Context: an optimization exercise on an open-source flow, tuned for small area and a short achievable clock period. The choices shown serve that exercise and are no tape-out recipe. Where RTL was checked, it was by simulation tests only, not by an equivalence proof against the original. Not every run is shown, and edits may drop behaviour that the tests do not exercise. The RTL of runs 2 to 8 was laid out without a check of its function. No driver is modelled on the clock port, so clock power and skew are understated where the tree is cut down; a real chip needs a root buffer or a tree.

$ cat flow/constraint.sdc
create_clock -name core_clock -period 6.5 [get_ports {clk_i}]
set_input_delay 1.3000 -clock core_clock [delete_from_list [all_inputs] [get_ports {clk_i}]]
set_output_delay 1.3000 -clock core_clock [all_outputs]
set_load 0.01 [all_outputs]
$ cat flow/run.sh
#!/bin/bash
# synth_recipe.tcl (not shown) runs the flow's synth.tcl, then flattens the netlist and writes it again
# the make line also repeats each setting of config.mk as NAME=value (left out here)
make -C /OpenROAD-flow-scripts/flow DESIGN_CONFIG=/design/flow/config.mk WORK_HOME=/design/flow/orfs CLKGATE_MAP_FILE= SYNTH_SCRIPT=/design/flow/synth_recipe.tcl finish
$ cat flow/config.mk
export PLATFORM = sky130hd
export DESIGN_NAME = axis_fifo
export DESIGN_NICKNAME = axis_fifo
export VERILOG_FILES = /design/flow/design.v
export SDC_FILE = /design/flow/constraint.sdc
export NUM_CORES = 4
export LEC_CHECK = 0
export CAP_MARGIN = 20
export CORE_MARGIN = 2
export CORE_UTILIZATION = 65
export CTS_CLUSTER_DIAMETER = 60
export CTS_CLUSTER_SIZE = 30
export PLACE_DENSITY = 0.75
export SETUP_SLACK_MARGIN = 4.0
export SLEW_MARGIN = 20
$ cat flow/design.v
module axis_fifo
#(
    parameter DATA_WIDTH  = 32,  
    parameter FIFO_DEPTH  = 32   
)
(
    input  logic                      clk_i,
    input  logic                      arstn_i,
    input  logic [DATA_WIDTH   - 1:0] s_axis_tdata_i,
    input  logic                      s_axis_tvalid_i,
    input  logic                      s_axis_tlast_i,
    input  logic [DATA_WIDTH/8 - 1:0] s_axis_tuser_i,
    input  logic [DATA_WIDTH/8 - 1:0] s_axis_tkeep_i,
    output logic                      s_axis_tready_o,
    input  logic                      m_axis_tready_i,
    output logic [DATA_WIDTH   - 1:0] m_axis_tdata_o,
    output logic                      m_axis_tvalid_o,
    output logic                      m_axis_tlast_o
    ,
    output logic [DATA_WIDTH/8 - 1:0] m_axis_tuser_o
    ,
    output logic [DATA_WIDTH/8 - 1:0] m_axis_tkeep_o
);
    localparam ADDR_WIDTH = $clog2(FIFO_DEPTH);
    localparam NSTORE     = FIFO_DEPTH - 2;      
    localparam UW = DATA_WIDTH/8;
    localparam KW = DATA_WIDTH/8;
    localparam W = DATA_WIDTH + 1 + UW + KW;     
    logic [W - 1:0] in_s;
    logic [W - 1:0] head_q;
    assign in_s[DATA_WIDTH - 1:0] = s_axis_tdata_i;
    assign in_s[DATA_WIDTH]       = s_axis_tlast_i;
    assign m_axis_tdata_o         = head_q[DATA_WIDTH - 1:0];
    assign m_axis_tlast_o         = head_q[DATA_WIDTH];
    assign in_s[DATA_WIDTH + 1 +: UW] = s_axis_tuser_i;
    assign m_axis_tuser_o             = head_q[DATA_WIDTH + 1 +: UW];
    assign in_s[DATA_WIDTH + 1 + UW +: KW] = s_axis_tkeep_i;
    assign m_axis_tkeep_o                  = head_q[DATA_WIDTH + 1 + UW +: KW];
    logic                    valid_q;    
    logic                    nfull_q;    
    logic                    snfull_q;   
    logic                    sfull_q;    
    logic                    ofull_q;    
    logic                    ovalid_q;   
    logic                    le1_q;      
    logic [NSTORE - 1:0]     sel_q;      
    logic                    par_q;
    logic wr_s, rd_s, up_s, dn_s, nfull_d;
    logic sh_s, hold_s;
    assign wr_s = s_axis_tvalid_i & nfull_q;
    assign rd_s = m_axis_tready_i & valid_q;
    assign up_s = wr_s & ~rd_s;
    assign dn_s = rd_s & ~wr_s;
    assign nfull_d = rd_s | (nfull_q & ~(sel_q[NSTORE - 2] & wr_s));
    assign sh_s   = s_axis_tvalid_i & snfull_q;
    assign hold_s = ~s_axis_tvalid_i | sfull_q;
    assign s_axis_tready_o = ~ofull_q;
    assign m_axis_tvalid_o = ovalid_q;
    always_ff @(posedge clk_i or negedge arstn_i) begin
        if (!arstn_i) begin
            valid_q <= 1'b0;
            nfull_q <= 1'b1;
            snfull_q <= 1'b1;
            sfull_q  <= 1'b0;
            ofull_q  <= 1'b0;
            ovalid_q <= 1'b0;
            le1_q   <= 1'b1;
            sel_q   <= '0;
            par_q   <= 1'b0;
        end else begin
            valid_q <= wr_s | (valid_q & ~(m_axis_tready_i & le1_q));
            nfull_q <= nfull_d;
            snfull_q <= rd_s | (~sfull_q & ~(sel_q[NSTORE - 2] & wr_s));
            sfull_q  <= ~nfull_d;
            ofull_q  <= ~rd_s & (ofull_q | (sel_q[NSTORE - 2] & wr_s));
            ovalid_q <= wr_s | (ovalid_q & ~(m_axis_tready_i & le1_q));
            le1_q   <= ~valid_q | (le1_q & ~up_s) | (sel_q[0] & dn_s);
            if (up_s)
                sel_q <= {sel_q[NSTORE - 2:0], valid_q & le1_q};
            else if (dn_s)
                sel_q <= {1'b0, sel_q[NSTORE - 1:1]};
            par_q   <= ~par_q;
        end
    end
    logic [W - 1:0] store_q [NSTORE];
    logic [W - 1:0] enc_s;
    assign enc_s = in_s ^ {W{par_q}};
    always_ff @(posedge clk_i) begin
        store_q[0] <= ~((enc_s | {W{hold_s}}) & (store_q[0] | {W{sh_s}}));
        for (int i = 1; i < NSTORE; i++)
            store_q[i] <= ~((store_q[i - 1] | {W{hold_s}}) & (store_q[i] | {W{sh_s}}));
    end
    logic [W - 1:0] rdmux_s;
    always_comb begin
        rdmux_s = '0;
        for (int i = 0; i < NSTORE; i++)
            rdmux_s = rdmux_s | (store_q[i] & {W{sel_q[i]}});
    end
    always_ff @(posedge clk_i or negedge arstn_i) begin
        if (!arstn_i)
            head_q <= '0;
        else if (~valid_q | m_axis_tready_i)
            head_q <= le1_q ? in_s : (rdmux_s ^ {W{par_q}});
    end
endmodule
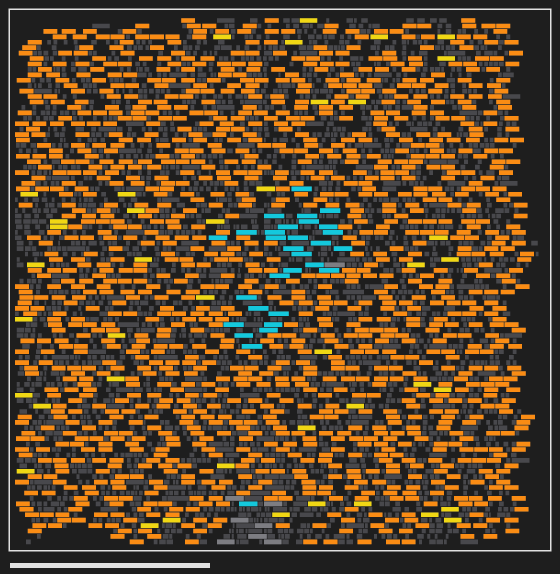
Run 1: sequential cells coloured by netlist name
Scale bar: 100 um. Other sequential cells in the stronger grey, the rest of the logic in the fainter grey.
netlist name	colour	sequential cells	where
sel_q	cyan	30	middle
store_q	orange	1230	all over the die
head_q	yellow	41	all over the die
Final Util: 69.2%
sequential share of cell area: 55.0%

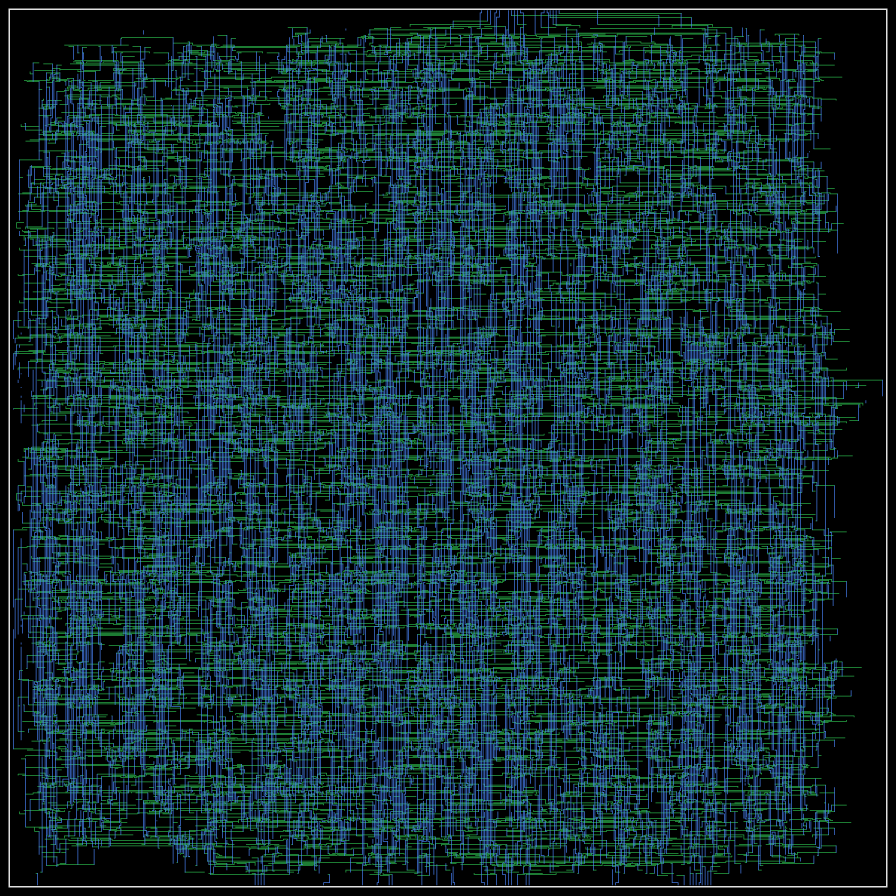
Run 1: signal wires by layer
Only two layers are drawn.
layer	colour	wire length
M2	blue	60.8 mm
M1	green	57.1 mm
GRT Overall Usage: 36.0%
WL final: 139000 um
vias: 36855

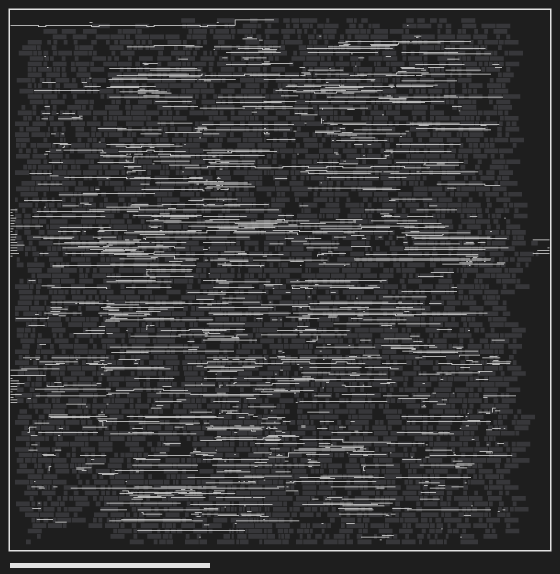
Run 1: met3 routing
Scale bar: 100 um. Cells faint in the background.
longest straight run	113 um
share of all routed wire	10%
met3 Usage GRT: 6.28%

==> impl_results.md, run 1 <==
- 1st-iter DRT viols: 5556
- Ports: 88
- Root Driver: clkbuf_16
- DR WL/cell: 27.8 um
- Period minus WS final: 2.57 ns
- Multi-input combinational cell area: 16500 um2
- Post-synthesis mux area share: 0.607%
- Fmax: 389 MHz
- Commonest non-fill, non-tap cells in the layout: 1230 x o22ai_1, 1230 x dfxtp_1, 558 x a22oi_1
- Top FF cell, synth: dfxtp_1
- Synth unique cells: 31
- Slowest CP cell: dfrtp_1
- Total CTS buffers: 71
- Async SR Flop Fraction: 6.04%
- Period utilization: 39.6%
- DRT Pass-1 Iters: 9
- Buf/Inv on CP: 1
- Largest net degree at the start of global routing: 182
- Share of the synthesized area in the top cell type: 53.4%
- Most frequent cells after synthesis: 1230 x dfxtp_1, 1230 x o22ai_1, 558 x a22oi_1
- Post_cts resized: 196
- Critical path, cell by cell: buf_2
- Worst Hold Path Cells: 1
- Die area: 73200 um2
- Post-synthesis compound-gate area fraction: 28.5%
- Critical Path Stages: 1
- Seq/Total Area, Yosys: 57.6%
- CTS sink count: 1309
- Worst-margin pin slew: 1.27 ns
- CP endpoint kind: primary output
- Post-DP HPWL: 65400 um
- Port-buffer cells: 87
- Die X: 270 um
- Crit path DAT: 1.27 ns
- Via density: 7.38
- Post-route ant nets: 0
- CTS tree: built
- Max Fanout on Critical Path: 2
- Met1 Usage GRT: 51.0%
- EDFF count, synth: 0
- Synth area leader: dfxtp_1
- Slew HR: 15.6%
- Total Nets Final: 4049
- First-pass GRT wire length: 205000 um
- Core Rows: 97
- Worst-skew pair later-pin latency: 0.65 ns
- Status: complete, no violations
- H-tree Lvls: 3
- Setup bufs post-CTS: 17
- Largest stage delay on the critical path: 0.46 ns
- Hold buffer count at cts: 0
- Xor and xnor area share after synthesis: 0.778%
- Max-Cap Viols: 0
- Layout cell share with drive strength beyond 1: 9.47%
- HP Class: flop to flop
- Clock transition at the registers of the reported paths: 0.10 ns
- Skew final: 0.0284 ns
- Top cells by area, synth: dfxtp_1 53%, o22ai_1 17%, a22oi_1 9.1%, dfrtp_1 4.1%, buf_6 3.2%
- Synth Warn #: 2
- Gr busiest metal: met2
- WHS: 0.451 ns
- Clock buffer depth: 3
- Met2 Resource Use GR: 54.6%
- Area Growth Syn to Fin: 5.23%
- Crit path required time: 5.20 ns
- RSZ-0062 raised after global routing: yes
- Main combinational cell family by area after synthesis: compound AO/OA/AOI/OAI gates
- Vias in the first global route: 33418
- Crit start category: flop
- Post-route DRC: 0
- Syn Inst Count: 4227
- Post-Synth Simple-Gate Area: 5.56%
- Reg area: 26700 um2
- Placeable Area: 70100 um2
- Gpl congestion: 0.792
- Pins Over Slew Limit: 0
- #FFs+latches synth: 1309
- Layout fillers: 5458
- Overflow after GRT: 0
- DIE HEIGHT: 270 um
- Setup tns final: 0 ns
- Synthesized cell area: 46200 um2
- Adder-cell area share of the yosys netlist: 0.0542%
- CP delay by family, top: flip-flops
- Syn Area/Cell: 10.9 um2
- Initial antenna violation count: 2
- R2r worst-path depth: 6
- Final setup fails: 0
- Setup CP Type: flop to primary output
- Post-Synthesis Net Count: 4274
- Hold Vio Cnt, Final: 0
- Initial Util: 65.8%
run 1: worst register-to-register path, stage by stage, from the launching register on:
cell and delay (ns):
dfrtp_4 0.81, buf_4 0.74, a22oi_1 0.22, nand4_1 0.16, nor2_1 0.08, and4_1 0.18
nor3_1 0.16
run 1: final cells by class:
| type | instances | share of cell area, % |
|---|---|---|
| sequential | 1309 | 55.0 |
| multi-input combinational | 2458 | 34.0 |
| clock buffer | 81 | 3.86 |
| timing repair buffer | 157 | 3.50 |
| tap | 940 | 2.42 |
| clock inverter | 46 | 1.19 |
| inverter | 5 | 0.0386 |
| antenna | 1 | 0.00515 |
run 1: metrics by stage:
step	instances	area, um2	setup slack, ns	util, %
3_5_place_dp	4841	45800	2.52	65.3
5_1_grt	4996	48600	3.91	69.2
4_1_cts	4992	48400	3.91	69.0
6_report	4997	48600	3.93	69.2
2_1_floorplan	4227	46200	4.13	-
3_3_place_gp	4841	45800	2.55	65.3
run 1: sequential cells by signal, summed over array words and instances (netlist names):
register,flops
snfull_q,1
head_q,41
par_q,1
valid_q,1
ofull_q,1
ovalid_q,1
sel_q,30
nfull_q,1
le1_q,1
store_q,1230
sfull_q,1
run 1: worst paths after layout:
kind,slack (ns),from,to
max,3.93,head_q[6]$_DFFE_PN0P_,m_axis_tdata_o[6]
min,0.45,store_q[23][17]$_DFF_P_,store_q[24][17]$_DFF_P_
max reg2reg,4.09,sel_q[6]$_DFFE_PN0P_,head_q[39]$_DFFE_PN0P_
min reg2reg,0.45,store_q[23][17]$_DFF_P_,store_q[24][17]$_DFF_P_
max in group asynchronous,4.45,arstn_i,sel_q[3]$_DFFE_PN0P_
min in group asynchronous,0.71,arstn_i,head_q[32]$_DFFE_PN0P_
run 1: layer usage:
layer	wire length [um]	up-vias	share of wire, %
li1	-	16357	-
met3	13800	426	10
met4	6930	0	5.0
met2	60800	2059	44
met1	57100	18013	41
met5	0	-	0
--- run 2 (diff from run 1) ---
--- a/flow/design.v
+++ b/flow/design.v
@@ -40,8 +40,6 @@
     logic                    nfull_q;    
     logic                    snfull_q;   
     logic                    sfull_q;    
-    logic                    ofull_q;    
-    logic                    ovalid_q;   
     logic                    le1_q;      
     logic [NSTORE - 1:0]     sel_q;      
     logic                    par_q;
@@ -54,16 +52,14 @@
     assign nfull_d = rd_s | (nfull_q & ~(sel_q[NSTORE - 2] & wr_s));
     assign sh_s   = s_axis_tvalid_i & snfull_q;
     assign hold_s = ~s_axis_tvalid_i | sfull_q;
-    assign s_axis_tready_o = ~ofull_q;
-    assign m_axis_tvalid_o = ovalid_q;
+    assign s_axis_tready_o = nfull_q;
+    assign m_axis_tvalid_o = valid_q;
     always_ff @(posedge clk_i or negedge arstn_i) begin
         if (!arstn_i) begin
             valid_q <= 1'b0;
             nfull_q <= 1'b1;
             snfull_q <= 1'b1;
             sfull_q  <= 1'b0;
-            ofull_q  <= 1'b0;
-            ovalid_q <= 1'b0;
             le1_q   <= 1'b1;
             sel_q   <= '0;
             par_q   <= 1'b0;
@@ -72,8 +68,6 @@
             nfull_q <= nfull_d;
             snfull_q <= rd_s | (~sfull_q & ~(sel_q[NSTORE - 2] & wr_s));
             sfull_q  <= ~nfull_d;
-            ofull_q  <= ~rd_s & (ofull_q | (sel_q[NSTORE - 2] & wr_s));
-            ovalid_q <= wr_s | (ovalid_q & ~(m_axis_tready_i & le1_q));
             le1_q   <= ~valid_q | (le1_q & ~up_s) | (sel_q[0] & dn_s);
             if (up_s)
                 sel_q <= {sel_q[NSTORE - 2:0], valid_q & le1_q};
@@ -96,10 +90,8 @@
         for (int i = 0; i < NSTORE; i++)
             rdmux_s = rdmux_s | (store_q[i] & {W{sel_q[i]}});
     end
-    always_ff @(posedge clk_i or negedge arstn_i) begin
-        if (!arstn_i)
-            head_q <= '0;
-        else if (~valid_q | m_axis_tready_i)
+    always_ff @(posedge clk_i) begin
+        if (~valid_q | m_axis_tready_i)
             head_q <= le1_q ? in_s : (rdmux_s ^ {W{par_q}});
     end
 endmodule
--- a/flow/config.mk
+++ b/flow/config.mk
@@ -7,9 +7,8 @@
 export LEC_CHECK = 0
 export CAP_MARGIN = 20
 export CORE_MARGIN = 2
-export CORE_UTILIZATION = 65
+export CORE_UTILIZATION = 40
 export CTS_CLUSTER_DIAMETER = 60
 export CTS_CLUSTER_SIZE = 30
-export PLACE_DENSITY = 0.75
-export SETUP_SLACK_MARGIN = 4.0
+export SETUP_SLACK_MARGIN = 4.2
 export SLEW_MARGIN = 20
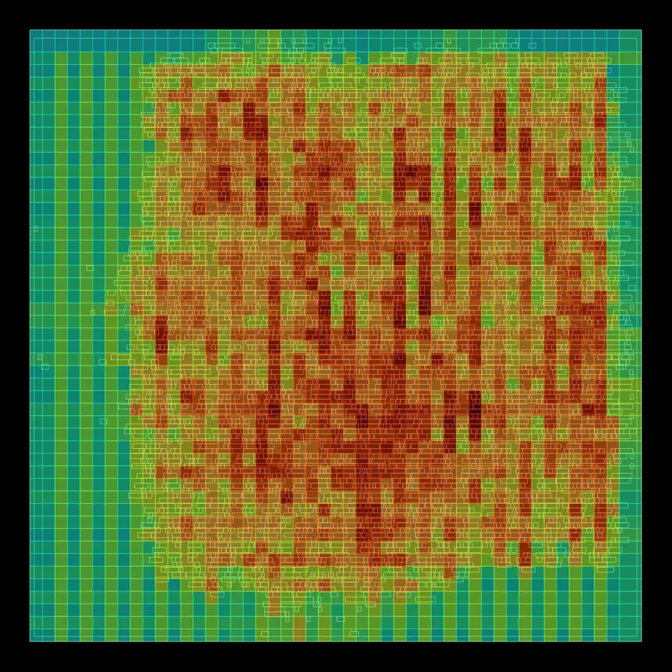
Run 2: track usage over the die
met2 Resource Use GR: 40.8%
Final Util: 46.5%
gr busiest metal: met2
met3 Usage GRT: 4.57%
DR WL/cell: 30.1 um

==> run 2 against run 1 <==
Compared with the run above: global-route usage fell by 9.1 points; critical path depth did not move; register-to-register slack improved by 0.12 ns; hold slack got worse by 0.0047 ns; flip-flop and latch count fell by 2; cell count rose by 11%; non-clock buffer count rose by 100; utilization fell by 23 points.
==> impl_results.md, run 2 <==
- Status: complete, no violations
- Total Nets Final: 4048 (-0.025%)
- HP Class: flop to flop
- Crit path DAT: 1.46 ns (+0.19 ns)
- Clock transition at the registers of the reported paths: 0.10 ns (about the same)
- Critical path, cell by cell: buf_2
- Share of the synthesized area in the top cell type: 55.7% (+2.4 points)
- CP delay by family, top: flip-flops
- Area Growth Syn to Fin: 15.0%
- Layout cell share with drive strength beyond 1: 11.7% (+2.2 points)
- Via density: 6.75 (-8.5%)
- H-tree Lvls: 3 (unchanged)
- Die X: 336 um (+24%)
- Initial Util: 40.5% (-25 points)
- Worst Hold Path Cells: 1 (unchanged)
- Synth area leader: dfxtp_1
- DIE HEIGHT: 336 um (+24%)
- Critical R2R Launch: sel_q[18]$_DFFE_PN0P_
- Flip-flop count of the largest register after layout: 1230 (unchanged)
- Worst-skew pair later-pin latency: 0.67 ns (+0.02 ns)
- Post-route DRC: 0 (unchanged)
- Core Rows: 121 (+25%)
- Max Fanout on Critical Path: 1 (-1)
- Ports: 88 (unchanged)
- Setup bufs post-CTS: 69 (+52)
- Setup tns final: 0 ns (unchanged)
- Period minus WS final: 2.76 ns (+0.185 ns)
- First-pass GRT wire length: 227000 um (+11%)
- Crit start category: flop
- CP endpoint kind: primary output
- Commonest non-fill, non-tap cells in the layout: 1230 x o22ai_1, 1230 x dfxtp_1, 495 x a22oi_1
- Gpl congestion: 0.783 (-1.2%)
- Synth Warn #: 2 (unchanged)
- Seq/Total Area, Yosys: 60.5% (+2.9 points)
- Most frequent cells after synthesis: 1230 x dfxtp_1, 1230 x o22ai_1, 495 x a22oi_1
- Worst r2r dst: head_q[18]$_DFFE_PP_
- Slew HR: 28.2% (+13 points)
- Post-Synthesis Net Count: 4157 (-2.7%)
- Skew final: 0.0247 ns (-0.00374 ns)
- Async SR Flop Fraction: 2.75% (-3.3 points)
- Placeable Area: 109000 um2 (+56%)
- Crit path required time: 5.20 ns (about the same)
- DRT Pass-1 Iters: 8 (-1)
- Crit path from: head_q[34]$_DFFE_PP_
- Hold Vio Cnt, Final: 0 (unchanged)
- Synthesized cell area: 44200 um2 (-4.2%)
- Hold buffer count at cts: 0 (unchanged)
- Period utilization: 42.4% (+2.8 points)
- Post_cts resized: 223 (+14%)
- Die area: 113000 um2 (+55%)
- Clock buffer depth: 3 (unchanged)
- CTS tree: built
- Initial antenna violation count: 5 (+3)
- Overflow after GRT: 0 (unchanged)
- Max-Cap Viols: 0 (unchanged)
- Root Driver: clkbuf_16
- Biggest regs: store_q x1230, head_q x41, sel_q x30
- Post-route ant nets: 0 (unchanged)
- Layout fillers: 10042 (+84%)
- Pins Over Slew Limit: 0 (unchanged)
- #FFs+latches synth: 1307 (-0.15%)
- Largest stage delay on the critical path: 0.57 ns (+0.11 ns)
- CTS sink count: 1307 (-0.15%)
- Worst-margin pin slew: 1.08 ns (-0.189 ns)
- Buf/Inv on CP: 1 (unchanged)
- Synth unique cells: 31 (unchanged)
- RSZ-0062 raised after global routing: yes
- EDFF count, synth: 41 (+41)
- Final setup fails: 0 (unchanged)
- Top cells by area, synth: dfxtp_1 56%, o22ai_1 17%, a22oi_1 8.4%, clkbuf_1 3.3%, edfxtp_1 2.8%
- Post-DP HPWL: 70000 um (+7.0%)
- Hold Path End: store_q[17][26]$_DFF_P_
- Largest net degree at the start of global routing: 163 (-10%)
- Top FF cell, synth: dfxtp_1
- 1st-iter DRT viols: 5556 (unchanged)
- Setup CP Type: flop to primary output
- HP Start: store_q[16][26]$_DFF_P_
- Syn Area/Cell: 10.8 um2 (-1.5%)
- Slowest CP cell: edfxtp_1
- Total CTS buffers: 78 (+9.9%)
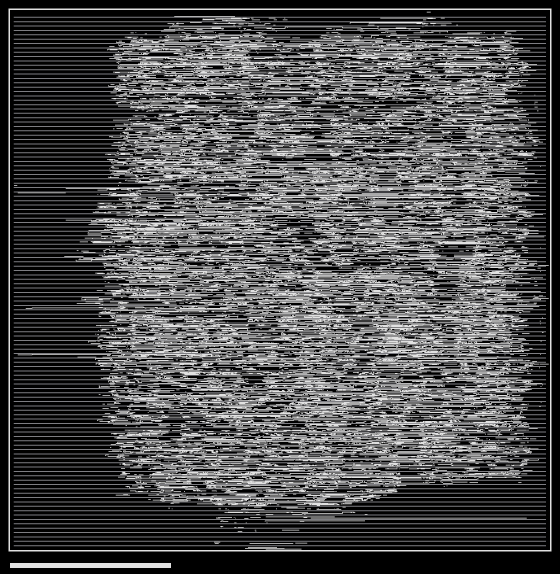
Run 2: signal wires on met1
Scale bar: 100 um. Supply wires on this layer in grey.
main direction	horizontal
wire length on this layer	68.9 mm
nets with wire on the layer	3925
longest straight run	134 um
share of all routed wire	41%
vias: 37402
met1 Usage GRT: 38.2%
WL final: 167000 um

-- run 2: cell count changes after synthesis, moves of 42 or more --
| cell | before | now |
|---|---|---|
| clkbuf_1 | 45 | 384 |
| buf_2 | 252 | 33 |
| buf_6 | 131 | 15 |
| nand2_1 | 42 | 121 |
| a22oi_1 | 558 | 495 |
| a221oi_1 | 0 | 60 |
| a22o_1 | 0 | 60 |
| a22oi_2 | 57 | 0 |
| nor2_1 | 83 | 26 |
| a21oi_1 | 43 | 0 |
| dfrtp_1 | 76 | 33 |
| nand3b_1 | 42 | 0 |
-- run 2: final cells by class --
cell class / instances / area, um2 / share of cell area [%]
Antenna cell: 4 / 10.0 / 0.0197
Clock buffer: 90 / 2160 / 4.26
Clock inverter: 54 / 701 / 1.38
Inverter: 5 / 18.8 / 0.0369
Multi-Input combinational cell: 2352 / 15800 / 31.2
Sequential cell: 1307 / 26900 / 52.9
Tap cell: 1476 / 1850 / 3.63
Timing Repair Buffer: 257 / 3350 / 6.59
-- run 2: worst max-delay path by stage --
stage / end / depth (start not counted)
2_1_floorplan: store_q[16][20]$_DFF_P_ / 6
3_3_place_gp: store_q[20][1]$_DFF_P_ / 4
3_5_place_dp: store_q[8][9]$_DFF_P_ / 4
4_1_cts: m_axis_tuser_o[1] / 1
5_1_grt: m_axis_tuser_o[1] / 1
6_report: m_axis_tuser_o[1] / 1
-- run 2: cell families (layout without fill, tap and decap cells) --
family / after synthesis / count (layout) / share of synthesized area, %
flip-flops: 1307 / 1307 / 60.5
buffers and inverters: 457 / 406 / 4.23
AO/OA/AOI/OAI: 1944 / 1944 / 30.1
adder cells (fa/ha/maj): 2 / 2 / 0.0566
AND/OR/NAND/NOR: 331 / 337 / 3.66
multiplexers: 28 / 28 / 0.634
other: 0 / 4 / 0
XOR/XNOR: 41 / 41 / 0.813
-- run 2: layer usage --
metal,track usage (%),up-vias,wire [um]
met3,4.57,346,18500
met1,38.2,18594,68900
met2,40.8,2145,72100
met5,0,-,179
li1,-,16311,-
met4,10.4,6,7070
-- run 2: stage by stage --
step	hold slack, ns	std cells	cell area, um2	worst slack, ns
2_1_floorplan	0.424	4110	44400	3.99
3_3_place_gp	0.429	5270	45800	2.75
3_5_place_dp	0.439	5270	45800	2.76
4_1_cts	0.443	5492	49800	3.77
5_1_grt	0.456	5541	50800	3.73
6_report	0.446	5545	50800	3.74
--- run 3 (diff from run 2) ---
--- a/flow/config.mk
+++ b/flow/config.mk
@@ -5,6 +5,7 @@
 export SDC_FILE = /design/flow/constraint.sdc
 export NUM_CORES = 4
 export LEC_CHECK = 0
+export ABC_AREA = 1
 export CAP_MARGIN = 20
 export CORE_MARGIN = 2
 export CORE_UTILIZATION = 40
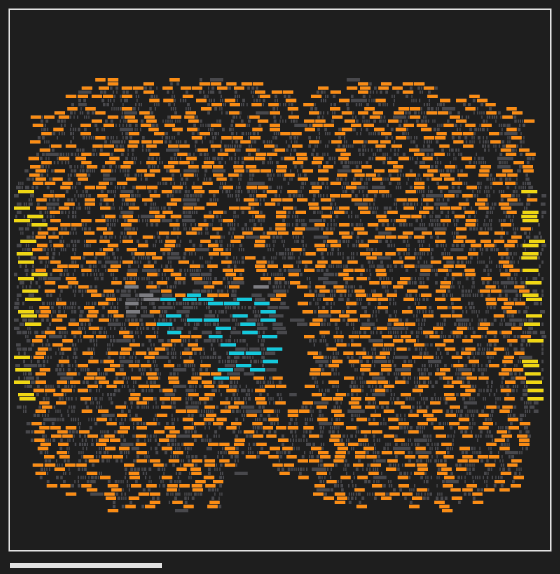
Run 3: sequential cells coloured by netlist name
Scale bar: 100 um. Other sequential cells in the stronger grey, the rest of the logic in the fainter grey.
netlist name	colour	sequential cells
store_q	orange	1230
head_q	yellow	41
sel_q	cyan	30
not coloured	6
Reg area: 26900 um2
Final Util: 43.6%
sequential share of cell area: 50.5%

==> run 3 against run 2 <==
Compared with the run above: worst setup slack better by 0.073 ns; die area grew 11%; maximum frequency grew 2.7%.
==> impl_results.md, run 3 <==
- Xor and xnor area share after synthesis: 0.713% (-0.10 points)
- Die area: 126000 um2 (+11%)
- Worst r2r dst: head_q[11]$_DFFE_PP_
- Worst-margin pin slew: 1.01 ns (-0.0665 ns)
- Final setup fails: 0 (unchanged)
- Async SR Flop Fraction: 2.75% (unchanged)
- Critical R2R Launch: sel_q[27]$_DFFE_PN0P_
- Top FF cell, synth: dfxtp_1
- Crit path required time: 5.20 ns (about the same)
- Ports: 88 (unchanged)
- Worst-skew pair later-pin latency: 0.69 ns (+0.02 ns)
- Post-Synthesis Net Count: 5891 (+42%)
- Hold Path End: snfull_q$_DFF_PN1_
- DIE HEIGHT: 355 um (+5.4%)
- Vias in the first global route: 35300
- Post-synthesis compound-gate area fraction: 16.5% (-14 points)
- DRT Pass-1 Iters: 6 (-2)
- Total CTS buffers: 81 (+3.8%)
- Top cells by area, synth: dfxtp_1 50%, nand2_1 16%, o22ai_1 16%, buf_6 2.9%, buf_2 2.7%
- Setup tns final: 0 ns (unchanged)
- HP Class: flop to flop
- Total Nets Final: 5684 (+40%)
- Buf/Inv on CP: 1 (unchanged)
- Core Rows: 128 (+5.8%)
- Placement Setup Slack: 2.57 ns (-0.185 ns)
- Setup CP Type: flop to primary output
- Clock buffer depth: 3 (unchanged)
- Post-DP HPWL: 70400 um (+0.66%)
- First-pass GRT wire length: 217000 um (-4.8%)
- Period utilization: 41.3% (-1.1 points)
- Largest stage delay on the critical path: 0.60 ns (+0.03 ns)
- Skew final: 0.0356 ns (+0.0109 ns)
- Port-buffer cells: 87
- Most frequent cells after synthesis: 2144 x nand2_1, 1230 x dfxtp_1, 1229 x o22ai_1
- #FFs+latches synth: 1307 (unchanged)
- Crit start category: flop
- Post-route ant nets: 0 (unchanged)
- Max-Cap Viols: 0 (unchanged)
- Slew HR: 32.6% (+4.4 points)
- WHS: 0.424 ns (-0.0223 ns)
- Layout cell share with drive strength beyond 1: 7.86% (-3.9 points)
- Via density: 5.50 (-18%)
- Synth area leader: dfxtp_1
- Crit path DAT: 1.39 ns (-0.07 ns)
- CP endpoint kind: primary output
- Share of the synthesized area in the top cell type: 50.1% (-5.6 points)
- Period minus WS final: 2.69 ns (-0.0727 ns)
- Synth Warn #: 2 (unchanged)
- CTS tree: built
- Commonest non-fill, non-tap cells in the layout: 2140 x nand2_1, 1230 x dfxtp_1, 1229 x o22ai_1
- Max Fanout on Critical Path: 2 (+1)
- H-tree Lvls: 3 (unchanged)
- GRT Overall Usage: 21.9%
- Clock transition at the registers of the reported paths: 0.11 ns (about the same)
- Biggest regs: store_q x1230, head_q x41, sel_q x30
- Placeable Area: 122000 um2 (+12%)
- Worst Hold Path Cells: 1 (unchanged)
- Status: complete, no violations
- RSZ-0062 raised after global routing: yes
- DR WL/cell: 20.8 um (-31%)
- Die X: 355 um (+5.4%)
- Diode count: 0 (-4)
- R2r worst-path depth: 9
- Synth unique cells: 30 (-3.2%)
- Slack of the critical path: 3.81 ns (+0.0727 ns)
- Largest net degree at the start of global routing: 156 (-4.3%)
- Post-Synth Simple-Gate Area: 21.2% (+18 points)
- Gpl congestion: 0.759 (-3.1%)
- Initial antenna violation count: 6 (+1)
- Most frequent cell after synthesis: nand2_1
- Slowest CP cell: dfstp_2
- Hold buffer count at cts: 0 (unchanged)
- Post-synthesis mux area share: 0% (-0.63 points)
- Synthesized cell area: 49100 um2 (+11%)
- Area Growth Syn to Fin: 8.22%
- HP Start: sfull_q$_DFF_PN0_
- Flip-flop count of the largest register after layout: 1230 (unchanged)
- Seq/Total Area, Yosys: 54.4% (-6.1 points)
- Main combinational cell family by area after synthesis: simple AND/OR/NAND/NOR gates
- Syn Inst Count: 5844
- Fmax: 372 MHz
- EDFF count, synth: 41 (unchanged)
- Adder-cell area share of the yosys netlist: 0.0509% (-0.0057 points)
- Critical path, cell by cell: buf_6
- Largest Register: store_q
- Syn Area/Cell: 8.41 um2 (-22%)
- Initial Util: 40.3% (-0.16 points)
- CTS sink count: 1307 (unchanged)
- Hold Vio Cnt, Final: 0 (unchanged)
- CP delay by family, top: flip-flops
- Post-route DRC: 0 (unchanged)
- Overflow after GRT: 0 (unchanged)
- Most common cell after layout, fill and taps aside: nand2_1
- Pins Over Slew Limit: 0 (unchanged)
- Root Driver: clkbuf_16
- 1st-iter DRT viols: 3936 (-29%)
- FF-to-FF setup slack: 4.24 ns
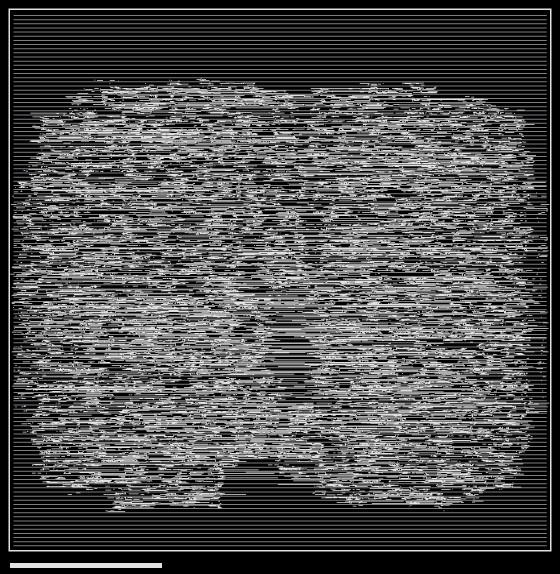
Run 3: signal wires on met1
Scale bar: 100 um. Supply wires on this layer in grey.
wire length on this layer	71.9 mm
longest straight run	133 um
main direction	horizontal
share of all routed wire	47%
nets with wire on the layer	5362
met1 Usage GRT: 31.9%
vias: 40312
WL final: 152000 um

-- run 3: logic make-up (layout without fill, tap and decap cells) --
| family | after synthesis | count (layout) |
|---|---|---|
| fa+ha+maj | 2 | 2 |
| simple gates | 2665 | 2667 |
| buf+inv | 537 | 393 |
| xor+xnor | 40 | 40 |
| compound gates | 1293 | 1293 |
| flops | 1307 | 1307 |
-- run 3: per-stage QoR --
| stage | util (%) | cells | instance area [um2] |
|---|---|---|---|
| floorplan | - | 5844 | 49200 |
| global placement | 40.6 | 7137 | 49500 |
| detailed placement | 40.6 | 7137 | 49500 |
| CTS | 43.2 | 7302 | 52700 |
| global route | 43.6 | 7327 | 53200 |
| finish | 43.6 | 7327 | 53200 |
-- run 3: layer usage --
metal  share of wire (%)  wire, um  vias up  GRT usage [%]
met4                 1.9      2930        8           4.41
li1                    -         -    19625              -
met2                  44     67100     1255           34.7
met3                 6.6     10100      195           2.95
met5               0.036        55        -              0
met1                  47     71900    19229           31.9
-- run 3: cell type report --
cell class	instances	area, um2
Clock buffer	100	2260
Inverter	80	327
Multi-Input combinational cell	4002	19000
Timing Repair inverter	3	26.3
Sequential cell	1307	26900
Fill cell	12004	68700
Timing Repair Buffer	162	2040
Clock inverter	48	629
Tap cell	1625	2030
-- run 3: worst reg2reg max path, delay by kind of cell, from the launching register on --
kind,cells,cell delay (ns)
buffers and inverters,1,0.31
AND/OR/NAND/NOR,8,1.03
flip-flops,1,0.64
-- run 3: worst max path at each step --
stage                           start                      to  slack [ns]  cells past startpoint
floorplan             s_axis_tvalid_i   sel_q[10]$_DFFE_PN0P_        4.19                      8
global placement      s_axis_tvalid_i  store_q[0][40]$_DFF_P_        2.59                      5
detailed placement    s_axis_tvalid_i  store_q[0][25]$_DFF_P_        2.57                      4
CTS                 nfull_q$_DFF_PN1_         s_axis_tready_o        3.79                      1
global route        nfull_q$_DFF_PN1_         s_axis_tready_o        3.77                      1
finish              nfull_q$_DFF_PN1_         s_axis_tready_o        3.81                      1
-- run 3: repair_timing --
action / 4_1_cts / 5_1_grt
pin swaps: 1 / 2
endpoints found under the setup margin: 1344 / 653
resized for setup: 217 / 21
hold endpoints to repair: 0 / 0
gates cloned: 9 / 3
setup buffers: 8 / 22
--- run 4 (diff from run 3) ---
--- a/flow/config.mk
+++ b/flow/config.mk
@@ -5,11 +5,11 @@
 export SDC_FILE = /design/flow/constraint.sdc
 export NUM_CORES = 4
 export LEC_CHECK = 0
-export ABC_AREA = 1
 export CAP_MARGIN = 20
 export CORE_MARGIN = 2
-export CORE_UTILIZATION = 40
+export CORE_UTILIZATION = 65
 export CTS_CLUSTER_DIAMETER = 60
 export CTS_CLUSTER_SIZE = 30
+export PLACE_DENSITY = 0.75
 export SETUP_SLACK_MARGIN = 4.2
 export SLEW_MARGIN = 20
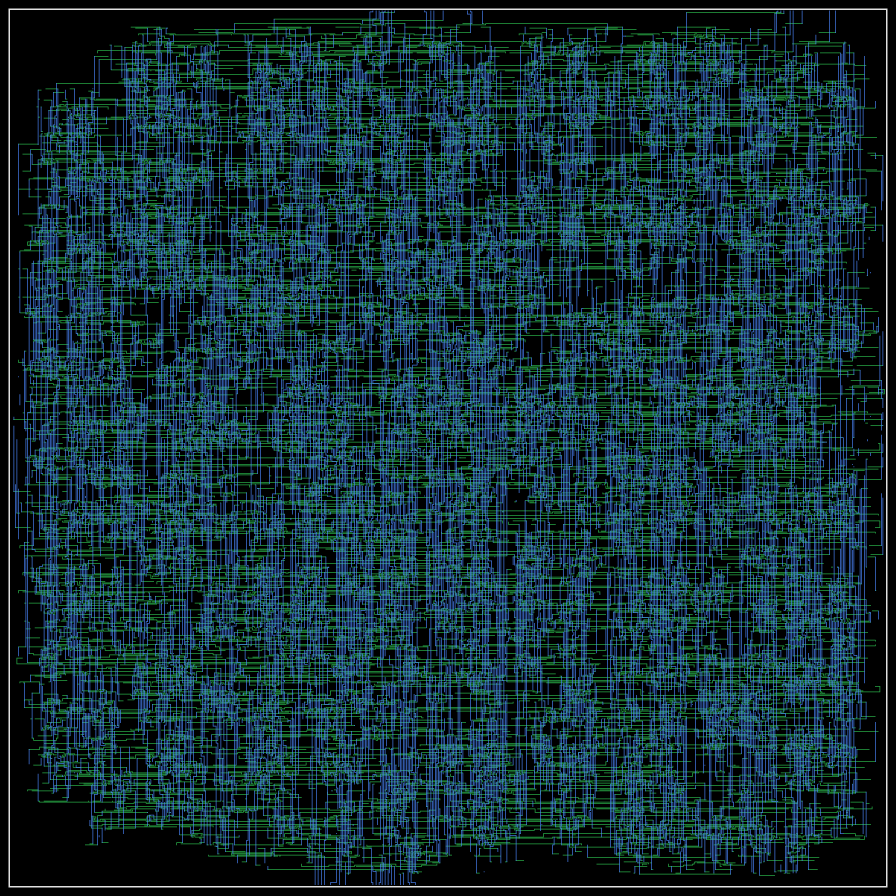
Run 4: signal wires by layer
Only two layers are drawn.
layer	colour	wire length
M2	blue	64.6 mm
M1	green	56.1 mm
WL final: 148000 um
vias: 38146

==> run 4 against run 3 <==
Compared with the run above: clock skew down 0.012 ns; critical path type unchanged; register-to-register slack worse by 0.13 ns; die area down 44%; still clean on timing, DRC and antenna.
==> impl_results.md, run 4 <==
- Status: complete, no violations
- Ports: 88 (unchanged)
- CTS tree: built
- Via density: 7.79 (+42%)
- Area Growth Syn to Fin: 11.1%
- Initial antenna violation count: 1 (-5)
- Setup CP Type: flop to primary output
- Clock transition at the registers of the reported paths: 0.11 ns (about the same)
- Post-route DRC: 0 (unchanged)
- Largest Register: store_q
- Period utilization: 40.9% (-0.42 points)
- GRT Overall Usage: 38.9% (+17 points)
- Final setup fails: 0 (unchanged)
- Most frequent cells after synthesis: 1230 x dfxtp_1, 1230 x o22ai_1, 495 x a22oi_1
- Gr busiest metal: met2
- Met2 Resource Use GR: 59.0% (+24 points)
- Slowest CP cell: edfxtp_1
- CP delay by family, top: flip-flops
- 1st-iter DRT viols: 6264 (+59%)
- Post-DP HPWL: 72200 um (+2.5%)
- Diode count: 0 (unchanged)
- Largest stage delay on the critical path: 0.51 ns (-0.09 ns)
- Initial Util: 65.7% (+25 points)
- Async SR Flop Fraction: 2.75% (unchanged)
- Core Rows: 95 (-26%)
- Largest net degree at the start of global routing: 180 (+15%)
- HP Start: store_q[22][5]$_DFF_P_
- Overflow after GRT: 0 (unchanged)
- Biggest regs: store_q x1230, head_q x41, sel_q x30
- Root Driver: clkbuf_16
- Slew HR: 27.7% (-4.9 points)
- Pins Over Slew Limit: 0 (unchanged)
- Post-route cell area: 49100 um2 (-7.7%)
- Met1 Usage GRT: 52.6% (+21 points)
- Worst-margin pin slew: 1.08 ns (+0.0735 ns)
- WL met2: 64600 um (-3.7%)
- Crit path required time: 5.20 ns (about the same)
- Crit start category: flop
- H-tree Lvls: 3 (unchanged)
- Post-Synthesis Net Count: 4157 (-29%)
- Vias in the first global route: 34530 (-2.2%)
- Die area: 70100 um2 (-44%)
- Fmax: 376 MHz (+1.0%)
- Gpl congestion: 0.898 (+18%)
- Setup tns final: 0 ns (unchanged)
- Buf/Inv on CP: 1 (unchanged)
- Synth Warn #: 2 (unchanged)
- Synth unique cells: 31 (+3.3%)
- Seq/Total Area, Yosys: 60.5% (+6.1 points)
- EDFF count, synth: 41 (unchanged)
- Flip-flop count of the largest register after layout: 1230 (unchanged)
- Top FF cell, synth: dfxtp_1
- Syn Inst Count: 4110 (-30%)
- WHS: 0.454 ns (+0.0304 ns)
- HP Class: flop to flop
- Period minus WS final: 2.66 ns (-0.0271 ns)
- Clock buffer depth: 3 (unchanged)
- Synth area leader: dfxtp_1
- Critical path, cell by cell: buf_2
- Critical R2R Launch: sel_q[29]$_DFFE_PN0P_
- Top layer in use: met5
- Placeable Area: 67300 um2 (-45%)
- Hold buffer count at cts: 0 (unchanged)
- Placed cell area: 45200 um2 (-8.7%)
- Share of the synthesized area in the top cell type: 55.7% (+5.6 points)
- Die X: 265 um (-25%)
- Syn Area/Cell: 10.8 um2 (+28%)
- Met3 wire len: 17800 um (+76%)
- Skew final: 0.0237 ns (-0.0119 ns)
- DR WL/cell: 30.2 um (+45%)
- Total Nets Final: 4015 (-29%)
- #FFs+latches synth: 1307 (unchanged)
- Commonest non-fill, non-tap cells in the layout: 1230 x o22ai_1, 1230 x dfxtp_1, 495 x a22oi_1
- First-pass GRT wire length: 210000 um (-2.9%)
- Max Fanout on Critical Path: 1 (-1)
- Crit path DAT: 1.36 ns (-0.03 ns)
- Worst-skew pair later-pin latency: 0.66 ns (-0.03 ns)
- Max-Cap Viols: 0 (unchanged)
- DIE HEIGHT: 265 um (-25%)
- DRT Pass-1 Iters: 7 (+1)
- Placement Setup Slack: 2.72 ns (+0.146 ns)
- Layout cell share with drive strength beyond 1: 10.4% (+2.6 points)
- Crit path from: head_q[8]$_DFFE_PP_
- RSZ-0062 raised after global routing: yes
- Hold Vio Cnt, Final: 0 (unchanged)
- Synthesized cell area: 44200 um2 (-10%)
- CP endpoint kind: primary output
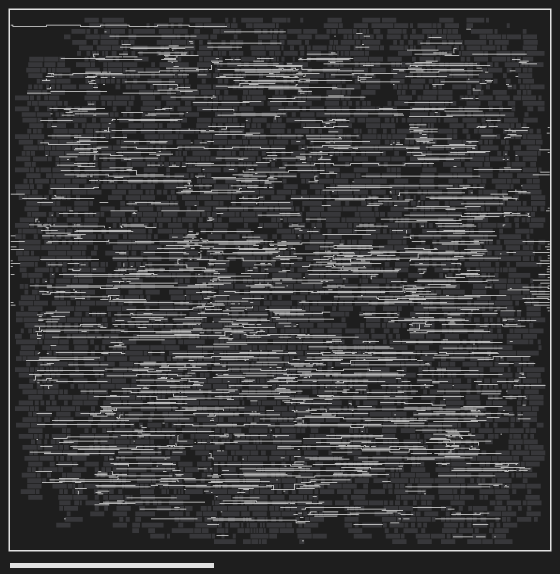
Run 4: met3 routing
Scale bar: 100 um. Cells faint in the background.
met3 Usage GRT: 8.05%

run 4: cell types whose count changed after synthesis, moves of 65 or more:
cell      change
buf_6       -113
nor2_1      -278
buf_2       -236
nand4_1      +82
a22oi_1     +495
inv_1        -73
clkbuf_1    +349
nand2_1    -2023
nand2_2      -65
nor2_2       -68
run 4: cell families after synthesis:
family	Yosys count	synth area share [%]
buffers and inverters	457	4.23
xor gates and xnor gates	41	0.813
AOI/OAI and AO/OA	1944	30.1
DFF	1307	60.5
and+or+nand+nor	331	3.66
muxes	28	0.634
adders and majority gates	2	0.0566
run 4: stage by stage:
step / utilization, % / cells
final: 73.0 / 4894
after floorplan: - / 4110
after global routing: 73.0 / 4894
after detailed placement: 67.1 / 4689
after CTS: 71.8 / 4859
after global placement: 67.1 / 4689
run 4: path summary, 6_finish.rpt:
| check | slack [ns] | depth (start not counted) | end |
|---|---|---|---|
| min | 0.45 | 1 | store_q[23][5]$_DFF_P_ |
| min in group asynchronous | 1.07 | 2 | sfull_q$_DFF_PN0_ |
| min reg2reg | 0.45 | 1 | store_q[23][5]$_DFF_P_ |
| max reg2reg | 4.11 | 5 | head_q[27]$_DFFE_PP_ |
| max | 3.84 | 1 | m_axis_tdata_o[8] |
| max in group asynchronous | 5.03 | 2 | sel_q[10]$_DFFE_PN0P_ |
run 4: cell type report:
| cell class | count | area [um2] |
|---|---|---|
| Multi-Input combinational cell | 2351 | 15800 |
| Timing Repair Buffer | 237 | 2920 |
| Fill cell | 4639 | 18200 |
| Clock inverter | 43 | 563 |
| Sequential cell | 1307 | 26900 |
| Clock buffer | 78 | 1890 |
| Inverter | 5 | 26.3 |
| Tap cell | 873 | 1090 |
run 4: repair_timing:
item | in CTS | in global routing
setup buffers | 42 | 23
endpoints found under the hold margin | 0 | 0
endpoints found under the setup margin | 1375 | 891
cloned | 7 | 12
resized for setup | 257 | 59
pin swaps | 1 | 4
--- run 5 (diff from run 4) ---
--- a/flow/design.v
+++ b/flow/design.v
@@ -90,8 +90,10 @@
         for (int i = 0; i < NSTORE; i++)
             rdmux_s = rdmux_s | (store_q[i] & {W{sel_q[i]}});
     end
-    always_ff @(posedge clk_i) begin
-        if (~valid_q | m_axis_tready_i)
+    always_ff @(posedge clk_i or negedge arstn_i) begin
+        if (!arstn_i)
+            head_q <= '0;
+        else if (~valid_q | m_axis_tready_i)
             head_q <= le1_q ? in_s : (rdmux_s ^ {W{par_q}});
     end
 endmodule
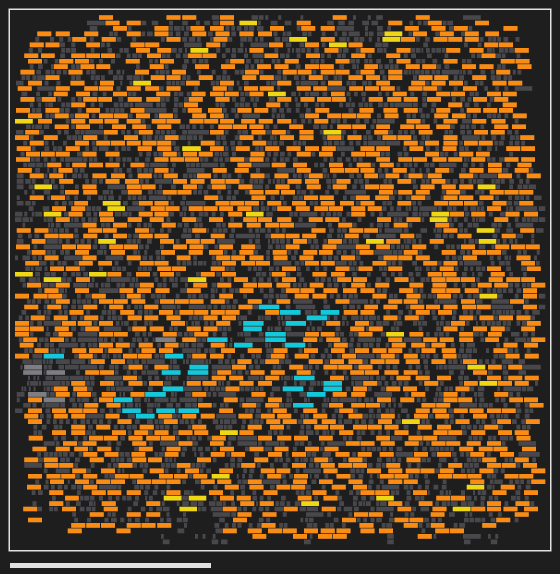
Run 5: sequential cells coloured by netlist name
Scale bar: 100 um. Other sequential cells in the stronger grey, the rest of the logic in the fainter grey.
netlist name	colour	sequential cells
head_q	yellow	41
sel_q	cyan	30
store_q	orange	1230
Reg area: 26600 um2
Final Util: 69.9%
sequential share of cell area: 54.7%

==> run 5 against run 4 <==
Compared with the run above: cell count increased by 2.3%; die area increased by 3.2%; first-iteration DRC count decreased by 13%; area after synthesis increased by 3.2%; utilization decreased by 3.1 points; still clean on timing, DRC and antenna; cell area decreased by 0.73%; hold slack got worse by 0.013 ns; routed wire length decreased by 4.6%; register-to-register slack improved by 0.07 ns; highest routed layer is now met4.
==> impl_results.md, run 5 <==
- Top FF cell, synth: dfxtp_1
- Commonest non-fill, non-tap cells in the layout: 1230 x o22ai_1, 1230 x dfxtp_1, 605 x a22oi_1
- H-tree Lvls: 3 (unchanged)
- Vias in the first global route: 32914 (-4.7%)
- DRT Pass-1 Iters: 7 (unchanged)
- Crit path from: nfull_q$_DFF_PN1_
- Port-buffer cells: 87
- Post-DP HPWL: 65800 um (-8.9%)
- Setup CP Type: flop to primary output
- Skew final: 0.0410 ns (+0.0173 ns)
- Post-synthesis mux area share: 0.614% (-0.020 points)
- CP delay by family, top: flip-flops
- Hold Path End: store_q[29][6]$_DFF_P_
- R2r worst-path depth: 6 (+1)
- Worst Hold Path Cells: 1 (unchanged)
- Period minus WS final: 2.61 ns (-0.0474 ns)
- Syn Area/Cell: 10.8 um2 (+0.51%)
- Total CTS buffers: 69
- Synth unique cells: 33 (+6.5%)
- Clock buffer depth: 3 (unchanged)
- DIE HEIGHT: 269 um (+1.6%)
- Via density: 7.47 (-4.2%)
- Critical R2R Launch: sel_q[3]$_DFFE_PN0P_
- Synth Warn #: 2 (unchanged)
- Critical Path Stages: 1 (unchanged)
- WHS: 0.442 ns (-0.0126 ns)
- CTS sink count: 1307
- Slew HR: 21.6% (-6.1 points)
- Area Growth Syn to Fin: 6.83%
- Layout fillers: 5298 (+14%)
- Post-route DRC: 0 (unchanged)
- Crit path required time: 5.20 ns (about the same)
- Placeable Area: 69800 um2 (+3.7%)
- Largest net degree at the start of global routing: 194 (+7.8%)
- Flip-flop count of the largest register after layout: 1230 (unchanged)
- #FFs+latches synth: 1307 (unchanged)
- Adder-cell area share of the yosys netlist: 0.0548% (-0.0018 points)
- Most frequent cells after synthesis: 1230 x dfxtp_1, 1230 x o22ai_1, 605 x a22oi_1
- Largest Register: store_q
- CP endpoint kind: primary output
- Synthesized cell area: 45600 um2 (+3.2%)
- Async SR Flop Fraction: 5.89% (+3.1 points)
- Main combinational cell family by area after synthesis: compound AO/OA/AOI/OAI gates
- Core Rows: 97 (+2.1%)
- CTS tree: built
- Die area: 72300 um2 (+3.2%)
- Max Fanout on Critical Path: 3 (+2)
- Critical path, cell by cell: buf_6
- Worst-skew pair later-pin latency: 0.67 ns (about the same)
- Crit path capture: s_axis_tready_o
- Fmax: 383 MHz (+1.8%)
- First-pass GRT wire length: 202000 um (-4.1%)
- Die X: 269 um (+1.6%)
- Share of the synthesized area in the top cell type: 54.0% (-1.8 points)
- Largest stage delay on the critical path: 0.57 ns (+0.06 ns)
- Clock transition at the registers of the reported paths: 0.11 ns (about the same)
- Period utilization: 40.2% (-0.73 points)
- Initial Util: 65.4% (-0.30 points)
- Total Nets Final: 4062 (+1.2%)
- EDFF count, synth: 0 (-100%)
- Worst-margin pin slew: 1.18 ns (+0.0913 ns)
- Max-Cap Viols: 0 (unchanged)
- Pins Over Slew Limit: 0 (unchanged)
- Crit start category: flop
- Post-Synthesis Net Count: 4269 (+2.7%)
- Biggest regs: store_q x1230, head_q x41, sel_q x30
- Status: complete, no violations
- Xor and xnor area share after synthesis: 0.787% (-0.026 points)
- Post-route ant nets: 0
- Slowest CP cell: dfstp_2
- Post-synthesis compound-gate area fraction: 28.3% (-1.7 points)
- Initial antenna violation count: 0 (-1)
- Final setup fails: 0 (unchanged)
- Crit path DAT: 1.31 ns (-0.05 ns)
- 1st-iter DRT viols: 5446 (-13%)
- Ports: 88 (unchanged)
- Root Driver: clkbuf_16
- RSZ-0062 raised after global routing: yes
- Worst r2r dst: head_q[31]$_DFFE_PN0P_
- HP Class: flop to flop
- Setup tns final: 0 ns (unchanged)
- Gpl congestion: 0.789 (-12%)
- Top cells by area, synth: dfxtp_1 54%, o22ai_1 17%, a22oi_1 10%, dfrtp_1 4.1%, buf_2 2.9%
- HP Start: store_q[28][6]$_DFF_P_
- Seq/Total Area, Yosys: 58.2% (-2.4 points)
- Synth area leader: dfxtp_1
- Layout cell share with drive strength beyond 1: 8.78% (-1.7 points)
- Post-Synth Simple-Gate Area: 5.64% (+2.0 points)
- Buf/Inv on CP: 1 (unchanged)
- Overflow after GRT: 0 (unchanged)
- FF-to-FF setup slack: 4.18 ns (+0.07 ns)
- Syn Inst Count: 4222 (+2.7%)
- Hold Vio Cnt, Final: 0 (unchanged)
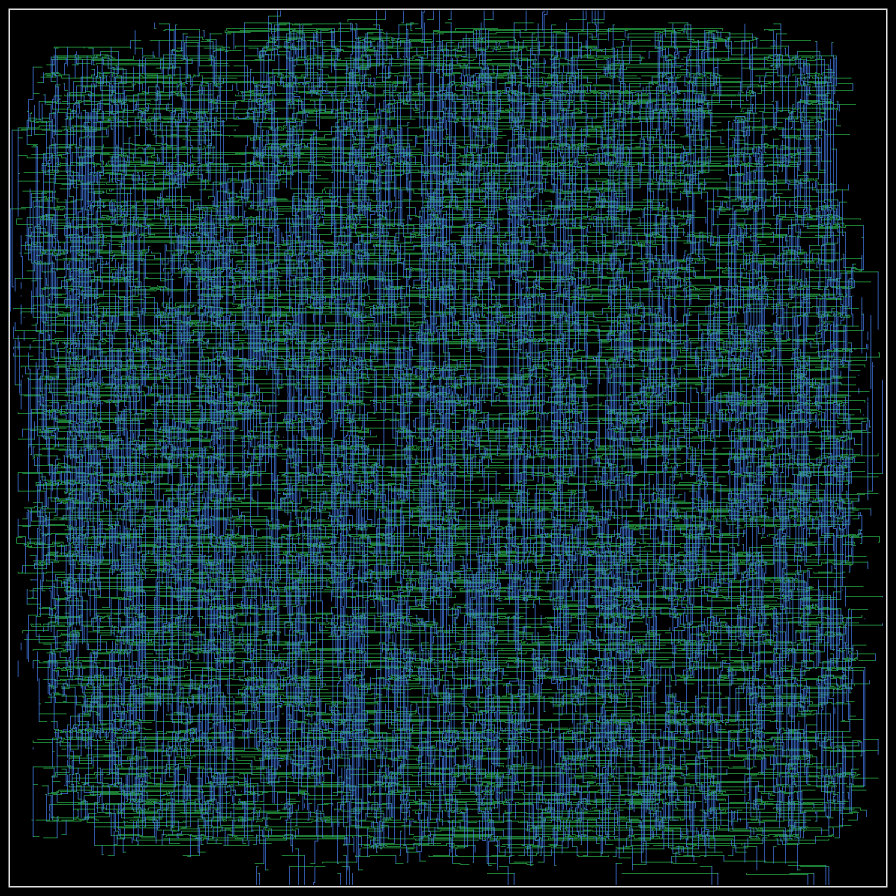
Run 5: signal wires by layer
Only two layers are drawn.
layer	colour	wire length
M1	green	57.7 mm
M2	blue	60.9 mm
WL final: 141000 um
GRT Overall Usage: 36.4%
DR WL/cell: 28.1 um
vias: 37403

-- run 5: what timing repair did --
action | in CTS | in global routing
endpoints found under the setup margin | 1345 | 977
hold buffers | 0 | 0
hold endpoints to repair | 0 | 0
pin swaps | 1 | 1
cloned | 7 | 13
resized for setup | 212 | 34
buffers inserted | 22 | 5
-- run 5: stage by stage --
step	util [%]	cells	instance area [um2]	worst slack [ns]
after floorplan	-	4222	45600	4.18
after global placement	65.1	4837	45400	2.52
after detailed placement	65.1	4837	45400	2.47
after CTS	69.1	4990	48200	3.87
after global routing	69.8	5008	48700	3.85
final	69.9	5009	48700	3.89
-- run 5: logic make-up (layout without fill, tap and decap cells) --
logic type	count (synthesis)	count (layout)
muxes	28	28
DFF	1307	1307
buffers and inverters	466	305
other	0	1
AOI/OAI and AO/OA	1958	1958
xor gates and xnor gates	41	41
adders and majority gates	2	2
and+or+nand+nor	420	427
-- run 5: area by class of cell --
type,count,area [um2],area share [%]
Multi-Input combinational cell,2456,16300,33.4
Inverter,4,15.0,0.0308
Clock buffer,81,1860,3.82
Sequential cell,1307,26600,54.7
Tap cell,940,1180,2.41
Antenna cell,1,2.50,0.00513
Clock inverter,43,642,1.32
Timing Repair Buffer,177,2120,4.36
-- run 5: metal layers --
| metal | part of all wire (%) | track usage, % | vias up |
|---|---|---|---|
| li1 | - | - | 16400 |
| met1 | 41 | 54.1 | 18266 |
| met2 | 43 | 53.5 | 2336 |
| met3 | 12 | 6.37 | 401 |
| met4 | 4.0 | 12.7 | 0 |
| met5 | 0 | 0 | - |
--- run 6 (diff from run 5) ---
--- a/flow/design.v
+++ b/flow/design.v
@@ -38,8 +38,7 @@
     assign m_axis_tkeep_o                  = head_q[DATA_WIDTH + 1 + UW +: KW];
     logic                    valid_q;    
     logic                    nfull_q;    
-    logic                    snfull_q;   
-    logic                    sfull_q;    
+    logic                    full_q;     
     logic                    le1_q;      
     logic [NSTORE - 1:0]     sel_q;      
     logic                    par_q;
@@ -50,24 +49,22 @@
     assign up_s = wr_s & ~rd_s;
     assign dn_s = rd_s & ~wr_s;
     assign nfull_d = rd_s | (nfull_q & ~(sel_q[NSTORE - 2] & wr_s));
-    assign sh_s   = s_axis_tvalid_i & snfull_q;
-    assign hold_s = ~s_axis_tvalid_i | sfull_q;
+    assign sh_s   = s_axis_tvalid_i & nfull_q;
+    assign hold_s = ~s_axis_tvalid_i | full_q;
     assign s_axis_tready_o = nfull_q;
     assign m_axis_tvalid_o = valid_q;
     always_ff @(posedge clk_i or negedge arstn_i) begin
         if (!arstn_i) begin
             valid_q <= 1'b0;
             nfull_q <= 1'b1;
-            snfull_q <= 1'b1;
-            sfull_q  <= 1'b0;
+            full_q  <= 1'b0;
             le1_q   <= 1'b1;
             sel_q   <= '0;
             par_q   <= 1'b0;
         end else begin
             valid_q <= wr_s | (valid_q & ~(m_axis_tready_i & le1_q));
             nfull_q <= nfull_d;
-            snfull_q <= rd_s | (~sfull_q & ~(sel_q[NSTORE - 2] & wr_s));
-            sfull_q  <= ~nfull_d;
+            full_q  <= ~nfull_d;
             le1_q   <= ~valid_q | (le1_q & ~up_s) | (sel_q[0] & dn_s);
             if (up_s)
                 sel_q <= {sel_q[NSTORE - 2:0], valid_q & le1_q};
@@ -90,10 +87,8 @@
         for (int i = 0; i < NSTORE; i++)
             rdmux_s = rdmux_s | (store_q[i] & {W{sel_q[i]}});
     end
-    always_ff @(posedge clk_i or negedge arstn_i) begin
-        if (!arstn_i)
-            head_q <= '0;
-        else if (~valid_q | m_axis_tready_i)
+    always_ff @(posedge clk_i) begin
+        if (~valid_q | m_axis_tready_i)
             head_q <= le1_q ? in_s : (rdmux_s ^ {W{par_q}});
     end
 endmodule
==> flow/config.mk (replaced) <==
export PLATFORM = sky130hd
export DESIGN_NAME = axis_fifo
export DESIGN_NICKNAME = axis_fifo
export VERILOG_FILES = /design/flow/design.v
export SDC_FILE = /design/flow/constraint.sdc
export NUM_CORES = 4
export LEC_CHECK = 0
export CAP_MARGIN = 20
export CORE_MARGIN = 2
export CORE_UTILIZATION = 40
export SETUP_SLACK_MARGIN = 0.2
export SLEW_MARGIN = 20
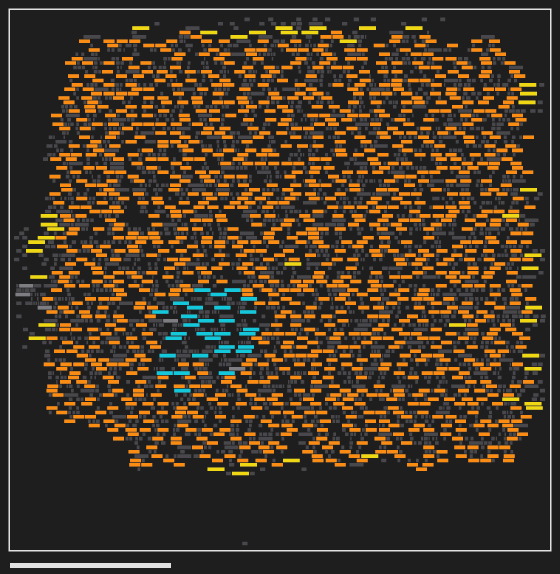
Run 6: sequential cells coloured by netlist name
Scale bar: 100 um. Other sequential cells in the stronger grey, the rest of the logic in the fainter grey.
netlist name	colour	sequential cells
store_q	orange	1230
sel_q	cyan	30
head_q	yellow	41
sequential share of cell area: 53.7%
Reg area: 26800 um2

==> run 6 against run 5 <==
Compared with the run above: via count decreased by 4.6%; highest routed layer unchanged; non-clock buffer count is 47 lower.
==> impl_results.md, run 6 <==
- DRT Pass-1 Iters: 6 (-1)
- CP delay by family, top: buffers and inverters
- Layout cell share with drive strength beyond 1: 7.95% (-0.83 points)
- Root Driver: clkbuf_16
- Clock buffer depth: 3 (unchanged)
- Synth Warn #: 2 (unchanged)
- Placement Setup Slack: 2.30 ns (-0.167 ns)
- 1st-iter DRT viols: 4283 (-21%)
- Max-Cap Viols: 0 (unchanged)
- Post_cts resized: 0 (-100%)
- Async SR Flop Fraction: 2.68% (-3.2 points)
- Most common cell on crit path: buf_12
- Die area: 113000 um2 (+56%)
- Largest net degree at the start of global routing: 256 (+32%)
- Slew HR: 19.0% (-2.7 points)
- Status: complete, no violations
- Syn Area/Cell: 10.7 um2 (-1.0%)
- CP endpoint kind: flop
- Gpl congestion: 0.766 (-2.9%)
- Ports: 88 (unchanged)
- Placeable Area: 109000 um2 (+56%)
- Top FF cell, synth: dfxtp_1
- Synth unique cells: 33 (unchanged)
- Setup bufs post-CTS: 0 (-100%)
- Synth area leader: dfxtp_1
- Diode count: 0 (-1)
- Flip-flop count of the largest register after layout: 1230 (unchanged)
- Slack of the critical path: 2.98 ns (-0.913 ns)
- Slowest CP cell: buf_12
- Total Nets Final: 3987 (-1.8%)
- Largest Register: store_q
- DIE HEIGHT: 336 um (+25%)
- #FFs+latches synth: 1306 (-0.077%)
- Hold Vio Cnt, Final: 0 (unchanged)
- Post-DP HPWL: 68600 um (+4.3%)
- Final setup fails: 0 (unchanged)
- Period minus WS final: 3.52 ns (+0.913 ns)
- Max Fanout on Critical Path: 145 (+142)
- Post-Synthesis Net Count: 4176 (-2.2%)
- Vias in the first global route: 32841 (-0.22%)
- Die X: 336 um (+25%)
- Share of the synthesized area in the top cell type: 55.7% (+1.8 points)
- Final Util: 45.8% (-24 points)
- RSZ-0062 raised after global routing: no
- Buf/Inv on CP: 4 (+3)
- Post-route ant nets: 0 (unchanged)
- Synthesized cell area: 44200 um2 (-3.2%)
- Worst Hold Path Cells: 1 (unchanged)
- Non-filler instance count after layout: 5516 (+10%)
- Biggest regs: store_q x1230, head_q x41, sel_q x30
- Crit path DAT: 4.09 ns (+2.78 ns)
- Period utilization: 54.2% (+14 points)
- Worst r2r dst: head_q[29]$_DFFE_PP_
- Via density: 6.47 (-13%)
- Setup CP Type: input port to flop
- Worst-margin pin slew: 1.22 ns (+0.0399 ns)
- Seq/Total Area, Yosys: 60.5% (+2.3 points)
- Crit path from: s_axis_tvalid_i
- Hold buffer count at cts: 0 (unchanged)
- Most frequent cells after synthesis: 1230 x dfxtp_1, 1230 x o22ai_1, 535 x a22oi_1
- Top cells by area, synth: dfxtp_1 56%, o22ai_1 17%, a22oi_1 9.1%, clkbuf_1 3.3%, edfxtp_1 2.8%
- Initial Util: 40.5% (-25 points)
- Core Rows: 121 (+25%)
- R2r worst-path depth: 4 (-2)
- CTS sink count: 1306 (-0.077%)
- Crit path required time: 7.07 ns (+1.87 ns)
- Critical R2R Launch: le1_q$_DFF_PN1_
- Initial antenna violation count: 0 (unchanged)
- FF-to-FF setup slack: 3.21 ns (-0.97 ns)
- First-pass GRT wire length: 211000 um (+4.5%)
- Commonest non-fill, non-tap cells in the layout: 1230 x o22ai_1, 1230 x dfxtp_1, 535 x a22oi_1
- Total CTS buffers: 131 (+90%)
- Setup tns final: 0 ns (unchanged)
- Syn Inst Count: 4129 (-2.2%)
- GRT Overall Usage: 24.3% (-12 points)
- EDFF count, synth: 41 (+41)
- Critical path, cell by cell: clkdlybuf4s50_1 -> nand2_1 -> inv_8 -> buf_12 -> buf_12 -> o22ai_1
- Crit path capture: store_q[27][21]$_DFF_P_
- Placed Cells: 5283 (+9.2%)
- Pins Over Slew Limit: 0 (unchanged)
- H-tree Lvls: 4 (+1)
- Skew final: 0.0233 ns (-0.0177 ns)
- Critical Path Stages: 6 (+5)
- Overflow after GRT: 0 (unchanged)
- Port-buffer cells: 87 (unchanged)
- CTS tree: built
- Fmax: 284 MHz (-26%)
- Worst-skew pair later-pin latency: 0.72 ns (+0.05 ns)
- Layout fillers: 10202 (+93%)
- Post-route DRC: 0 (unchanged)
- DR WL/cell: 25.9 um (-7.9%)
- Area Growth Syn to Fin: 13.2%
- Clock transition at the registers of the reported paths: 0.06 ns (-0.05 ns)
- Crit start category: input port
- HP Class: flop to flop
- Largest stage delay on the critical path: 0.55 ns (-0.02 ns)
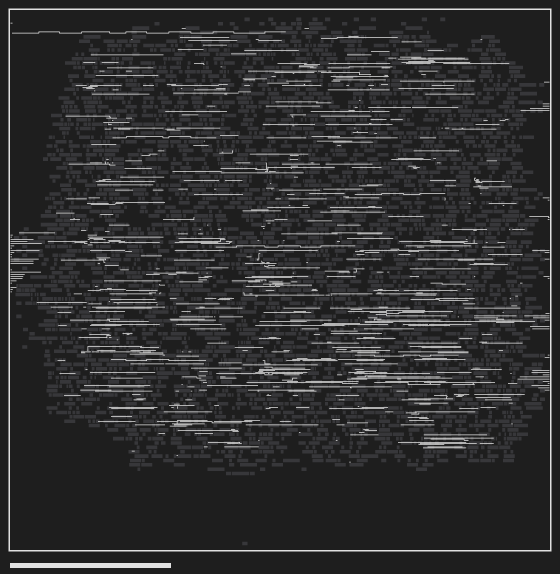
Run 6: met3 routing
Scale bar: 100 um. Cells faint in the background.
nets with wire on the layer	317
share of all routed wire	7.7%
longest straight run	106 um
wire length on this layer	11000 um
met3 Usage GRT: 3.34%
vias: 35670
WL final: 143000 um

## run 6: changes by cell type in the layout (fill, tap and decap cells not counted), moves of 41 or more
cell,change
nand4_1,-41
nand3b_1,-42
clkbuf_16,+58
a22oi_1,-70
clkdlybuf4s50_1,+45
edfxtp_1,+41
nor2_1,-48
nand2_1,+92
## run 6: metal layers
metal / track usage, % / part of all wire (%) / routed length (um) / vias to the layer above
met3: 3.34 / 7.7 / 11000 / 246
met2: 37.5 / 45 / 64100 / 1411
met4: 7.14 / 2.4 / 3430 / 0
li1: - / - / - / 16195
met5: 0 / 0 / 0 / -
met1: 35.4 / 45 / 64500 / 17818
## run 6: cell families after synthesis
logic type	after synthesis	synth area share (%)
flip-flops	1306	60.5
AO/OA/AOI/OAI	1948	30.0
buffers and inverters	457	4.22
XOR/XNOR	41	0.813
multiplexers	28	0.634
adder cells (fa/ha/maj)	2	0.0566
AND/OR/NAND/NOR	347	3.77
## run 6: worst min path at each step
stage / start / slack, ns / endpoint
2_1_floorplan: store_q[9][13]$_DFF_P_ / 0.42 / store_q[10][13]$_DFF_P_
3_3_place_gp: store_q[24][33]$_DFF_P_ / 0.43 / store_q[25][33]$_DFF_P_
3_5_place_dp: store_q[5][40]$_DFF_P_ / 0.44 / store_q[6][40]$_DFF_P_
4_1_cts: store_q[17][31]$_DFF_P_ / 0.44 / store_q[18][31]$_DFF_P_
5_1_grt: store_q[13][12]$_DFF_P_ / 0.46 / store_q[14][12]$_DFF_P_
6_report: store_q[8][32]$_DFF_P_ / 0.44 / store_q[9][32]$_DFF_P_
## run 6: through the flow
stage	hold WS, ns	area [um2]
3_3_place_gp	0.430	45700
4_1_cts	0.438	50000
5_1_grt	0.457	50000
6_report	0.443	50000
3_5_place_dp	0.438	45700
2_1_floorplan	0.424	44200
## run 6: final cells by class
| type | count | area, um2 | area share, % |
|---|---|---|---|
| repair buffers | 130 | 1350 | 2.70 |
| clock inverters | 26 | 225 | 0.450 |
| well taps | 1476 | 1850 | 3.69 |
| clock buffers | 207 | 4100 | 8.19 |
| multi-input cells | 2366 | 15600 | 31.2 |
| inverters | 5 | 26.3 | 0.0525 |
| flip-flops and latches | 1306 | 26800 | 53.7 |
--- run 7 (diff from run 6) ---
--- a/flow/design.v
+++ b/flow/design.v
@@ -40,15 +40,15 @@
     logic                    nfull_q;    
     logic                    full_q;     
     logic                    le1_q;      
-    logic [NSTORE - 1:0]     sel_q;      
+    logic [ADDR_WIDTH - 1:0] idx_q;      
     logic                    par_q;
-    logic wr_s, rd_s, up_s, dn_s, nfull_d;
+    logic wr_s, rd_s, eq2_s, eq30_s, nfull_d;
     logic sh_s, hold_s;
-    assign wr_s = s_axis_tvalid_i & nfull_q;
-    assign rd_s = m_axis_tready_i & valid_q;
-    assign up_s = wr_s & ~rd_s;
-    assign dn_s = rd_s & ~wr_s;
-    assign nfull_d = rd_s | (nfull_q & ~(sel_q[NSTORE - 2] & wr_s));
+    assign wr_s   = s_axis_tvalid_i & nfull_q;
+    assign rd_s   = m_axis_tready_i & valid_q;
+    assign eq2_s  = (idx_q == ADDR_WIDTH'(0));
+    assign eq30_s = (idx_q == ADDR_WIDTH'(FIFO_DEPTH - 4));
+    assign nfull_d = rd_s | (nfull_q & ~(eq30_s & wr_s));
     assign sh_s   = s_axis_tvalid_i & nfull_q;
     assign hold_s = ~s_axis_tvalid_i | full_q;
     assign s_axis_tready_o = nfull_q;
@@ -59,17 +59,18 @@
             nfull_q <= 1'b1;
             full_q  <= 1'b0;
             le1_q   <= 1'b1;
-            sel_q   <= '0;
+            idx_q   <= ADDR_WIDTH'(-2);
             par_q   <= 1'b0;
         end else begin
             valid_q <= wr_s | (valid_q & ~(m_axis_tready_i & le1_q));
             nfull_q <= nfull_d;
             full_q  <= ~nfull_d;
-            le1_q   <= ~valid_q | (le1_q & ~up_s) | (sel_q[0] & dn_s);
-            if (up_s)
-                sel_q <= {sel_q[NSTORE - 2:0], valid_q & le1_q};
-            else if (dn_s)
-                sel_q <= {1'b0, sel_q[NSTORE - 1:1]};
+            le1_q   <= ~valid_q | (le1_q & ~(wr_s & ~m_axis_tready_i))
+                                | (eq2_s & m_axis_tready_i & ~wr_s);
+            if (wr_s & ~rd_s)
+                idx_q <= idx_q + ADDR_WIDTH'(1);
+            else if (rd_s & ~wr_s)
+                idx_q <= idx_q - ADDR_WIDTH'(1);
             par_q   <= ~par_q;
         end
     end
@@ -85,7 +86,7 @@
     always_comb begin
         rdmux_s = '0;
         for (int i = 0; i < NSTORE; i++)
-            rdmux_s = rdmux_s | (store_q[i] & {W{sel_q[i]}});
+            rdmux_s = rdmux_s | (store_q[i] & {W{idx_q == ADDR_WIDTH'(i)}});
     end
     always_ff @(posedge clk_i) begin
         if (~valid_q | m_axis_tready_i)
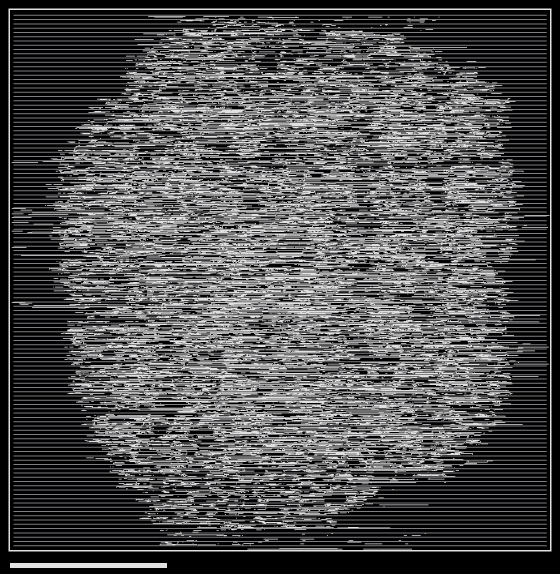
Run 7: signal wires on met1
Scale bar: 100 um. Supply wires on this layer in grey.
longest straight run	102 um
wire length on this layer	72.5 mm
WL final: 183000 um
met1 Usage GRT: 39.9%
vias: 39744

==> run 7 against run 6 <==
Compared with the run above: global-route usage grew 5.5 points; area after synthesis increased by 4.3%; worst setup slack lost 0.63 ns; flip-flop and latch count shrank 25; routed wire length increased by 28%; cell area rose by 5.3%; largest cell class unchanged.
==> impl_results.md, run 7 <==
- Status: complete, no violations
- CTS sink count: 1281 (-1.9%)
- Setup bufs post-CTS: 0 (unchanged)
- Fmax: 241 MHz (-15%)
- Setup tns final: 0 ns (unchanged)
- Worst-margin pin slew: 1.37 ns (+0.156 ns)
- Crit path DAT: 4.64 ns (+0.55 ns)
- Placed cell area: 48200 um2 (+5.4%)
- Final Util: 46.1% (+0.26 points)
- Crit path required time: 6.99 ns (-0.08 ns)
- Skew final: 0.0322 ns (+0.00892 ns)
- 1st-iter DRT viols: 6111 (+43%)
- Die area: 118000 um2 (+4.2%)
- Max-Cap Viols: 0 (unchanged)
- FF-to-FF setup slack: 2.35 ns (-0.86 ns)
- Worst Hold Path Cells: 1 (unchanged)
- Pins Over Slew Limit: 0 (unchanged)
- Largest Register: store_q
- Async SR Flop Fraction: 0.781% (-1.9 points)
- Main combinational cell family by area after synthesis: compound AO/OA/AOI/OAI gates
- Largest stage delay on the critical path: 1.18 ns (+0.63 ns)
- Most frequent cells after synthesis: 1284 x o22ai_1, 1230 x dfxtp_1, 332 x clkbuf_1
- H-tree Lvls: 4 (unchanged)
- Synth area leader: dfxtp_1
- Port-buffer cells: 87 (unchanged)
- Die X: 343 um (+2.1%)
- Synth unique cells: 92 (+180%)
- Post-DP HPWL: 115000 um (+67%)
- Critical path, cell by cell: buf_12 -> and4b_1 -> buf_4 -> a22oi_1 -> nand4b_1 -> nor4_1 -> nand2_1 -> o221a_2
- Placeable Area: 114000 um2 (+4.8%)
- Placed Cells: 5556 (+5.2%)
- Total CTS buffers: 134 (+2.3%)
- Xor and xnor area share after synthesis: 0.893% (+0.081 points)
- Syn Inst Count: 4302 (+4.2%)
- Hold Path End: store_q[15][1]$_DFF_P_
- Biggest regs: store_q x1230, head_q x41, idx_q x5
- Total Nets Final: 4232 (+6.1%)
- Worst r2r dst: head_q[38]$_DFFE_PP_
- Most frequent cell after synthesis: o22ai_1
- Clock transition at the registers of the reported paths: 0.07 ns (about the same)
- Share of the synthesized area in the top cell type: 53.4% (-2.3 points)
- Synth Warn #: 2 (unchanged)
- Initial Util: 40.3% (-0.18 points)
- Via density: 6.85 (+5.9%)
- Root Driver: clkbuf_16
- HP Start: store_q[14][1]$_DFF_P_
- Top cells by area, synth: dfxtp_1 53%, o22ai_1 17%, a22oi_1 4.4%, clkbuf_1 2.7%, edfxtp_1 2.7%
- RSZ-0062 raised after global routing: no
- Flip-flop count of the largest register after layout: 1230 (unchanged)
- Seq/Total Area, Yosys: 56.7% (-3.8 points)
- Core Rows: 124 (+2.5%)
- Area Growth Syn to Fin: 14.3%
- Largest net degree at the start of global routing: 238 (-7.0%)
- #FFs+latches synth: 1281 (-1.9%)
- Overflow after GRT: 0 (unchanged)
- EDFF count, synth: 41 (unchanged)
- Clock buffer depth: 3 (unchanged)
- Slowest CP cell: dfstp_4
- Vias in the first global route: 36552 (+11%)
- Most common cell after layout, fill and taps aside: o22ai_1
- Post-synthesis compound-gate area fraction: 27.7% (-2.3 points)
- Slew HR: 8.57% (-10 points)
- R2r worst-path depth: 8 (+4)
- DIE HEIGHT: 343 um (+2.1%)
- Final setup fails: 0 (unchanged)
- First-pass GRT wire length: 259000 um (+23%)
- Post-route DRC: 0 (unchanged)
- Layout fillers: 10499 (+2.9%)
- Setup CP Type: flop to flop
- Adder-cell area share of the yosys netlist: 0.190% (+0.13 points)
- Post-Synthesis Net Count: 4354 (+4.3%)
- Synthesized cell area: 46100 um2 (+4.3%)
- Worst-skew pair later-pin latency: 0.76 ns (+0.04 ns)
- Ports: 88 (unchanged)
- Post-synthesis mux area share: 4.49% (+3.9 points)
- Commonest non-fill, non-tap cells in the layout: 1284 x o22ai_1, 1230 x dfxtp_1, 269 x a22oi_1
- Syn Area/Cell: 10.7 um2 (+0.10%)
- Period minus WS final: 4.15 ns (+0.629 ns)
- Crit start category: flop
- Hold Vio Cnt, Final: 0 (unchanged)
- HP Class: flop to flop
- Top FF cell, synth: dfxtp_1
- Post-Synth Simple-Gate Area: 5.63% (+1.9 points)
- DRT Pass-1 Iters: 6 (unchanged)
- CP endpoint kind: flop
- Gpl congestion: 0.933 (+22%)
- WHS: 0.440 ns (-0.00283 ns)
- Non-filler instance count after layout: 5804 (+5.2%)
- Hold buffer count at cts: 0 (unchanged)
- Post-route ant nets: 0 (unchanged)
- Period utilization: 63.9% (+9.7 points)
- Critical R2R Launch: idx_q[3]$_DFFE_PN1P_
- Initial antenna violation count: 9 (+9)
- Layout cell share with drive strength beyond 1: 11.2% (+3.2 points)
- Post-route cell area: 52700 um2 (+5.3%)
- Max Fanout on Critical Path: 81 (-44%)
- Post_cts resized: 0 (unchanged)
- CTS tree: built
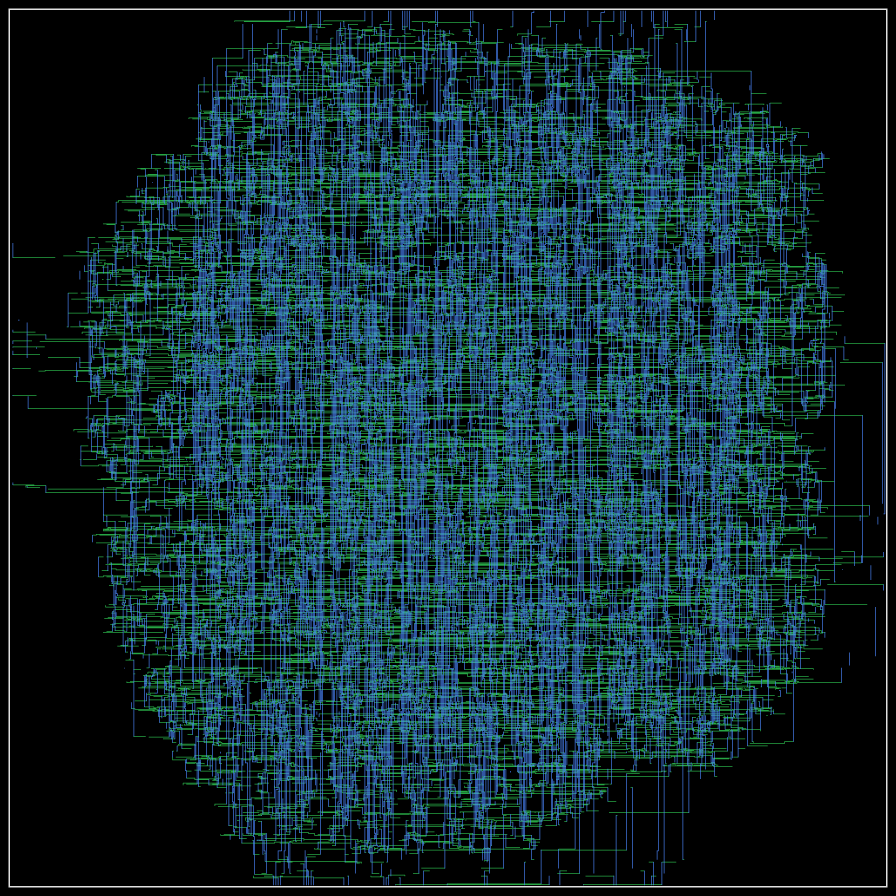
Run 7: signal wires by layer
Only two layers are drawn.
GRT Overall Usage: 29.9%
DR WL/cell: 31.5 um

-- run 7: cell count changes after synthesis, sizes merged, moves of 27 or more --
cell    previous run  this run
a21oi              2        31
a22oi            535       269
a32oi              0        29
buf               63       123
clkbuf           389       332
dfrtp             33         4
mux2               0        61
mux2i             28       100
nand2            135       106
nand3b             0        31
nand4             82        37
nor3              41        14
o22ai           1230      1284
-- run 7: worst max-delay path by stage --
stage	start	endpoint	slack [ns]	cells after the start
floorplan	s_axis_tvalid_i	idx_q[3]$_DFFE_PN1P_	3.38	9
global placement	idx_q[3]$_DFFE_PN1P_	head_q[17]$_DFFE_PP_	2.54	7
detailed placement	idx_q[3]$_DFFE_PN1P_	head_q[38]$_DFFE_PP_	2.45	8
CTS	idx_q[3]$_DFFE_PN1P_	head_q[38]$_DFFE_PP_	2.43	8
global route	idx_q[3]$_DFFE_PN1P_	head_q[38]$_DFFE_PP_	2.34	8
finish	idx_q[3]$_DFFE_PN1P_	head_q[38]$_DFFE_PP_	2.35	8
-- run 7: layer usage --
layer | up-vias | part of all wire (%) | GRT usage [%]
met5 | - | 0.037 | 0.0801
met4 | 10 | 7.2 | 19.3
met3 | 626 | 11 | 7.11
met2 | 2528 | 42 | 43.2
met1 | 19491 | 40 | 39.9
li1 | 17089 | - | -
-- run 7: through the flow --
step	setup WS [ns]
after floorplan	3.38
after global placement	2.54
after detailed placement	2.45
after CTS	2.43
after global routing	2.34
final	2.35
-- run 7: worst max-delay path, delay by kind of cell, from the launching register on --
family / cells / cell delay, ns
AO/OA/AOI/OAI: 2 / 0.37
buffers and inverters: 2 / 0.90
flip-flops: 1 / 1.18
AND/OR/NAND/NOR: 4 / 1.40
-- run 7: cell type report --
type	instances	area [um2]	share of cell area [%]
flip-flops and latches	1281	26100	49.6
multi-input cells	2553	18200	34.6
clock buffers	214	4210	7.99
well taps	1512	1890	3.59
repair buffers	197	1880	3.58
clock inverters	31	288	0.546
inverters	13	48.8	0.0926
diodes	3	7.51	0.0143
--- run 8 (diff from run 7) ---
==> flow/design.v (replaced) <==
module axis_fifo
#(
    parameter DATA_WIDTH  = 32,  
    parameter FIFO_DEPTH  = 32   
)
(
    input  logic                      clk_i,
    input  logic                      arstn_i,
    input  logic [DATA_WIDTH   - 1:0] s_axis_tdata_i,
    input  logic                      s_axis_tvalid_i,
    input  logic                      s_axis_tlast_i,
    input  logic [DATA_WIDTH/8 - 1:0] s_axis_tuser_i,
    input  logic [DATA_WIDTH/8 - 1:0] s_axis_tkeep_i,
    output logic                      s_axis_tready_o,
    input  logic                      m_axis_tready_i,
    output logic [DATA_WIDTH   - 1:0] m_axis_tdata_o,
    output logic                      m_axis_tvalid_o,
    output logic                      m_axis_tlast_o
    ,
    output logic [DATA_WIDTH/8 - 1:0] m_axis_tuser_o
    ,
    output logic [DATA_WIDTH/8 - 1:0] m_axis_tkeep_o
);
    localparam ADDR_WIDTH = $clog2(FIFO_DEPTH);  
    logic [DATA_WIDTH   - 1:0] fifo_tdata_mem [FIFO_DEPTH - 1:0];
    logic                      fifo_tlast_mem [FIFO_DEPTH - 1:0];
    logic [DATA_WIDTH/8 - 1:0] fifo_tuser_mem [FIFO_DEPTH - 1:0];
    logic [DATA_WIDTH/8 - 1:0] fifo_tkeep_mem [FIFO_DEPTH - 1:0];
    logic [ADDR_WIDTH  - 1:0] fifo_write_ptr_s;
    logic [ADDR_WIDTH  - 1:0] fifo_read_ptr_s;
    logic                     fifo_full_s;
    logic                     fifo_empty_s;
    always_ff @(posedge clk_i or negedge arstn_i) begin
        if (!arstn_i) begin
            fifo_write_ptr_s <= '0;
        end else if (s_axis_tvalid_i & s_axis_tready_o) begin
            fifo_tdata_mem[fifo_write_ptr_s] <= s_axis_tdata_i;
            fifo_tlast_mem[fifo_write_ptr_s] <= s_axis_tlast_i;
            fifo_tuser_mem[fifo_write_ptr_s] <= s_axis_tuser_i;
            fifo_tkeep_mem[fifo_write_ptr_s] <= s_axis_tkeep_i;
            fifo_write_ptr_s <= fifo_write_ptr_s + {{(ADDR_WIDTH - 1){1'b0}}, 1'b1};
        end
    end
    always_ff @(posedge clk_i or negedge arstn_i) begin
        if (!arstn_i) begin
            fifo_read_ptr_s <= '0;
        end else if (m_axis_tready_i & m_axis_tvalid_o) begin
            fifo_read_ptr_s <= fifo_read_ptr_s + {{(ADDR_WIDTH - 1){1'b0}}, 1'b1};
        end
    end
    assign fifo_empty_s = (fifo_read_ptr_s == fifo_write_ptr_s);
    assign fifo_full_s  = (fifo_write_ptr_s + {{(ADDR_WIDTH - 1){1'b0}}, 1'b1} == fifo_read_ptr_s);
    assign s_axis_tready_o = !fifo_full_s;
    assign m_axis_tdata_o  = fifo_tdata_mem[fifo_read_ptr_s];
    assign m_axis_tuser_o  = fifo_tuser_mem[fifo_read_ptr_s];
    assign m_axis_tkeep_o  = fifo_tkeep_mem[fifo_read_ptr_s];
    assign m_axis_tvalid_o = !fifo_empty_s;
    assign m_axis_tlast_o  = fifo_tlast_mem[fifo_read_ptr_s];
    logic [ADDR_WIDTH:0] fifo_count_s;
    always_comb begin
        if (fifo_write_ptr_s >= fifo_read_ptr_s) begin
            fifo_count_s = fifo_write_ptr_s - fifo_read_ptr_s;
        end else begin
            fifo_count_s = FIFO_DEPTH - (fifo_read_ptr_s - fifo_write_ptr_s);
        end
    end
endmodule
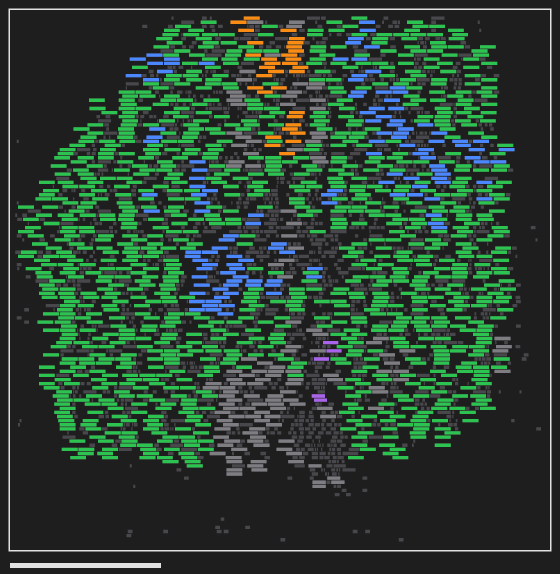
Run 8: sequential cells coloured by netlist name
Scale bar: 100 um. Other sequential cells in the stronger grey, the rest of the logic in the fainter grey.
sequential share of cell area: 68.5%
Reg area: 39700 um2

==> run 8 against run 7 <==
Compared with the run above: flip-flop and latch count rose by 41; non-clock buffer count is 40 higher; critical path type is now flop to primary output; via count down 20%; global-route usage decreased by 1.0 points; area after synthesis increased by 8.6%.
==> impl_results.md, run 8 <==
- Clock transition at the registers of the reported paths: 0.06 ns (about the same)
- Flip-flop count of the largest register after layout: 1024 (-17%)
- Seq/Total Area, Yosys: 79.3% (+23 points)
- Crit path required time: 5.20 ns (-1.79 ns)
- Placeable Area: 124000 um2 (+8.4%)
- FF+latch count: 1322 (+3.2%)
- Critical path, cell by cell: buf_4 -> buf_4 -> and3b_1 -> buf_4 -> a22o_1 -> a221oi_1 -> a31oi_1 -> clkdlybuf4s50_1
- Buf/Inv on CP: 4 (+2)
- Via density: 6.69 (-2.3%)
- Initial Util: 40.4% (+0.057 points)
- 1st-iter DRT viols: 5695 (-6.8%)
- Max-Cap Viols: 0 (unchanged)
- H-tree Lvls: 4 (unchanged)
- Fmax: 161 MHz (-33%)
- Diode count: 4 (+1)
- Worst-margin pin slew: 1.23 ns (-0.142 ns)
- Placement Setup Slack: 1.18 ns (-1.28 ns)
- DIE HEIGHT: 358 um (+4.1%)
- Hold Vio Cnt, Final: 0 (unchanged)
- Top cells by area, synth: edfxtp_1 79%, a22oi_1 4.2%, mux2_2 1.6%, mux2i_1 1.2%, a22o_1 1.1%
- HP Class: flop to flop
- Port-buffer cells: 87 (unchanged)
- Period utilization: 95.6% (+32 points)
- Layout fillers: 10465 (-0.32%)
- Multi-input combinational area share: 17.3% (-17 points)
- Overflow after GRT: 0 (unchanged)
- Post-route DRC: 0 (unchanged)
- First-pass GRT wire length: 251000 um (-3.1%)
- Status: complete, no violations
- Share of the synthesized area in the top cell type: 78.8% (+25 points)
- Total CTS buffers: 135 (+0.75%)
- Clock-cell share: 7.04% (-1.5 points)
- Largest stage delay on the critical path: 1.05 ns (-0.13 ns)
- Period minus WS final: 6.22 ns (+2.06 ns)
- Slew HR: 18.0% (+9.4 points)
- # clk buffers: 167 (-22%)
- Biggest regs: fifo_tdata_mem x1024, fifo_tkeep_mem x128, fifo_tuser_mem x128
- Largest net degree at the start of global routing: 47 (-80%)
- Worst-skew pair later-pin latency: 0.76 ns (about the same)
- Die X: 358 um (+4.1%)
- CTS tree: built
- Total Nets Final: 3048 (-28%)
- #FFs+latches synth: 1322 (+3.2%)
- Pins Over Slew Limit: 0 (unchanged)
- Dominant kind of cell: sequential cells
- Post-route cell area: 57900 um2 (+9.9%)
- Setup tns final: 0 ns (unchanged)
- Non-clk bufs: 237 (+20%)
- Clock buffer depth: 3 (unchanged)
- Synthesized cell area: 50000 um2 (+8.6%)
- Commonest non-fill, non-tap cells in the layout: 1312 x edfxtp_1, 282 x a22oi_1, 137 x buf_4
- EDFF count, synth: 1312 (+3100%)
- Most frequent cells after synthesis: 1312 x edfxtp_1, 282 x a22oi_1, 118 x clkbuf_1
- Core Rows: 129 (+4.0%)
- Vias in the first global route: 30171 (-17%)
- CTS sink count: 1322 (+3.2%)
- Gpl congestion: 0.866 (-7.2%)
- Syn Area/Cell: 17.8 um2 (+67%)
- Non-clk invs: 9 (-4)
- Root Driver: clkbuf_16
- RSZ-0062 raised after global routing: no
- Skew final: 0.0268 ns (-0.00538 ns)
- Slowest CP cell: and3b_1
- Multi-input gates: 1286 (-50%)
- Slack of the critical path: 0.283 ns (-2.06 ns)
- DRT Pass-1 Iters: 7 (+1)
- Most frequent cell after synthesis: edfxtp_1
- Most common cell on crit path: buf_4
- Final setup fails: 0 (unchanged)
- Largest Register: fifo_tdata_mem
- Syn Inst Count: 2803 (-35%)
- Async SR Flop Fraction: 0.756% (-0.024 points)
- Synth unique cells: 68 (-26%)
- Post-DP HPWL: 106000 um (-7.6%)
- CP delay by family, top: buffers and inverters
- Ports: 88 (unchanged)
- Synth Warn #: 5 (+3)
- Most common cell after layout, fill and taps aside: edfxtp_1
- Initial antenna violation count: 9 (unchanged)
- Multi-input combinational cell area: 10000 um2 (-45%)
- CP endpoint kind: primary output
- Top FF cell, synth: edfxtp_1
- Crit path DAT: 4.92 ns (+0.28 ns)
- Die area: 128000 um2 (+8.5%)
- Placed cell area: 53900 um2 (+12%)
- Max Fanout on Critical Path: 40 (-51%)
- Tap cells: 1637 (+8.3%)
- Layout non-clock buf frac: 3.51% (-0.072 points)
- Crit start category: flop
- Setup CP Type: flop to primary output
- Layout cell share with drive strength beyond 1: 16.2% (+5.0 points)
- Synth area leader: edfxtp_1
- Post-route ant nets: 0 (unchanged)
- Area Growth Syn to Fin: 15.7%
- Post-Synthesis Net Count: 2860 (-34%)
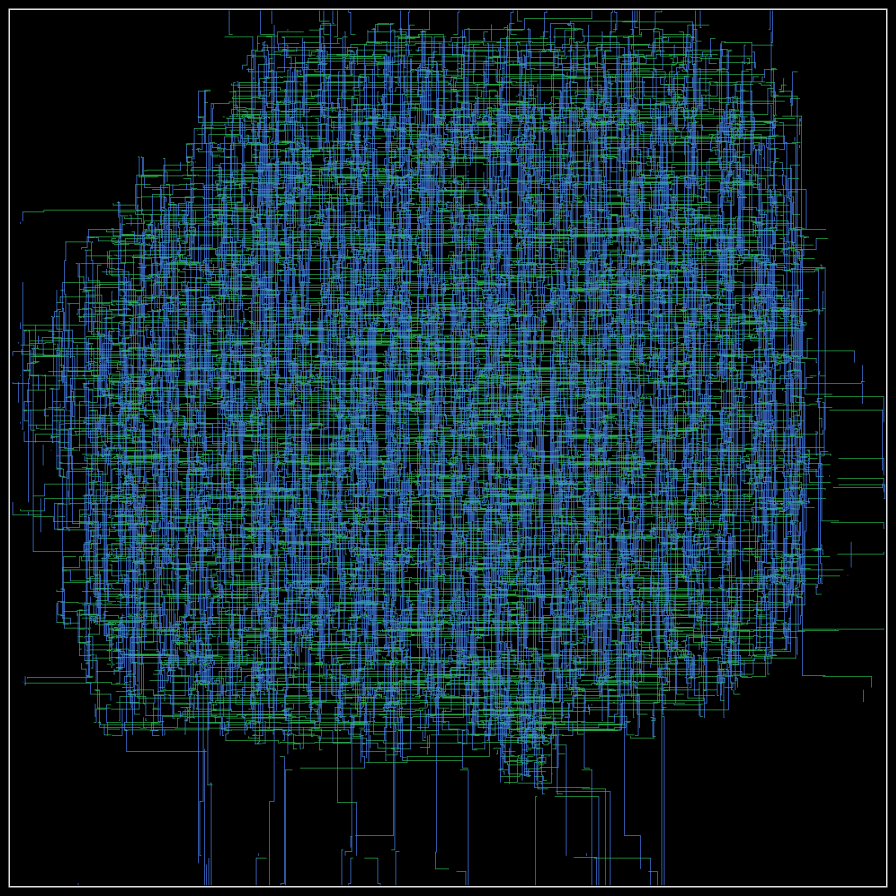
Run 8: signal wires by layer
Only two layers are drawn.
layer	colour	wire length
M1	green	64.6 mm
M2	blue	84.0 mm
WL final: 186000 um
DR WL/cell: 39.4 um
vias: 31654
GRT Overall Usage: 28.8%

==> run 8: cell count changes after synthesis, sizes merged, moves of 44 or more <==
cell / change
o22ai: -1258
nor2: +44
edfxtp: +1271
clkbuf: -214
mux2: +49
dfxtp: -1230
buf: -55
==> run 8: final timing paths <==
kind | startpoint | end | slack [ns] | depth (start not counted)
worst max-delay path | fifo_read_ptr_s[3]$_DFFE_PN0P_ | m_axis_tuser_o[2] | 0.28 | 8
worst min-delay path | fifo_read_ptr_s[0]$_DFFE_PN0P_ | fifo_read_ptr_s[0]$_DFFE_PN0P_ | 0.60 | 1
worst max register to register | fifo_read_ptr_s[3]$_DFFE_PN0P_ | fifo_tdata_mem[22][7]$_DFFE_PP_ | 1.77 | 7
worst min register to register | fifo_read_ptr_s[0]$_DFFE_PN0P_ | fifo_read_ptr_s[0]$_DFFE_PN0P_ | 0.60 | 1
max in group asynchronous | arstn_i | fifo_read_ptr_s[2]$_DFFE_PN0P_ | 5.16 | 1
min in group asynchronous | arstn_i | fifo_write_ptr_s[2]$_DFFE_PN0P_ | 0.91 | 1
==> run 8: logic make-up (layout without fill, tap and decap cells) <==
kind of cell	Yosys count	in the layout	synth area share (%)
AO/OA/AOI/OAI	673	673	10.3
XOR/XNOR	15	15	0.293
adder cells (fa/ha/maj)	12	12	0.300
buffers and inverters	195	482	1.65
flip-flops	1322	1322	79.3
multiplexers	172	172	3.77
other	0	4	0
AND/OR/NAND/NOR	414	414	4.41
==> run 8: through the flow <==
step / hold slack, ns / utilization [%] / std cells
floorplan: 0.550 / - / 2803
global placement: 0.572 / 43.5 / 4490
detailed placement: 0.591 / 43.5 / 4491
CTS: 0.596 / 46.8 / 4727
global route: 0.622 / 46.7 / 4728
finish: 0.605 / 46.7 / 4731
==> run 8: timing repair <==
item | CTS | global route
setup buffers | 0 | 0
hold buffers | 0 | 0
gates resized for setup | 0 | 1
setup endpoints to repair | 0 | 1
==> run 8: per-layer routing <==
metal,up-vias,share of wire (%),global-route usage (%)
li1,12024,-,-
met1,16192,35,37.2
met2,2822,45,44.3
met3,606,15,8.67
met4,10,5.7,14.6
met5,-,0.042,0
## Run 9: files that changed since run 8, shown whole
removed: flow/run.sh
==> flow/design.v <==
module axis_fifo
#(
    parameter DATA_WIDTH  = 32,  
    parameter FIFO_DEPTH  = 32   
)
(
    input  logic                      clk_i,
    input  logic                      arstn_i,
    input  logic [DATA_WIDTH   - 1:0] s_axis_tdata_i,
    input  logic                      s_axis_tvalid_i,
    input  logic                      s_axis_tlast_i,
    input  logic [DATA_WIDTH/8 - 1:0] s_axis_tuser_i,
    input  logic [DATA_WIDTH/8 - 1:0] s_axis_tkeep_i,
    output logic                      s_axis_tready_o,
    input  logic                      m_axis_tready_i,
    output logic [DATA_WIDTH   - 1:0] m_axis_tdata_o,
    output logic                      m_axis_tvalid_o,
    output logic                      m_axis_tlast_o
    ,
    output logic [DATA_WIDTH/8 - 1:0] m_axis_tuser_o
    ,
    output logic [DATA_WIDTH/8 - 1:0] m_axis_tkeep_o
);
    localparam ADDR_WIDTH = $clog2(FIFO_DEPTH);
    localparam NSTORE     = FIFO_DEPTH - 2;      
    localparam UW = DATA_WIDTH/8;
    localparam KW = DATA_WIDTH/8;
    localparam W = DATA_WIDTH + 1 + UW + KW;     
    logic [W - 1:0] in_s;
    logic [W - 1:0] head_q;
    assign in_s[DATA_WIDTH - 1:0] = s_axis_tdata_i;
    assign in_s[DATA_WIDTH]       = s_axis_tlast_i;
    assign m_axis_tdata_o         = head_q[DATA_WIDTH - 1:0];
    assign m_axis_tlast_o         = head_q[DATA_WIDTH];
    assign in_s[DATA_WIDTH + 1 +: UW] = s_axis_tuser_i;
    assign m_axis_tuser_o             = head_q[DATA_WIDTH + 1 +: UW];
    assign in_s[DATA_WIDTH + 1 + UW +: KW] = s_axis_tkeep_i;
    assign m_axis_tkeep_o                  = head_q[DATA_WIDTH + 1 + UW +: KW];
    logic                    valid_q;    
    logic                    nfull_q;    
    logic                    snfull_q;   
    logic                    sfull_q;    
    logic                    ofull_q;    
    logic                    ovalid_q;   
    logic                    le1_q;      
    logic [NSTORE - 1:0]     sel_q;      
    logic                    par_q;
    logic wr_s, rd_s, up_s, dn_s, nfull_d;
    logic sh_s, hold_s;
    assign wr_s = s_axis_tvalid_i & nfull_q;
    assign rd_s = m_axis_tready_i & valid_q;
    assign up_s = wr_s & ~rd_s;
    assign dn_s = rd_s & ~wr_s;
    assign nfull_d = rd_s | (nfull_q & ~(sel_q[NSTORE - 2] & wr_s));
    assign sh_s   = s_axis_tvalid_i & snfull_q;
    assign hold_s = ~s_axis_tvalid_i | sfull_q;
    assign s_axis_tready_o = ~ofull_q;
    assign m_axis_tvalid_o = ovalid_q;
    always_ff @(posedge clk_i or negedge arstn_i) begin
        if (!arstn_i) begin
            valid_q <= 1'b0;
            nfull_q <= 1'b1;
            snfull_q <= 1'b1;
            sfull_q  <= 1'b0;
            ofull_q  <= 1'b0;
            ovalid_q <= 1'b0;
            le1_q   <= 1'b1;
            sel_q   <= '0;
            par_q   <= 1'b0;
        end else begin
            valid_q <= wr_s | (valid_q & ~(m_axis_tready_i & le1_q));
            nfull_q <= nfull_d;
            snfull_q <= rd_s | (~sfull_q & ~(sel_q[NSTORE - 2] & wr_s));
            sfull_q  <= ~nfull_d;
            ofull_q  <= ~rd_s & (ofull_q | (sel_q[NSTORE - 2] & wr_s));
            ovalid_q <= wr_s | (ovalid_q & ~(m_axis_tready_i & le1_q));
            le1_q   <= ~valid_q | (le1_q & ~up_s) | (sel_q[0] & dn_s);
            if (up_s)
                sel_q <= {sel_q[NSTORE - 2:0], valid_q & le1_q};
            else if (dn_s)
                sel_q <= {1'b0, sel_q[NSTORE - 1:1]};
            par_q   <= ~par_q;
        end
    end
    logic [W - 1:0] store_q [NSTORE];
    logic [W - 1:0] enc_s;
    assign enc_s = in_s ^ {W{par_q}};
    always_ff @(posedge clk_i) begin
        store_q[0] <= ~((enc_s | {W{hold_s}}) & (store_q[0] | {W{sh_s}}));
        for (int i = 1; i < NSTORE; i++)
            store_q[i] <= ~((store_q[i - 1] | {W{hold_s}}) & (store_q[i] | {W{sh_s}}));
    end
    logic [W - 1:0] rdmux_s;
    always_comb begin
        rdmux_s = '0;
        for (int i = 0; i < NSTORE; i++)
            rdmux_s = rdmux_s | (store_q[i] & {W{sel_q[i]}});
    end
    always_ff @(posedge clk_i or negedge arstn_i) begin
        if (!arstn_i)
            head_q <= '0;
        else if (~valid_q | m_axis_tready_i)
            head_q <= le1_q ? in_s : (rdmux_s ^ {W{par_q}});
    end
endmodule
==> flow/flow/run.sh <==
#!/bin/bash
set -euo pipefail
work=$(pwd)
bash standard.sh \
  "PRE_CTS_TCL=$work/flow/pre_cts.tcl" \
  "CTS_ARGS=-sink_clustering_enable -repair_clock_nets -dont_use_dummy_load -sink_clustering_size 30 -sink_clustering_max_diameter 60" \
  finish > "$work/standard.log" 2>&1
==> flow/flow/pre_cts.tcl <==
# Sourced by ORFS's cts.tcl before clock tree synthesis (PRE_CTS_TCL).
#
# TritonCTS builds an H-tree with a root buffer and an intermediate level
# above the leaf buffers that drive the flip-flops. This wraps
# clock_tree_synthesis so that, once TritonCTS is done, the leaf buffers are
# split into NROOT groups by their angle around the die centre and each group
# is driven by its own clkbuf_16 placed at the group's centroid, fed straight
# from the clock port. The port then drives NROOT buffer inputs, and every
# flip-flop still sees the same number of buffer stages (root, leaf), so the
# tree stays balanced; it is just one level shallower.

set ::flatten_nroot 4

proc flatten_clock_tree { nroot } {
  set db [ord::get_db]
  set block [ord::get_db_block]
  set clknet [$block findNet clk_i]
  set master [$db findMaster sky130_fd_sc_hd__clkbuf_16]
  set leaves {}
  set others {}
  foreach inst [$block getInsts] {
    set n [$inst getName]
    if {![string match "clkbuf_*" $n]} continue
    if {[string match "clkbuf_leaf_*" $n]} { lappend leaves $inst } else { lappend others $inst }
  }
  puts "flatten_clock_tree: [llength $leaves] leaf buffers, removing [llength $others] upper buffers"
  if {[llength $leaves] == 0} { return }
  set die [$block getDieArea]
  set cx [expr {([$die xMin] + [$die xMax]) / 2.0}]
  set cy [expr {([$die yMin] + [$die yMax]) / 2.0}]
  set items {}
  foreach l $leaves {
    set loc [$l getLocation]
    lappend items [list [expr {atan2([lindex $loc 1] - $cy, [lindex $loc 0] - $cx)}] $l]
  }
  set items [lsort -real -index 0 $items]
  set per [expr {int(ceil([llength $items] / double($nroot)))}]
  foreach inst $others {
    set outnet ""
    foreach it [$inst getITerms] {
      if {[$it isOutputSignal] && [$it getNet] ne "NULL"} { set outnet [$it getNet] }
    }
    odb::dbInst_destroy $inst
    if {$outnet ne "" && [$outnet getName] ne "clk_i"} { odb::dbNet_destroy $outnet }
  }
  for {set g 0} {$g < $nroot} {incr g} {
    set grp [lrange $items [expr {$g * $per}] [expr {($g + 1) * $per - 1}]]
    if {[llength $grp] == 0} continue
    set sx 0
    set sy 0
    foreach it $grp {
      set loc [[lindex $it 1] getLocation]
      set sx [expr {$sx + [lindex $loc 0]}]
      set sy [expr {$sy + [lindex $loc 1]}]
    }
    set sx [expr {int($sx / [llength $grp])}]
    set sy [expr {int($sy / [llength $grp])}]
    set root [odb::dbInst_create $block $master "clkbuf_root_$g"]
    $root setLocation $sx $sy
    $root setPlacementStatus PLACED
    set rnet [odb::dbNet_create $block "clknet_root_$g"]
    $rnet setSigType CLOCK
    [$root findITerm A] connect $clknet
    [$root findITerm X] connect $rnet
    foreach it $grp {
      set a [[lindex $it 1] findITerm A]
      $a disconnect
      $a connect $rnet
    }
    puts "flatten_clock_tree: root $g at ($sx, $sy) drives [llength $grp] leaf buffers"
  }
}

rename clock_tree_synthesis tritoncts_clock_tree_synthesis
proc clock_tree_synthesis { args } {
  tritoncts_clock_tree_synthesis {*}$args
  flatten_clock_tree $::flatten_nroot
}
==> flow/standard.sh <==
#!/bin/bash
# synth_recipe.tcl (not shown) runs the flow's synth.tcl, then flattens the netlist and writes it again
# the make line also repeats each setting of config.mk as NAME=value (left out here)
make -C /OpenROAD-flow-scripts/flow DESIGN_CONFIG=/design/flow/config.mk WORK_HOME=/design/flow/orfs CLKGATE_MAP_FILE= SYNTH_SCRIPT=/design/flow/synth_recipe.tcl "${@:-finish}"
==> flow/config.mk <==
export PLATFORM = sky130hd
export DESIGN_NAME = axis_fifo
export DESIGN_NICKNAME = axis_fifo
export VERILOG_FILES = /design/flow/design.v
export SDC_FILE = /design/flow/constraint.sdc
export NUM_CORES = 4
export LEC_CHECK = 0
export CAP_MARGIN = 20
export CORE_MARGIN = 2
export CORE_UTILIZATION = 65
export CTS_CLUSTER_DIAMETER = 60
export CTS_CLUSTER_SIZE = 30
export PLACE_DENSITY = 0.75
export SETUP_SLACK_MARGIN = 4.0
export SLEW_MARGIN = 20
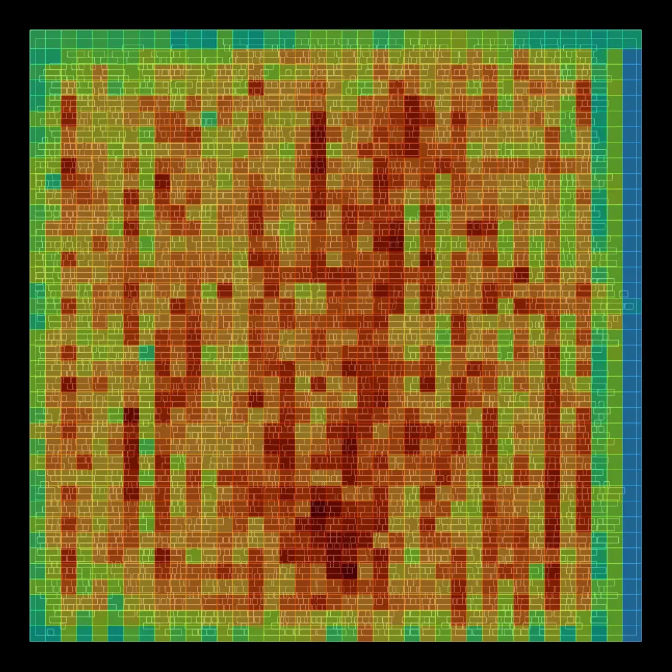
Run 9: track usage over the die
GRT Overall Usage: 35.8%
met2 Resource Use GR: 54.8%

==> run 9 against run 8 <==
Compared with the run above: clock skew grew 0.034 ns; first-iteration DRC count shrank 7.5%; flip-flop and latch count shrank 13; critical path depth shrank 3; hold slack lost 0.19 ns; cell count grew 4.3%; still clean; sequential share of layout area shrank 13 points; via count grew 15%; die area shrank 43%.
==> impl_results.md, run 9 <==
- Status: complete, no violations
- Overflow after GRT: 0 (unchanged)
- 1st-iter DRT viols: 5266 (-7.5%)
- Largest stage delay on the critical path: 0.45 ns (-0.60 ns)
- Syn Inst Count: 4227 (+51%)
- Initial antenna violation count: 3 (-6)
- EDFF count, synth: 0 (-100%)
- Xor and xnor area share after synthesis: 0.778% (+0.49 points)
- Crit start category: input port
- Setup tns final: 0 ns (unchanged)
- Period minus WS final: 2.53 ns (-3.69 ns)
- RSZ-0062 raised after global routing: yes
- Top FF cell, synth: dfxtp_1
- Crit path DAT: 2.83 ns (-2.09 ns)
- Max Fanout on Critical Path: 181 (+350%)
- Async SR Flop Fraction: 6.04% (+5.3 points)
- Placement Setup Slack: 2.52 ns (+1.34 ns)
- Layout fillers: 5561 (-47%)
- CP endpoint kind: flop
- Largest Register: store_q
- Adder-cell area share of the yosys netlist: 0.0542% (-0.25 points)
- Placed cell area: 45800 um2 (-15%)
- DR WL/cell: 27.8 um (-29%)
- #FFs+latches synth: 1309 (-0.98%)
- First-pass GRT wire length: 204000 um (-19%)
- Period utilization: 38.9% (-57 points)
- Seq/Total Area, Yosys: 57.6% (-22 points)
- Ports: 88 (unchanged)
- Core Rows: 97 (-25%)
- Largest net degree at the start of global routing: 182 (+290%)
- Final Util: 68.1% (+21 points)
- Initial Util: 65.8% (+25 points)
- Fmax: 395 MHz (+150%)
- Post-route ant nets: 0 (unchanged)
- Post-Synth Simple-Gate Area: 5.56% (+1.1 points)
- Hold buffer count at cts: 0 (unchanged)
- Synth Warn #: 2 (-3)
- Total Nets Final: 4040 (+33%)
- Share of the synthesized area in the top cell type: 53.4% (-25 points)
- HP Class: flop to flop
- Commonest non-fill, non-tap cells in the layout: 1230 x o22ai_1, 1230 x dfxtp_1, 558 x a22oi_1
- Slowest CP cell: buf_16
- Crit path required time: 6.80 ns (+1.60 ns)
- DIE HEIGHT: 270 um (-24%)
- Synth unique cells: 31 (-54%)
- Syn Area/Cell: 10.9 um2 (-39%)
- Slew HR: 17.2% (-0.80 points)
- Post-DP HPWL: 65400 um (-38%)
- Post-route DRC: 0 (unchanged)
- Synthesized cell area: 46200 um2 (-7.7%)
- Via density: 7.40 (+11%)
- Placeable Area: 70100 um2 (-43%)
- WL final: 137000 um (-26%)
- DRT Pass-1 Iters: 6 (-1)
- Slack of the critical path: 3.97 ns (+3.69 ns)
- Vias: 36507 (+15%)
- Post-synthesis mux area share: 0.607% (-3.2 points)
- Hold Vio Cnt, Final: 0 (unchanged)
- Setup CP Type: input port to flop
- Post-Synthesis Net Count: 4274 (+49%)
- Synth area leader: dfxtp_1
- Max-Cap Viols: 0 (unchanged)
- Port-buffer cells: 87 (unchanged)
- Gpl congestion: 0.792 (-8.5%)
- Clock transition at the registers of the reported paths: 0.09 ns (+0.03 ns)
- Main combinational cell family by area after synthesis: compound AO/OA/AOI/OAI gates
- Layout cell share with drive strength beyond 1: 7.34% (-8.9 points)
- Pins Over Slew Limit: 0 (unchanged)
- CTS sink count: 1309 (-0.98%)
- Flip-flop count of the largest register after layout: 1230 (+20%)
- Most frequent cells after synthesis: 1230 x dfxtp_1, 1230 x o22ai_1, 558 x a22oi_1
- Skew final: 0.0605 ns (+0.0337 ns)
- Critical path, cell by cell: clkdlybuf4s15_2 -> and2_4 -> buf_12 -> buf_16 -> o22ai_1
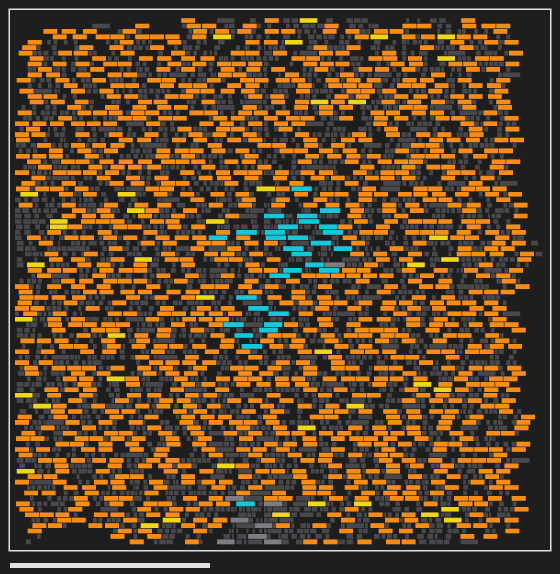
Run 9: sequential cells coloured by netlist name
Scale bar: 100 um. Other sequential cells in the stronger grey, the rest of the logic in the fainter grey.
sequential share of cell area: 55.9%

[run 9: layout make-up, clock buffers not listed]
class	instances	area, um2	share of cell area (%)
flip-flops and latches	1309	26700	55.9
well taps	940	1180	2.46
repair buffers	153	1720	3.59
multi-input cells	2458	16500	34.6
inverters	5	18.8	0.0393
diodes	3	7.51	0.0157
plain buffers	4	100	0.209
[run 9: final timing paths]
check | cells past startpoint | from | to | slack (ns)
max | 5 | s_axis_tvalid_i | store_q[8][13]$_DFF_P_ | 3.97
min | 1 | store_q[26][26]$_DFF_P_ | store_q[27][26]$_DFF_P_ | 0.41
max reg2reg | 5 | par_q$_DFF_PN0_ | head_q[5]$_DFFE_PN0P_ | 4.00
min reg2reg | 1 | store_q[26][26]$_DFF_P_ | store_q[27][26]$_DFF_P_ | 0.41
max in group asynchronous | 2 | arstn_i | sel_q[15]$_DFFE_PN0P_ | 4.27
min in group asynchronous | 1 | arstn_i | head_q[33]$_DFFE_PN0P_ | 0.86
[run 9: kinds of logic (layout without fill, tap and decap cells)]
family / after synthesis / count (layout)
flops: 1309 / 1309
fa+ha+maj: 2 / 2
mux: 28 / 28
xor+xnor: 41 / 41
other cells: 0 / 3
compound gates: 1960 / 1960
buf+inv: 467 / 224
simple gates: 420 / 427
[run 9: per-layer routing]
layer	global-route usage [%]	vias to the layer above	part of all wire (%)	wire length [um]
li1	-	16297	-	-
met1	50.5	17823	41	56100
met2	54.8	1992	44	60700
met3	5.54	395	10	14100
met4	15.3	0	4.7	6480
met5	0	-	0	0
[run 9: repair_timing]
| item | in CTS | in global routing |
|---|---|---|
| endpoints found under the setup margin | 1311 | 379 |
| pin swaps | 3 | 1 |
| cloned | 7 | 1 |
| gates resized for setup | 88 | 18 |
| buffers inserted | 15 | 1 |
[run 9: per-stage QoR]
step | hold slack (ns) | std cells
floorplan | 0.424 | 4227
global placement | 0.428 | 4841
detailed placement | 0.439 | 4841
CTS | 0.398 | 4929
global route | 0.422 | 4932
finish | 0.410 | 4934

==> gallery <==
Signal wires by layer.
Only two layers are drawn.
shot_01.png
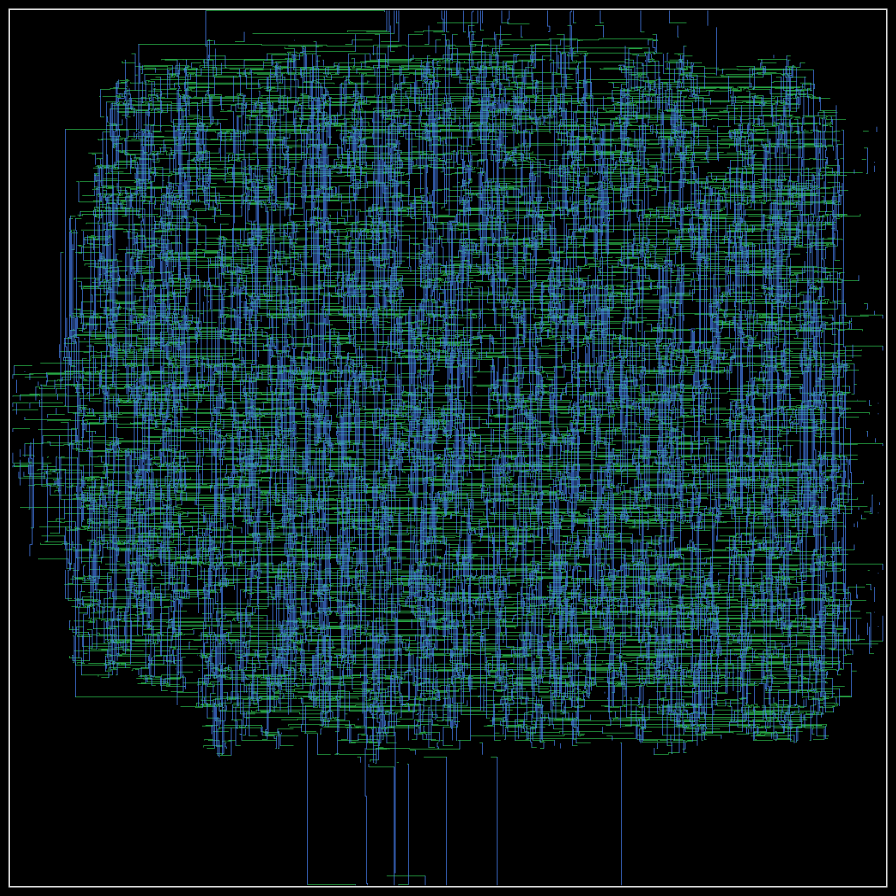
shot_02.png
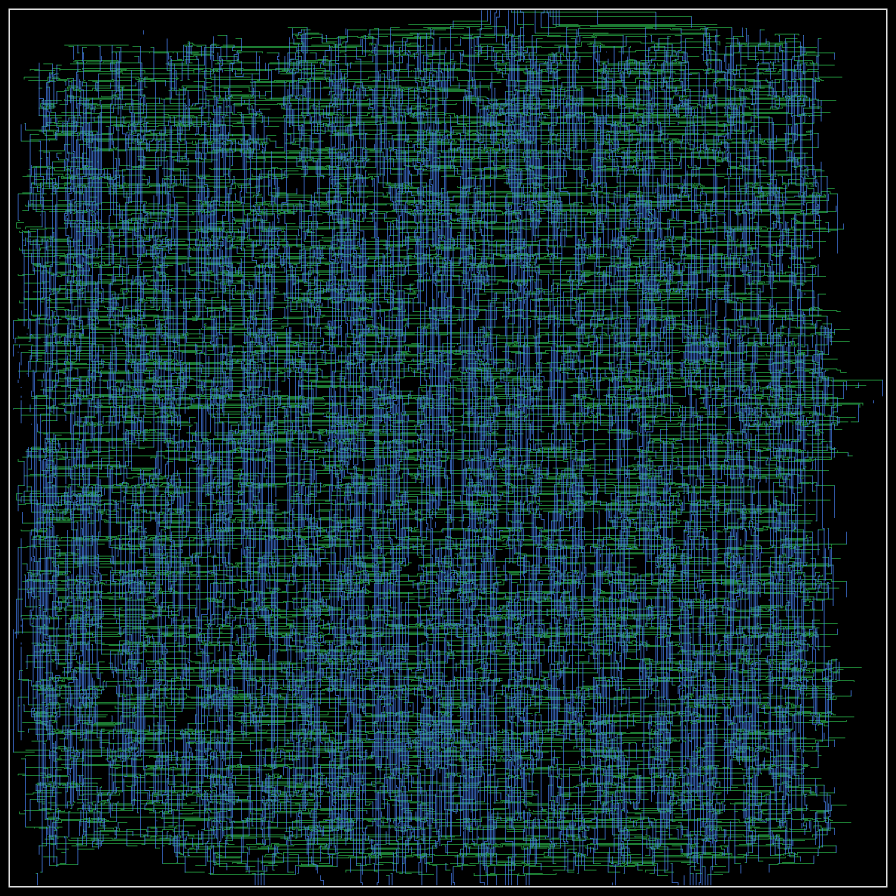
shot_03.png
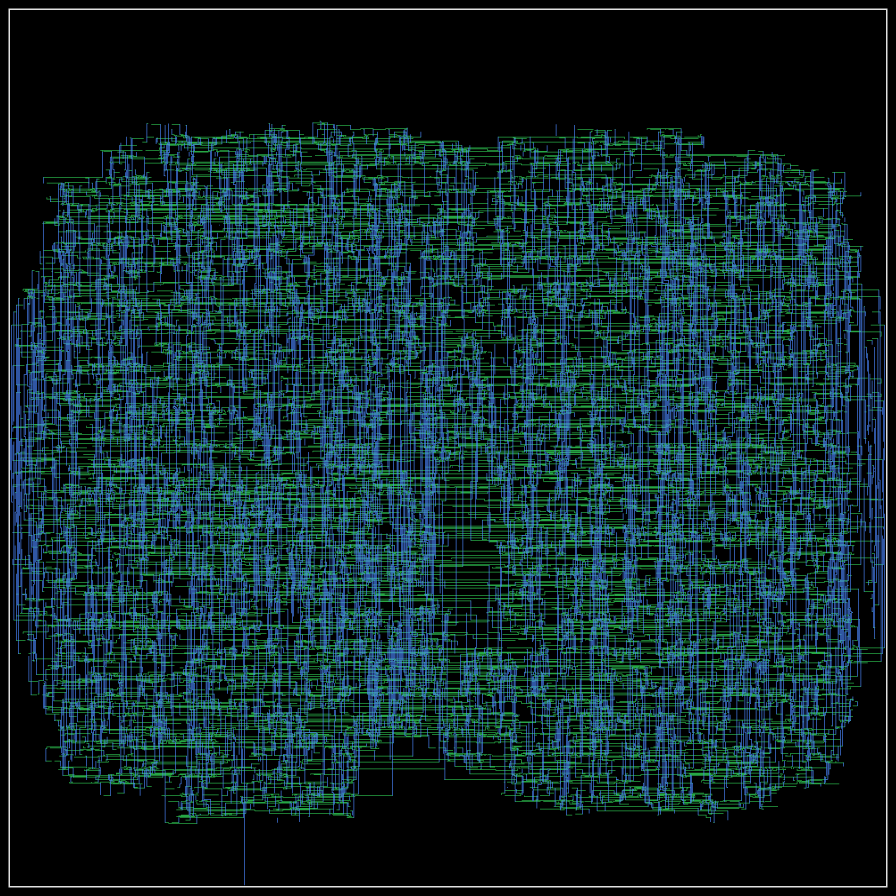
shot_04.png
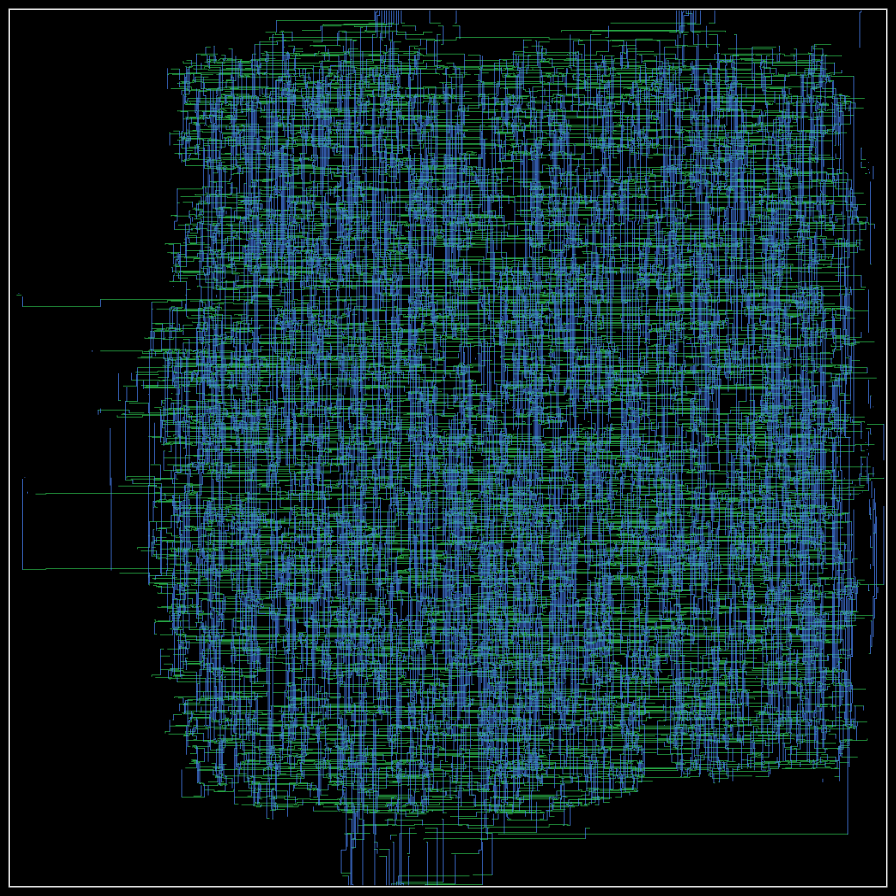
Run 9 is shot_02.png.
Run 6 is shot_01.png.
Run 2 is shot_04.png.
Run 3 is shot_03.png.


==> gallery <==
Track usage over the die.
picture 1
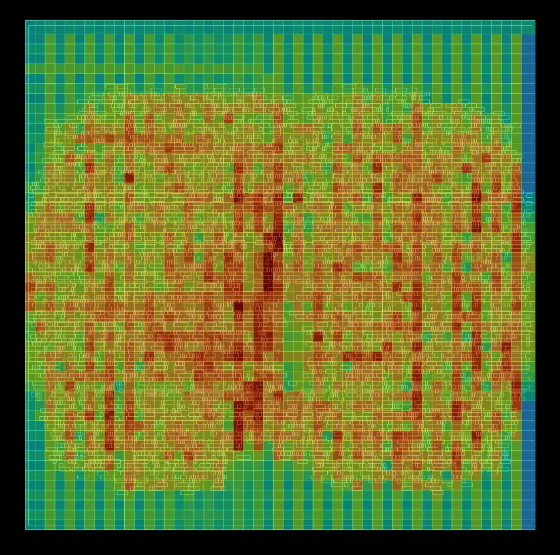
picture 2
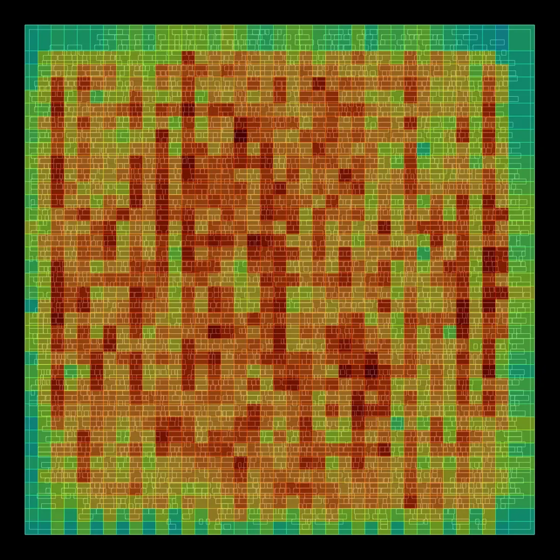
picture 3
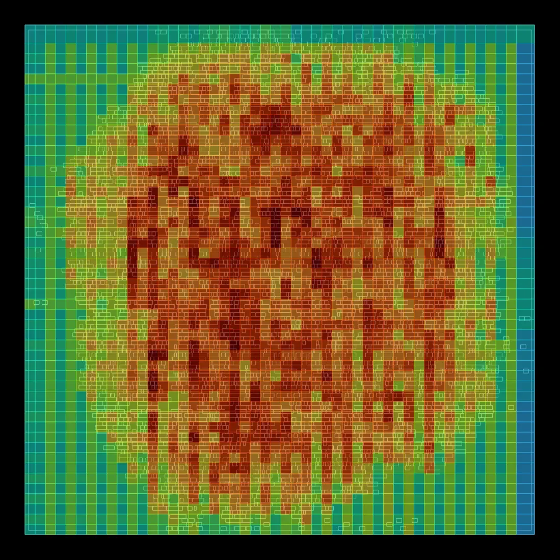
picture 4
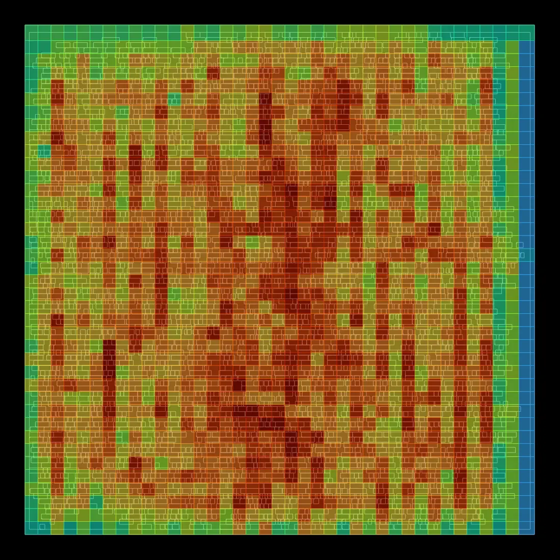
picture 5
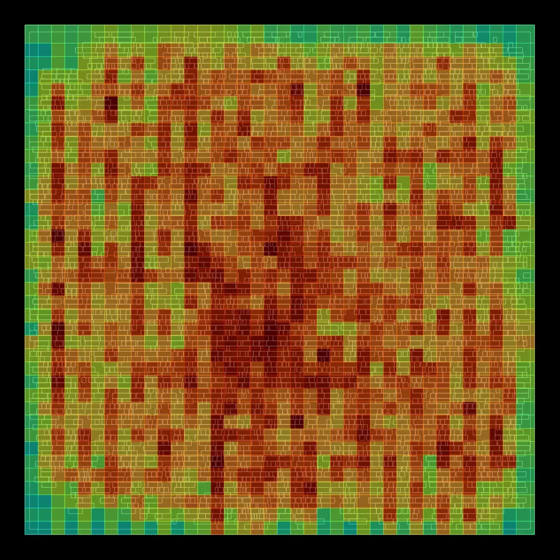
picture 6
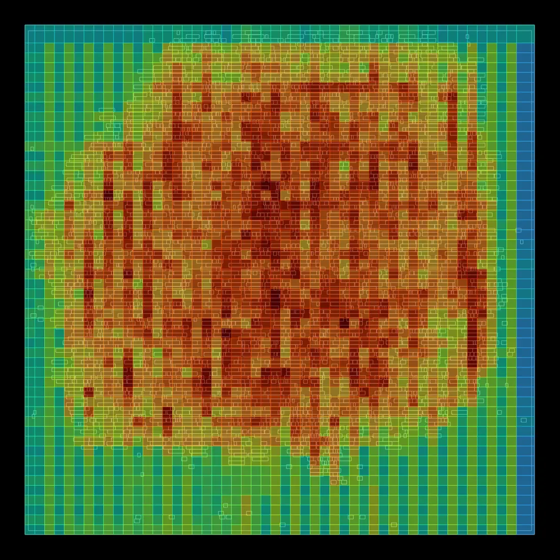
| picture | from |
|---|---|
| picture 1 | run 3 |
| picture 5 | run 4 |
| picture 2 | run 5 |
| picture 6 | run 8 |
| picture 3 | run 7 |
| picture 4 | run 1 |
Of these, least wire per cell: picture 1
Of these, lowest track usage: picture 1

==> static timing again, ports no longer ideal <==
The flow's constraints put no driver on any port. The routed layouts listed below were extracted and timed again, unchanged, in two steps. Step 1, drivers: a clkbuf_16 drives clk_i and a buf_2 each remaining input, both assumed. Step 2 also shifts input and output timing later by t, the mid clock arrival at the registers, as if the neighbouring blocks saw the same clock. Three values: no drivers, after step 1, after step 2; two values: the first two.
| run | shift t [ns] | setup slack, ns | hold WS [ns] | worst register clock-pin slew, ns | worst slew at a driven data input, ns |
|---|---|---|---|---|---|
| run 1 | 0.710 | 3.926 / 3.860 / 3.289 | 0.451 / 0.451 / 0.451 | 0.11 / 0.11 | 0.14 |
| run 2 | 0.726 | 3.741 / 3.669 / 3.529 | 0.446 / 0.446 / 0.446 | 0.11 / 0.11 | 0.07 |
| run 3 | 0.737 | 3.814 / 3.743 / 3.624 | 0.424 / 0.424 / 0.424 | 0.11 / 0.11 | 0.09 |
| run 4 | 0.708 | 3.841 / 3.773 / 3.525 | 0.454 / 0.454 / 0.454 | 0.11 / 0.11 | 0.11 |
| run 5 | 0.710 | 3.888 / 3.822 / 3.583 | 0.442 / 0.442 / 0.442 | 0.11 / 0.11 | 0.05 |
| run 6 | 0.774 | 2.976 / 3.018 / 2.243 | 0.443 / 0.443 / 0.443 | 0.07 / 0.07 | 0.06 |
| run 7 | 0.819 | 2.347 / 2.347 / 2.347 | 0.440 / 0.440 / 0.440 | 0.07 / 0.07 | 0.06 |
| run 8 | 0.819 | 0.283 / 0.208 / 1.027 | 0.605 / 0.605 / 0.605 | 0.06 / 0.06 | 0.22 |
| run 9 | 0.617 | 3.969 / 3.872 / 3.460 | 0.410 / 0.410 / 0.410 | 0.11 / 0.11 | 0.14 |
After both steps every run listed still meets setup and hold. For run 6, which loses most, drivers alone change the setup slack by +0.042 ns; drivers and shift together by -0.733 ns.
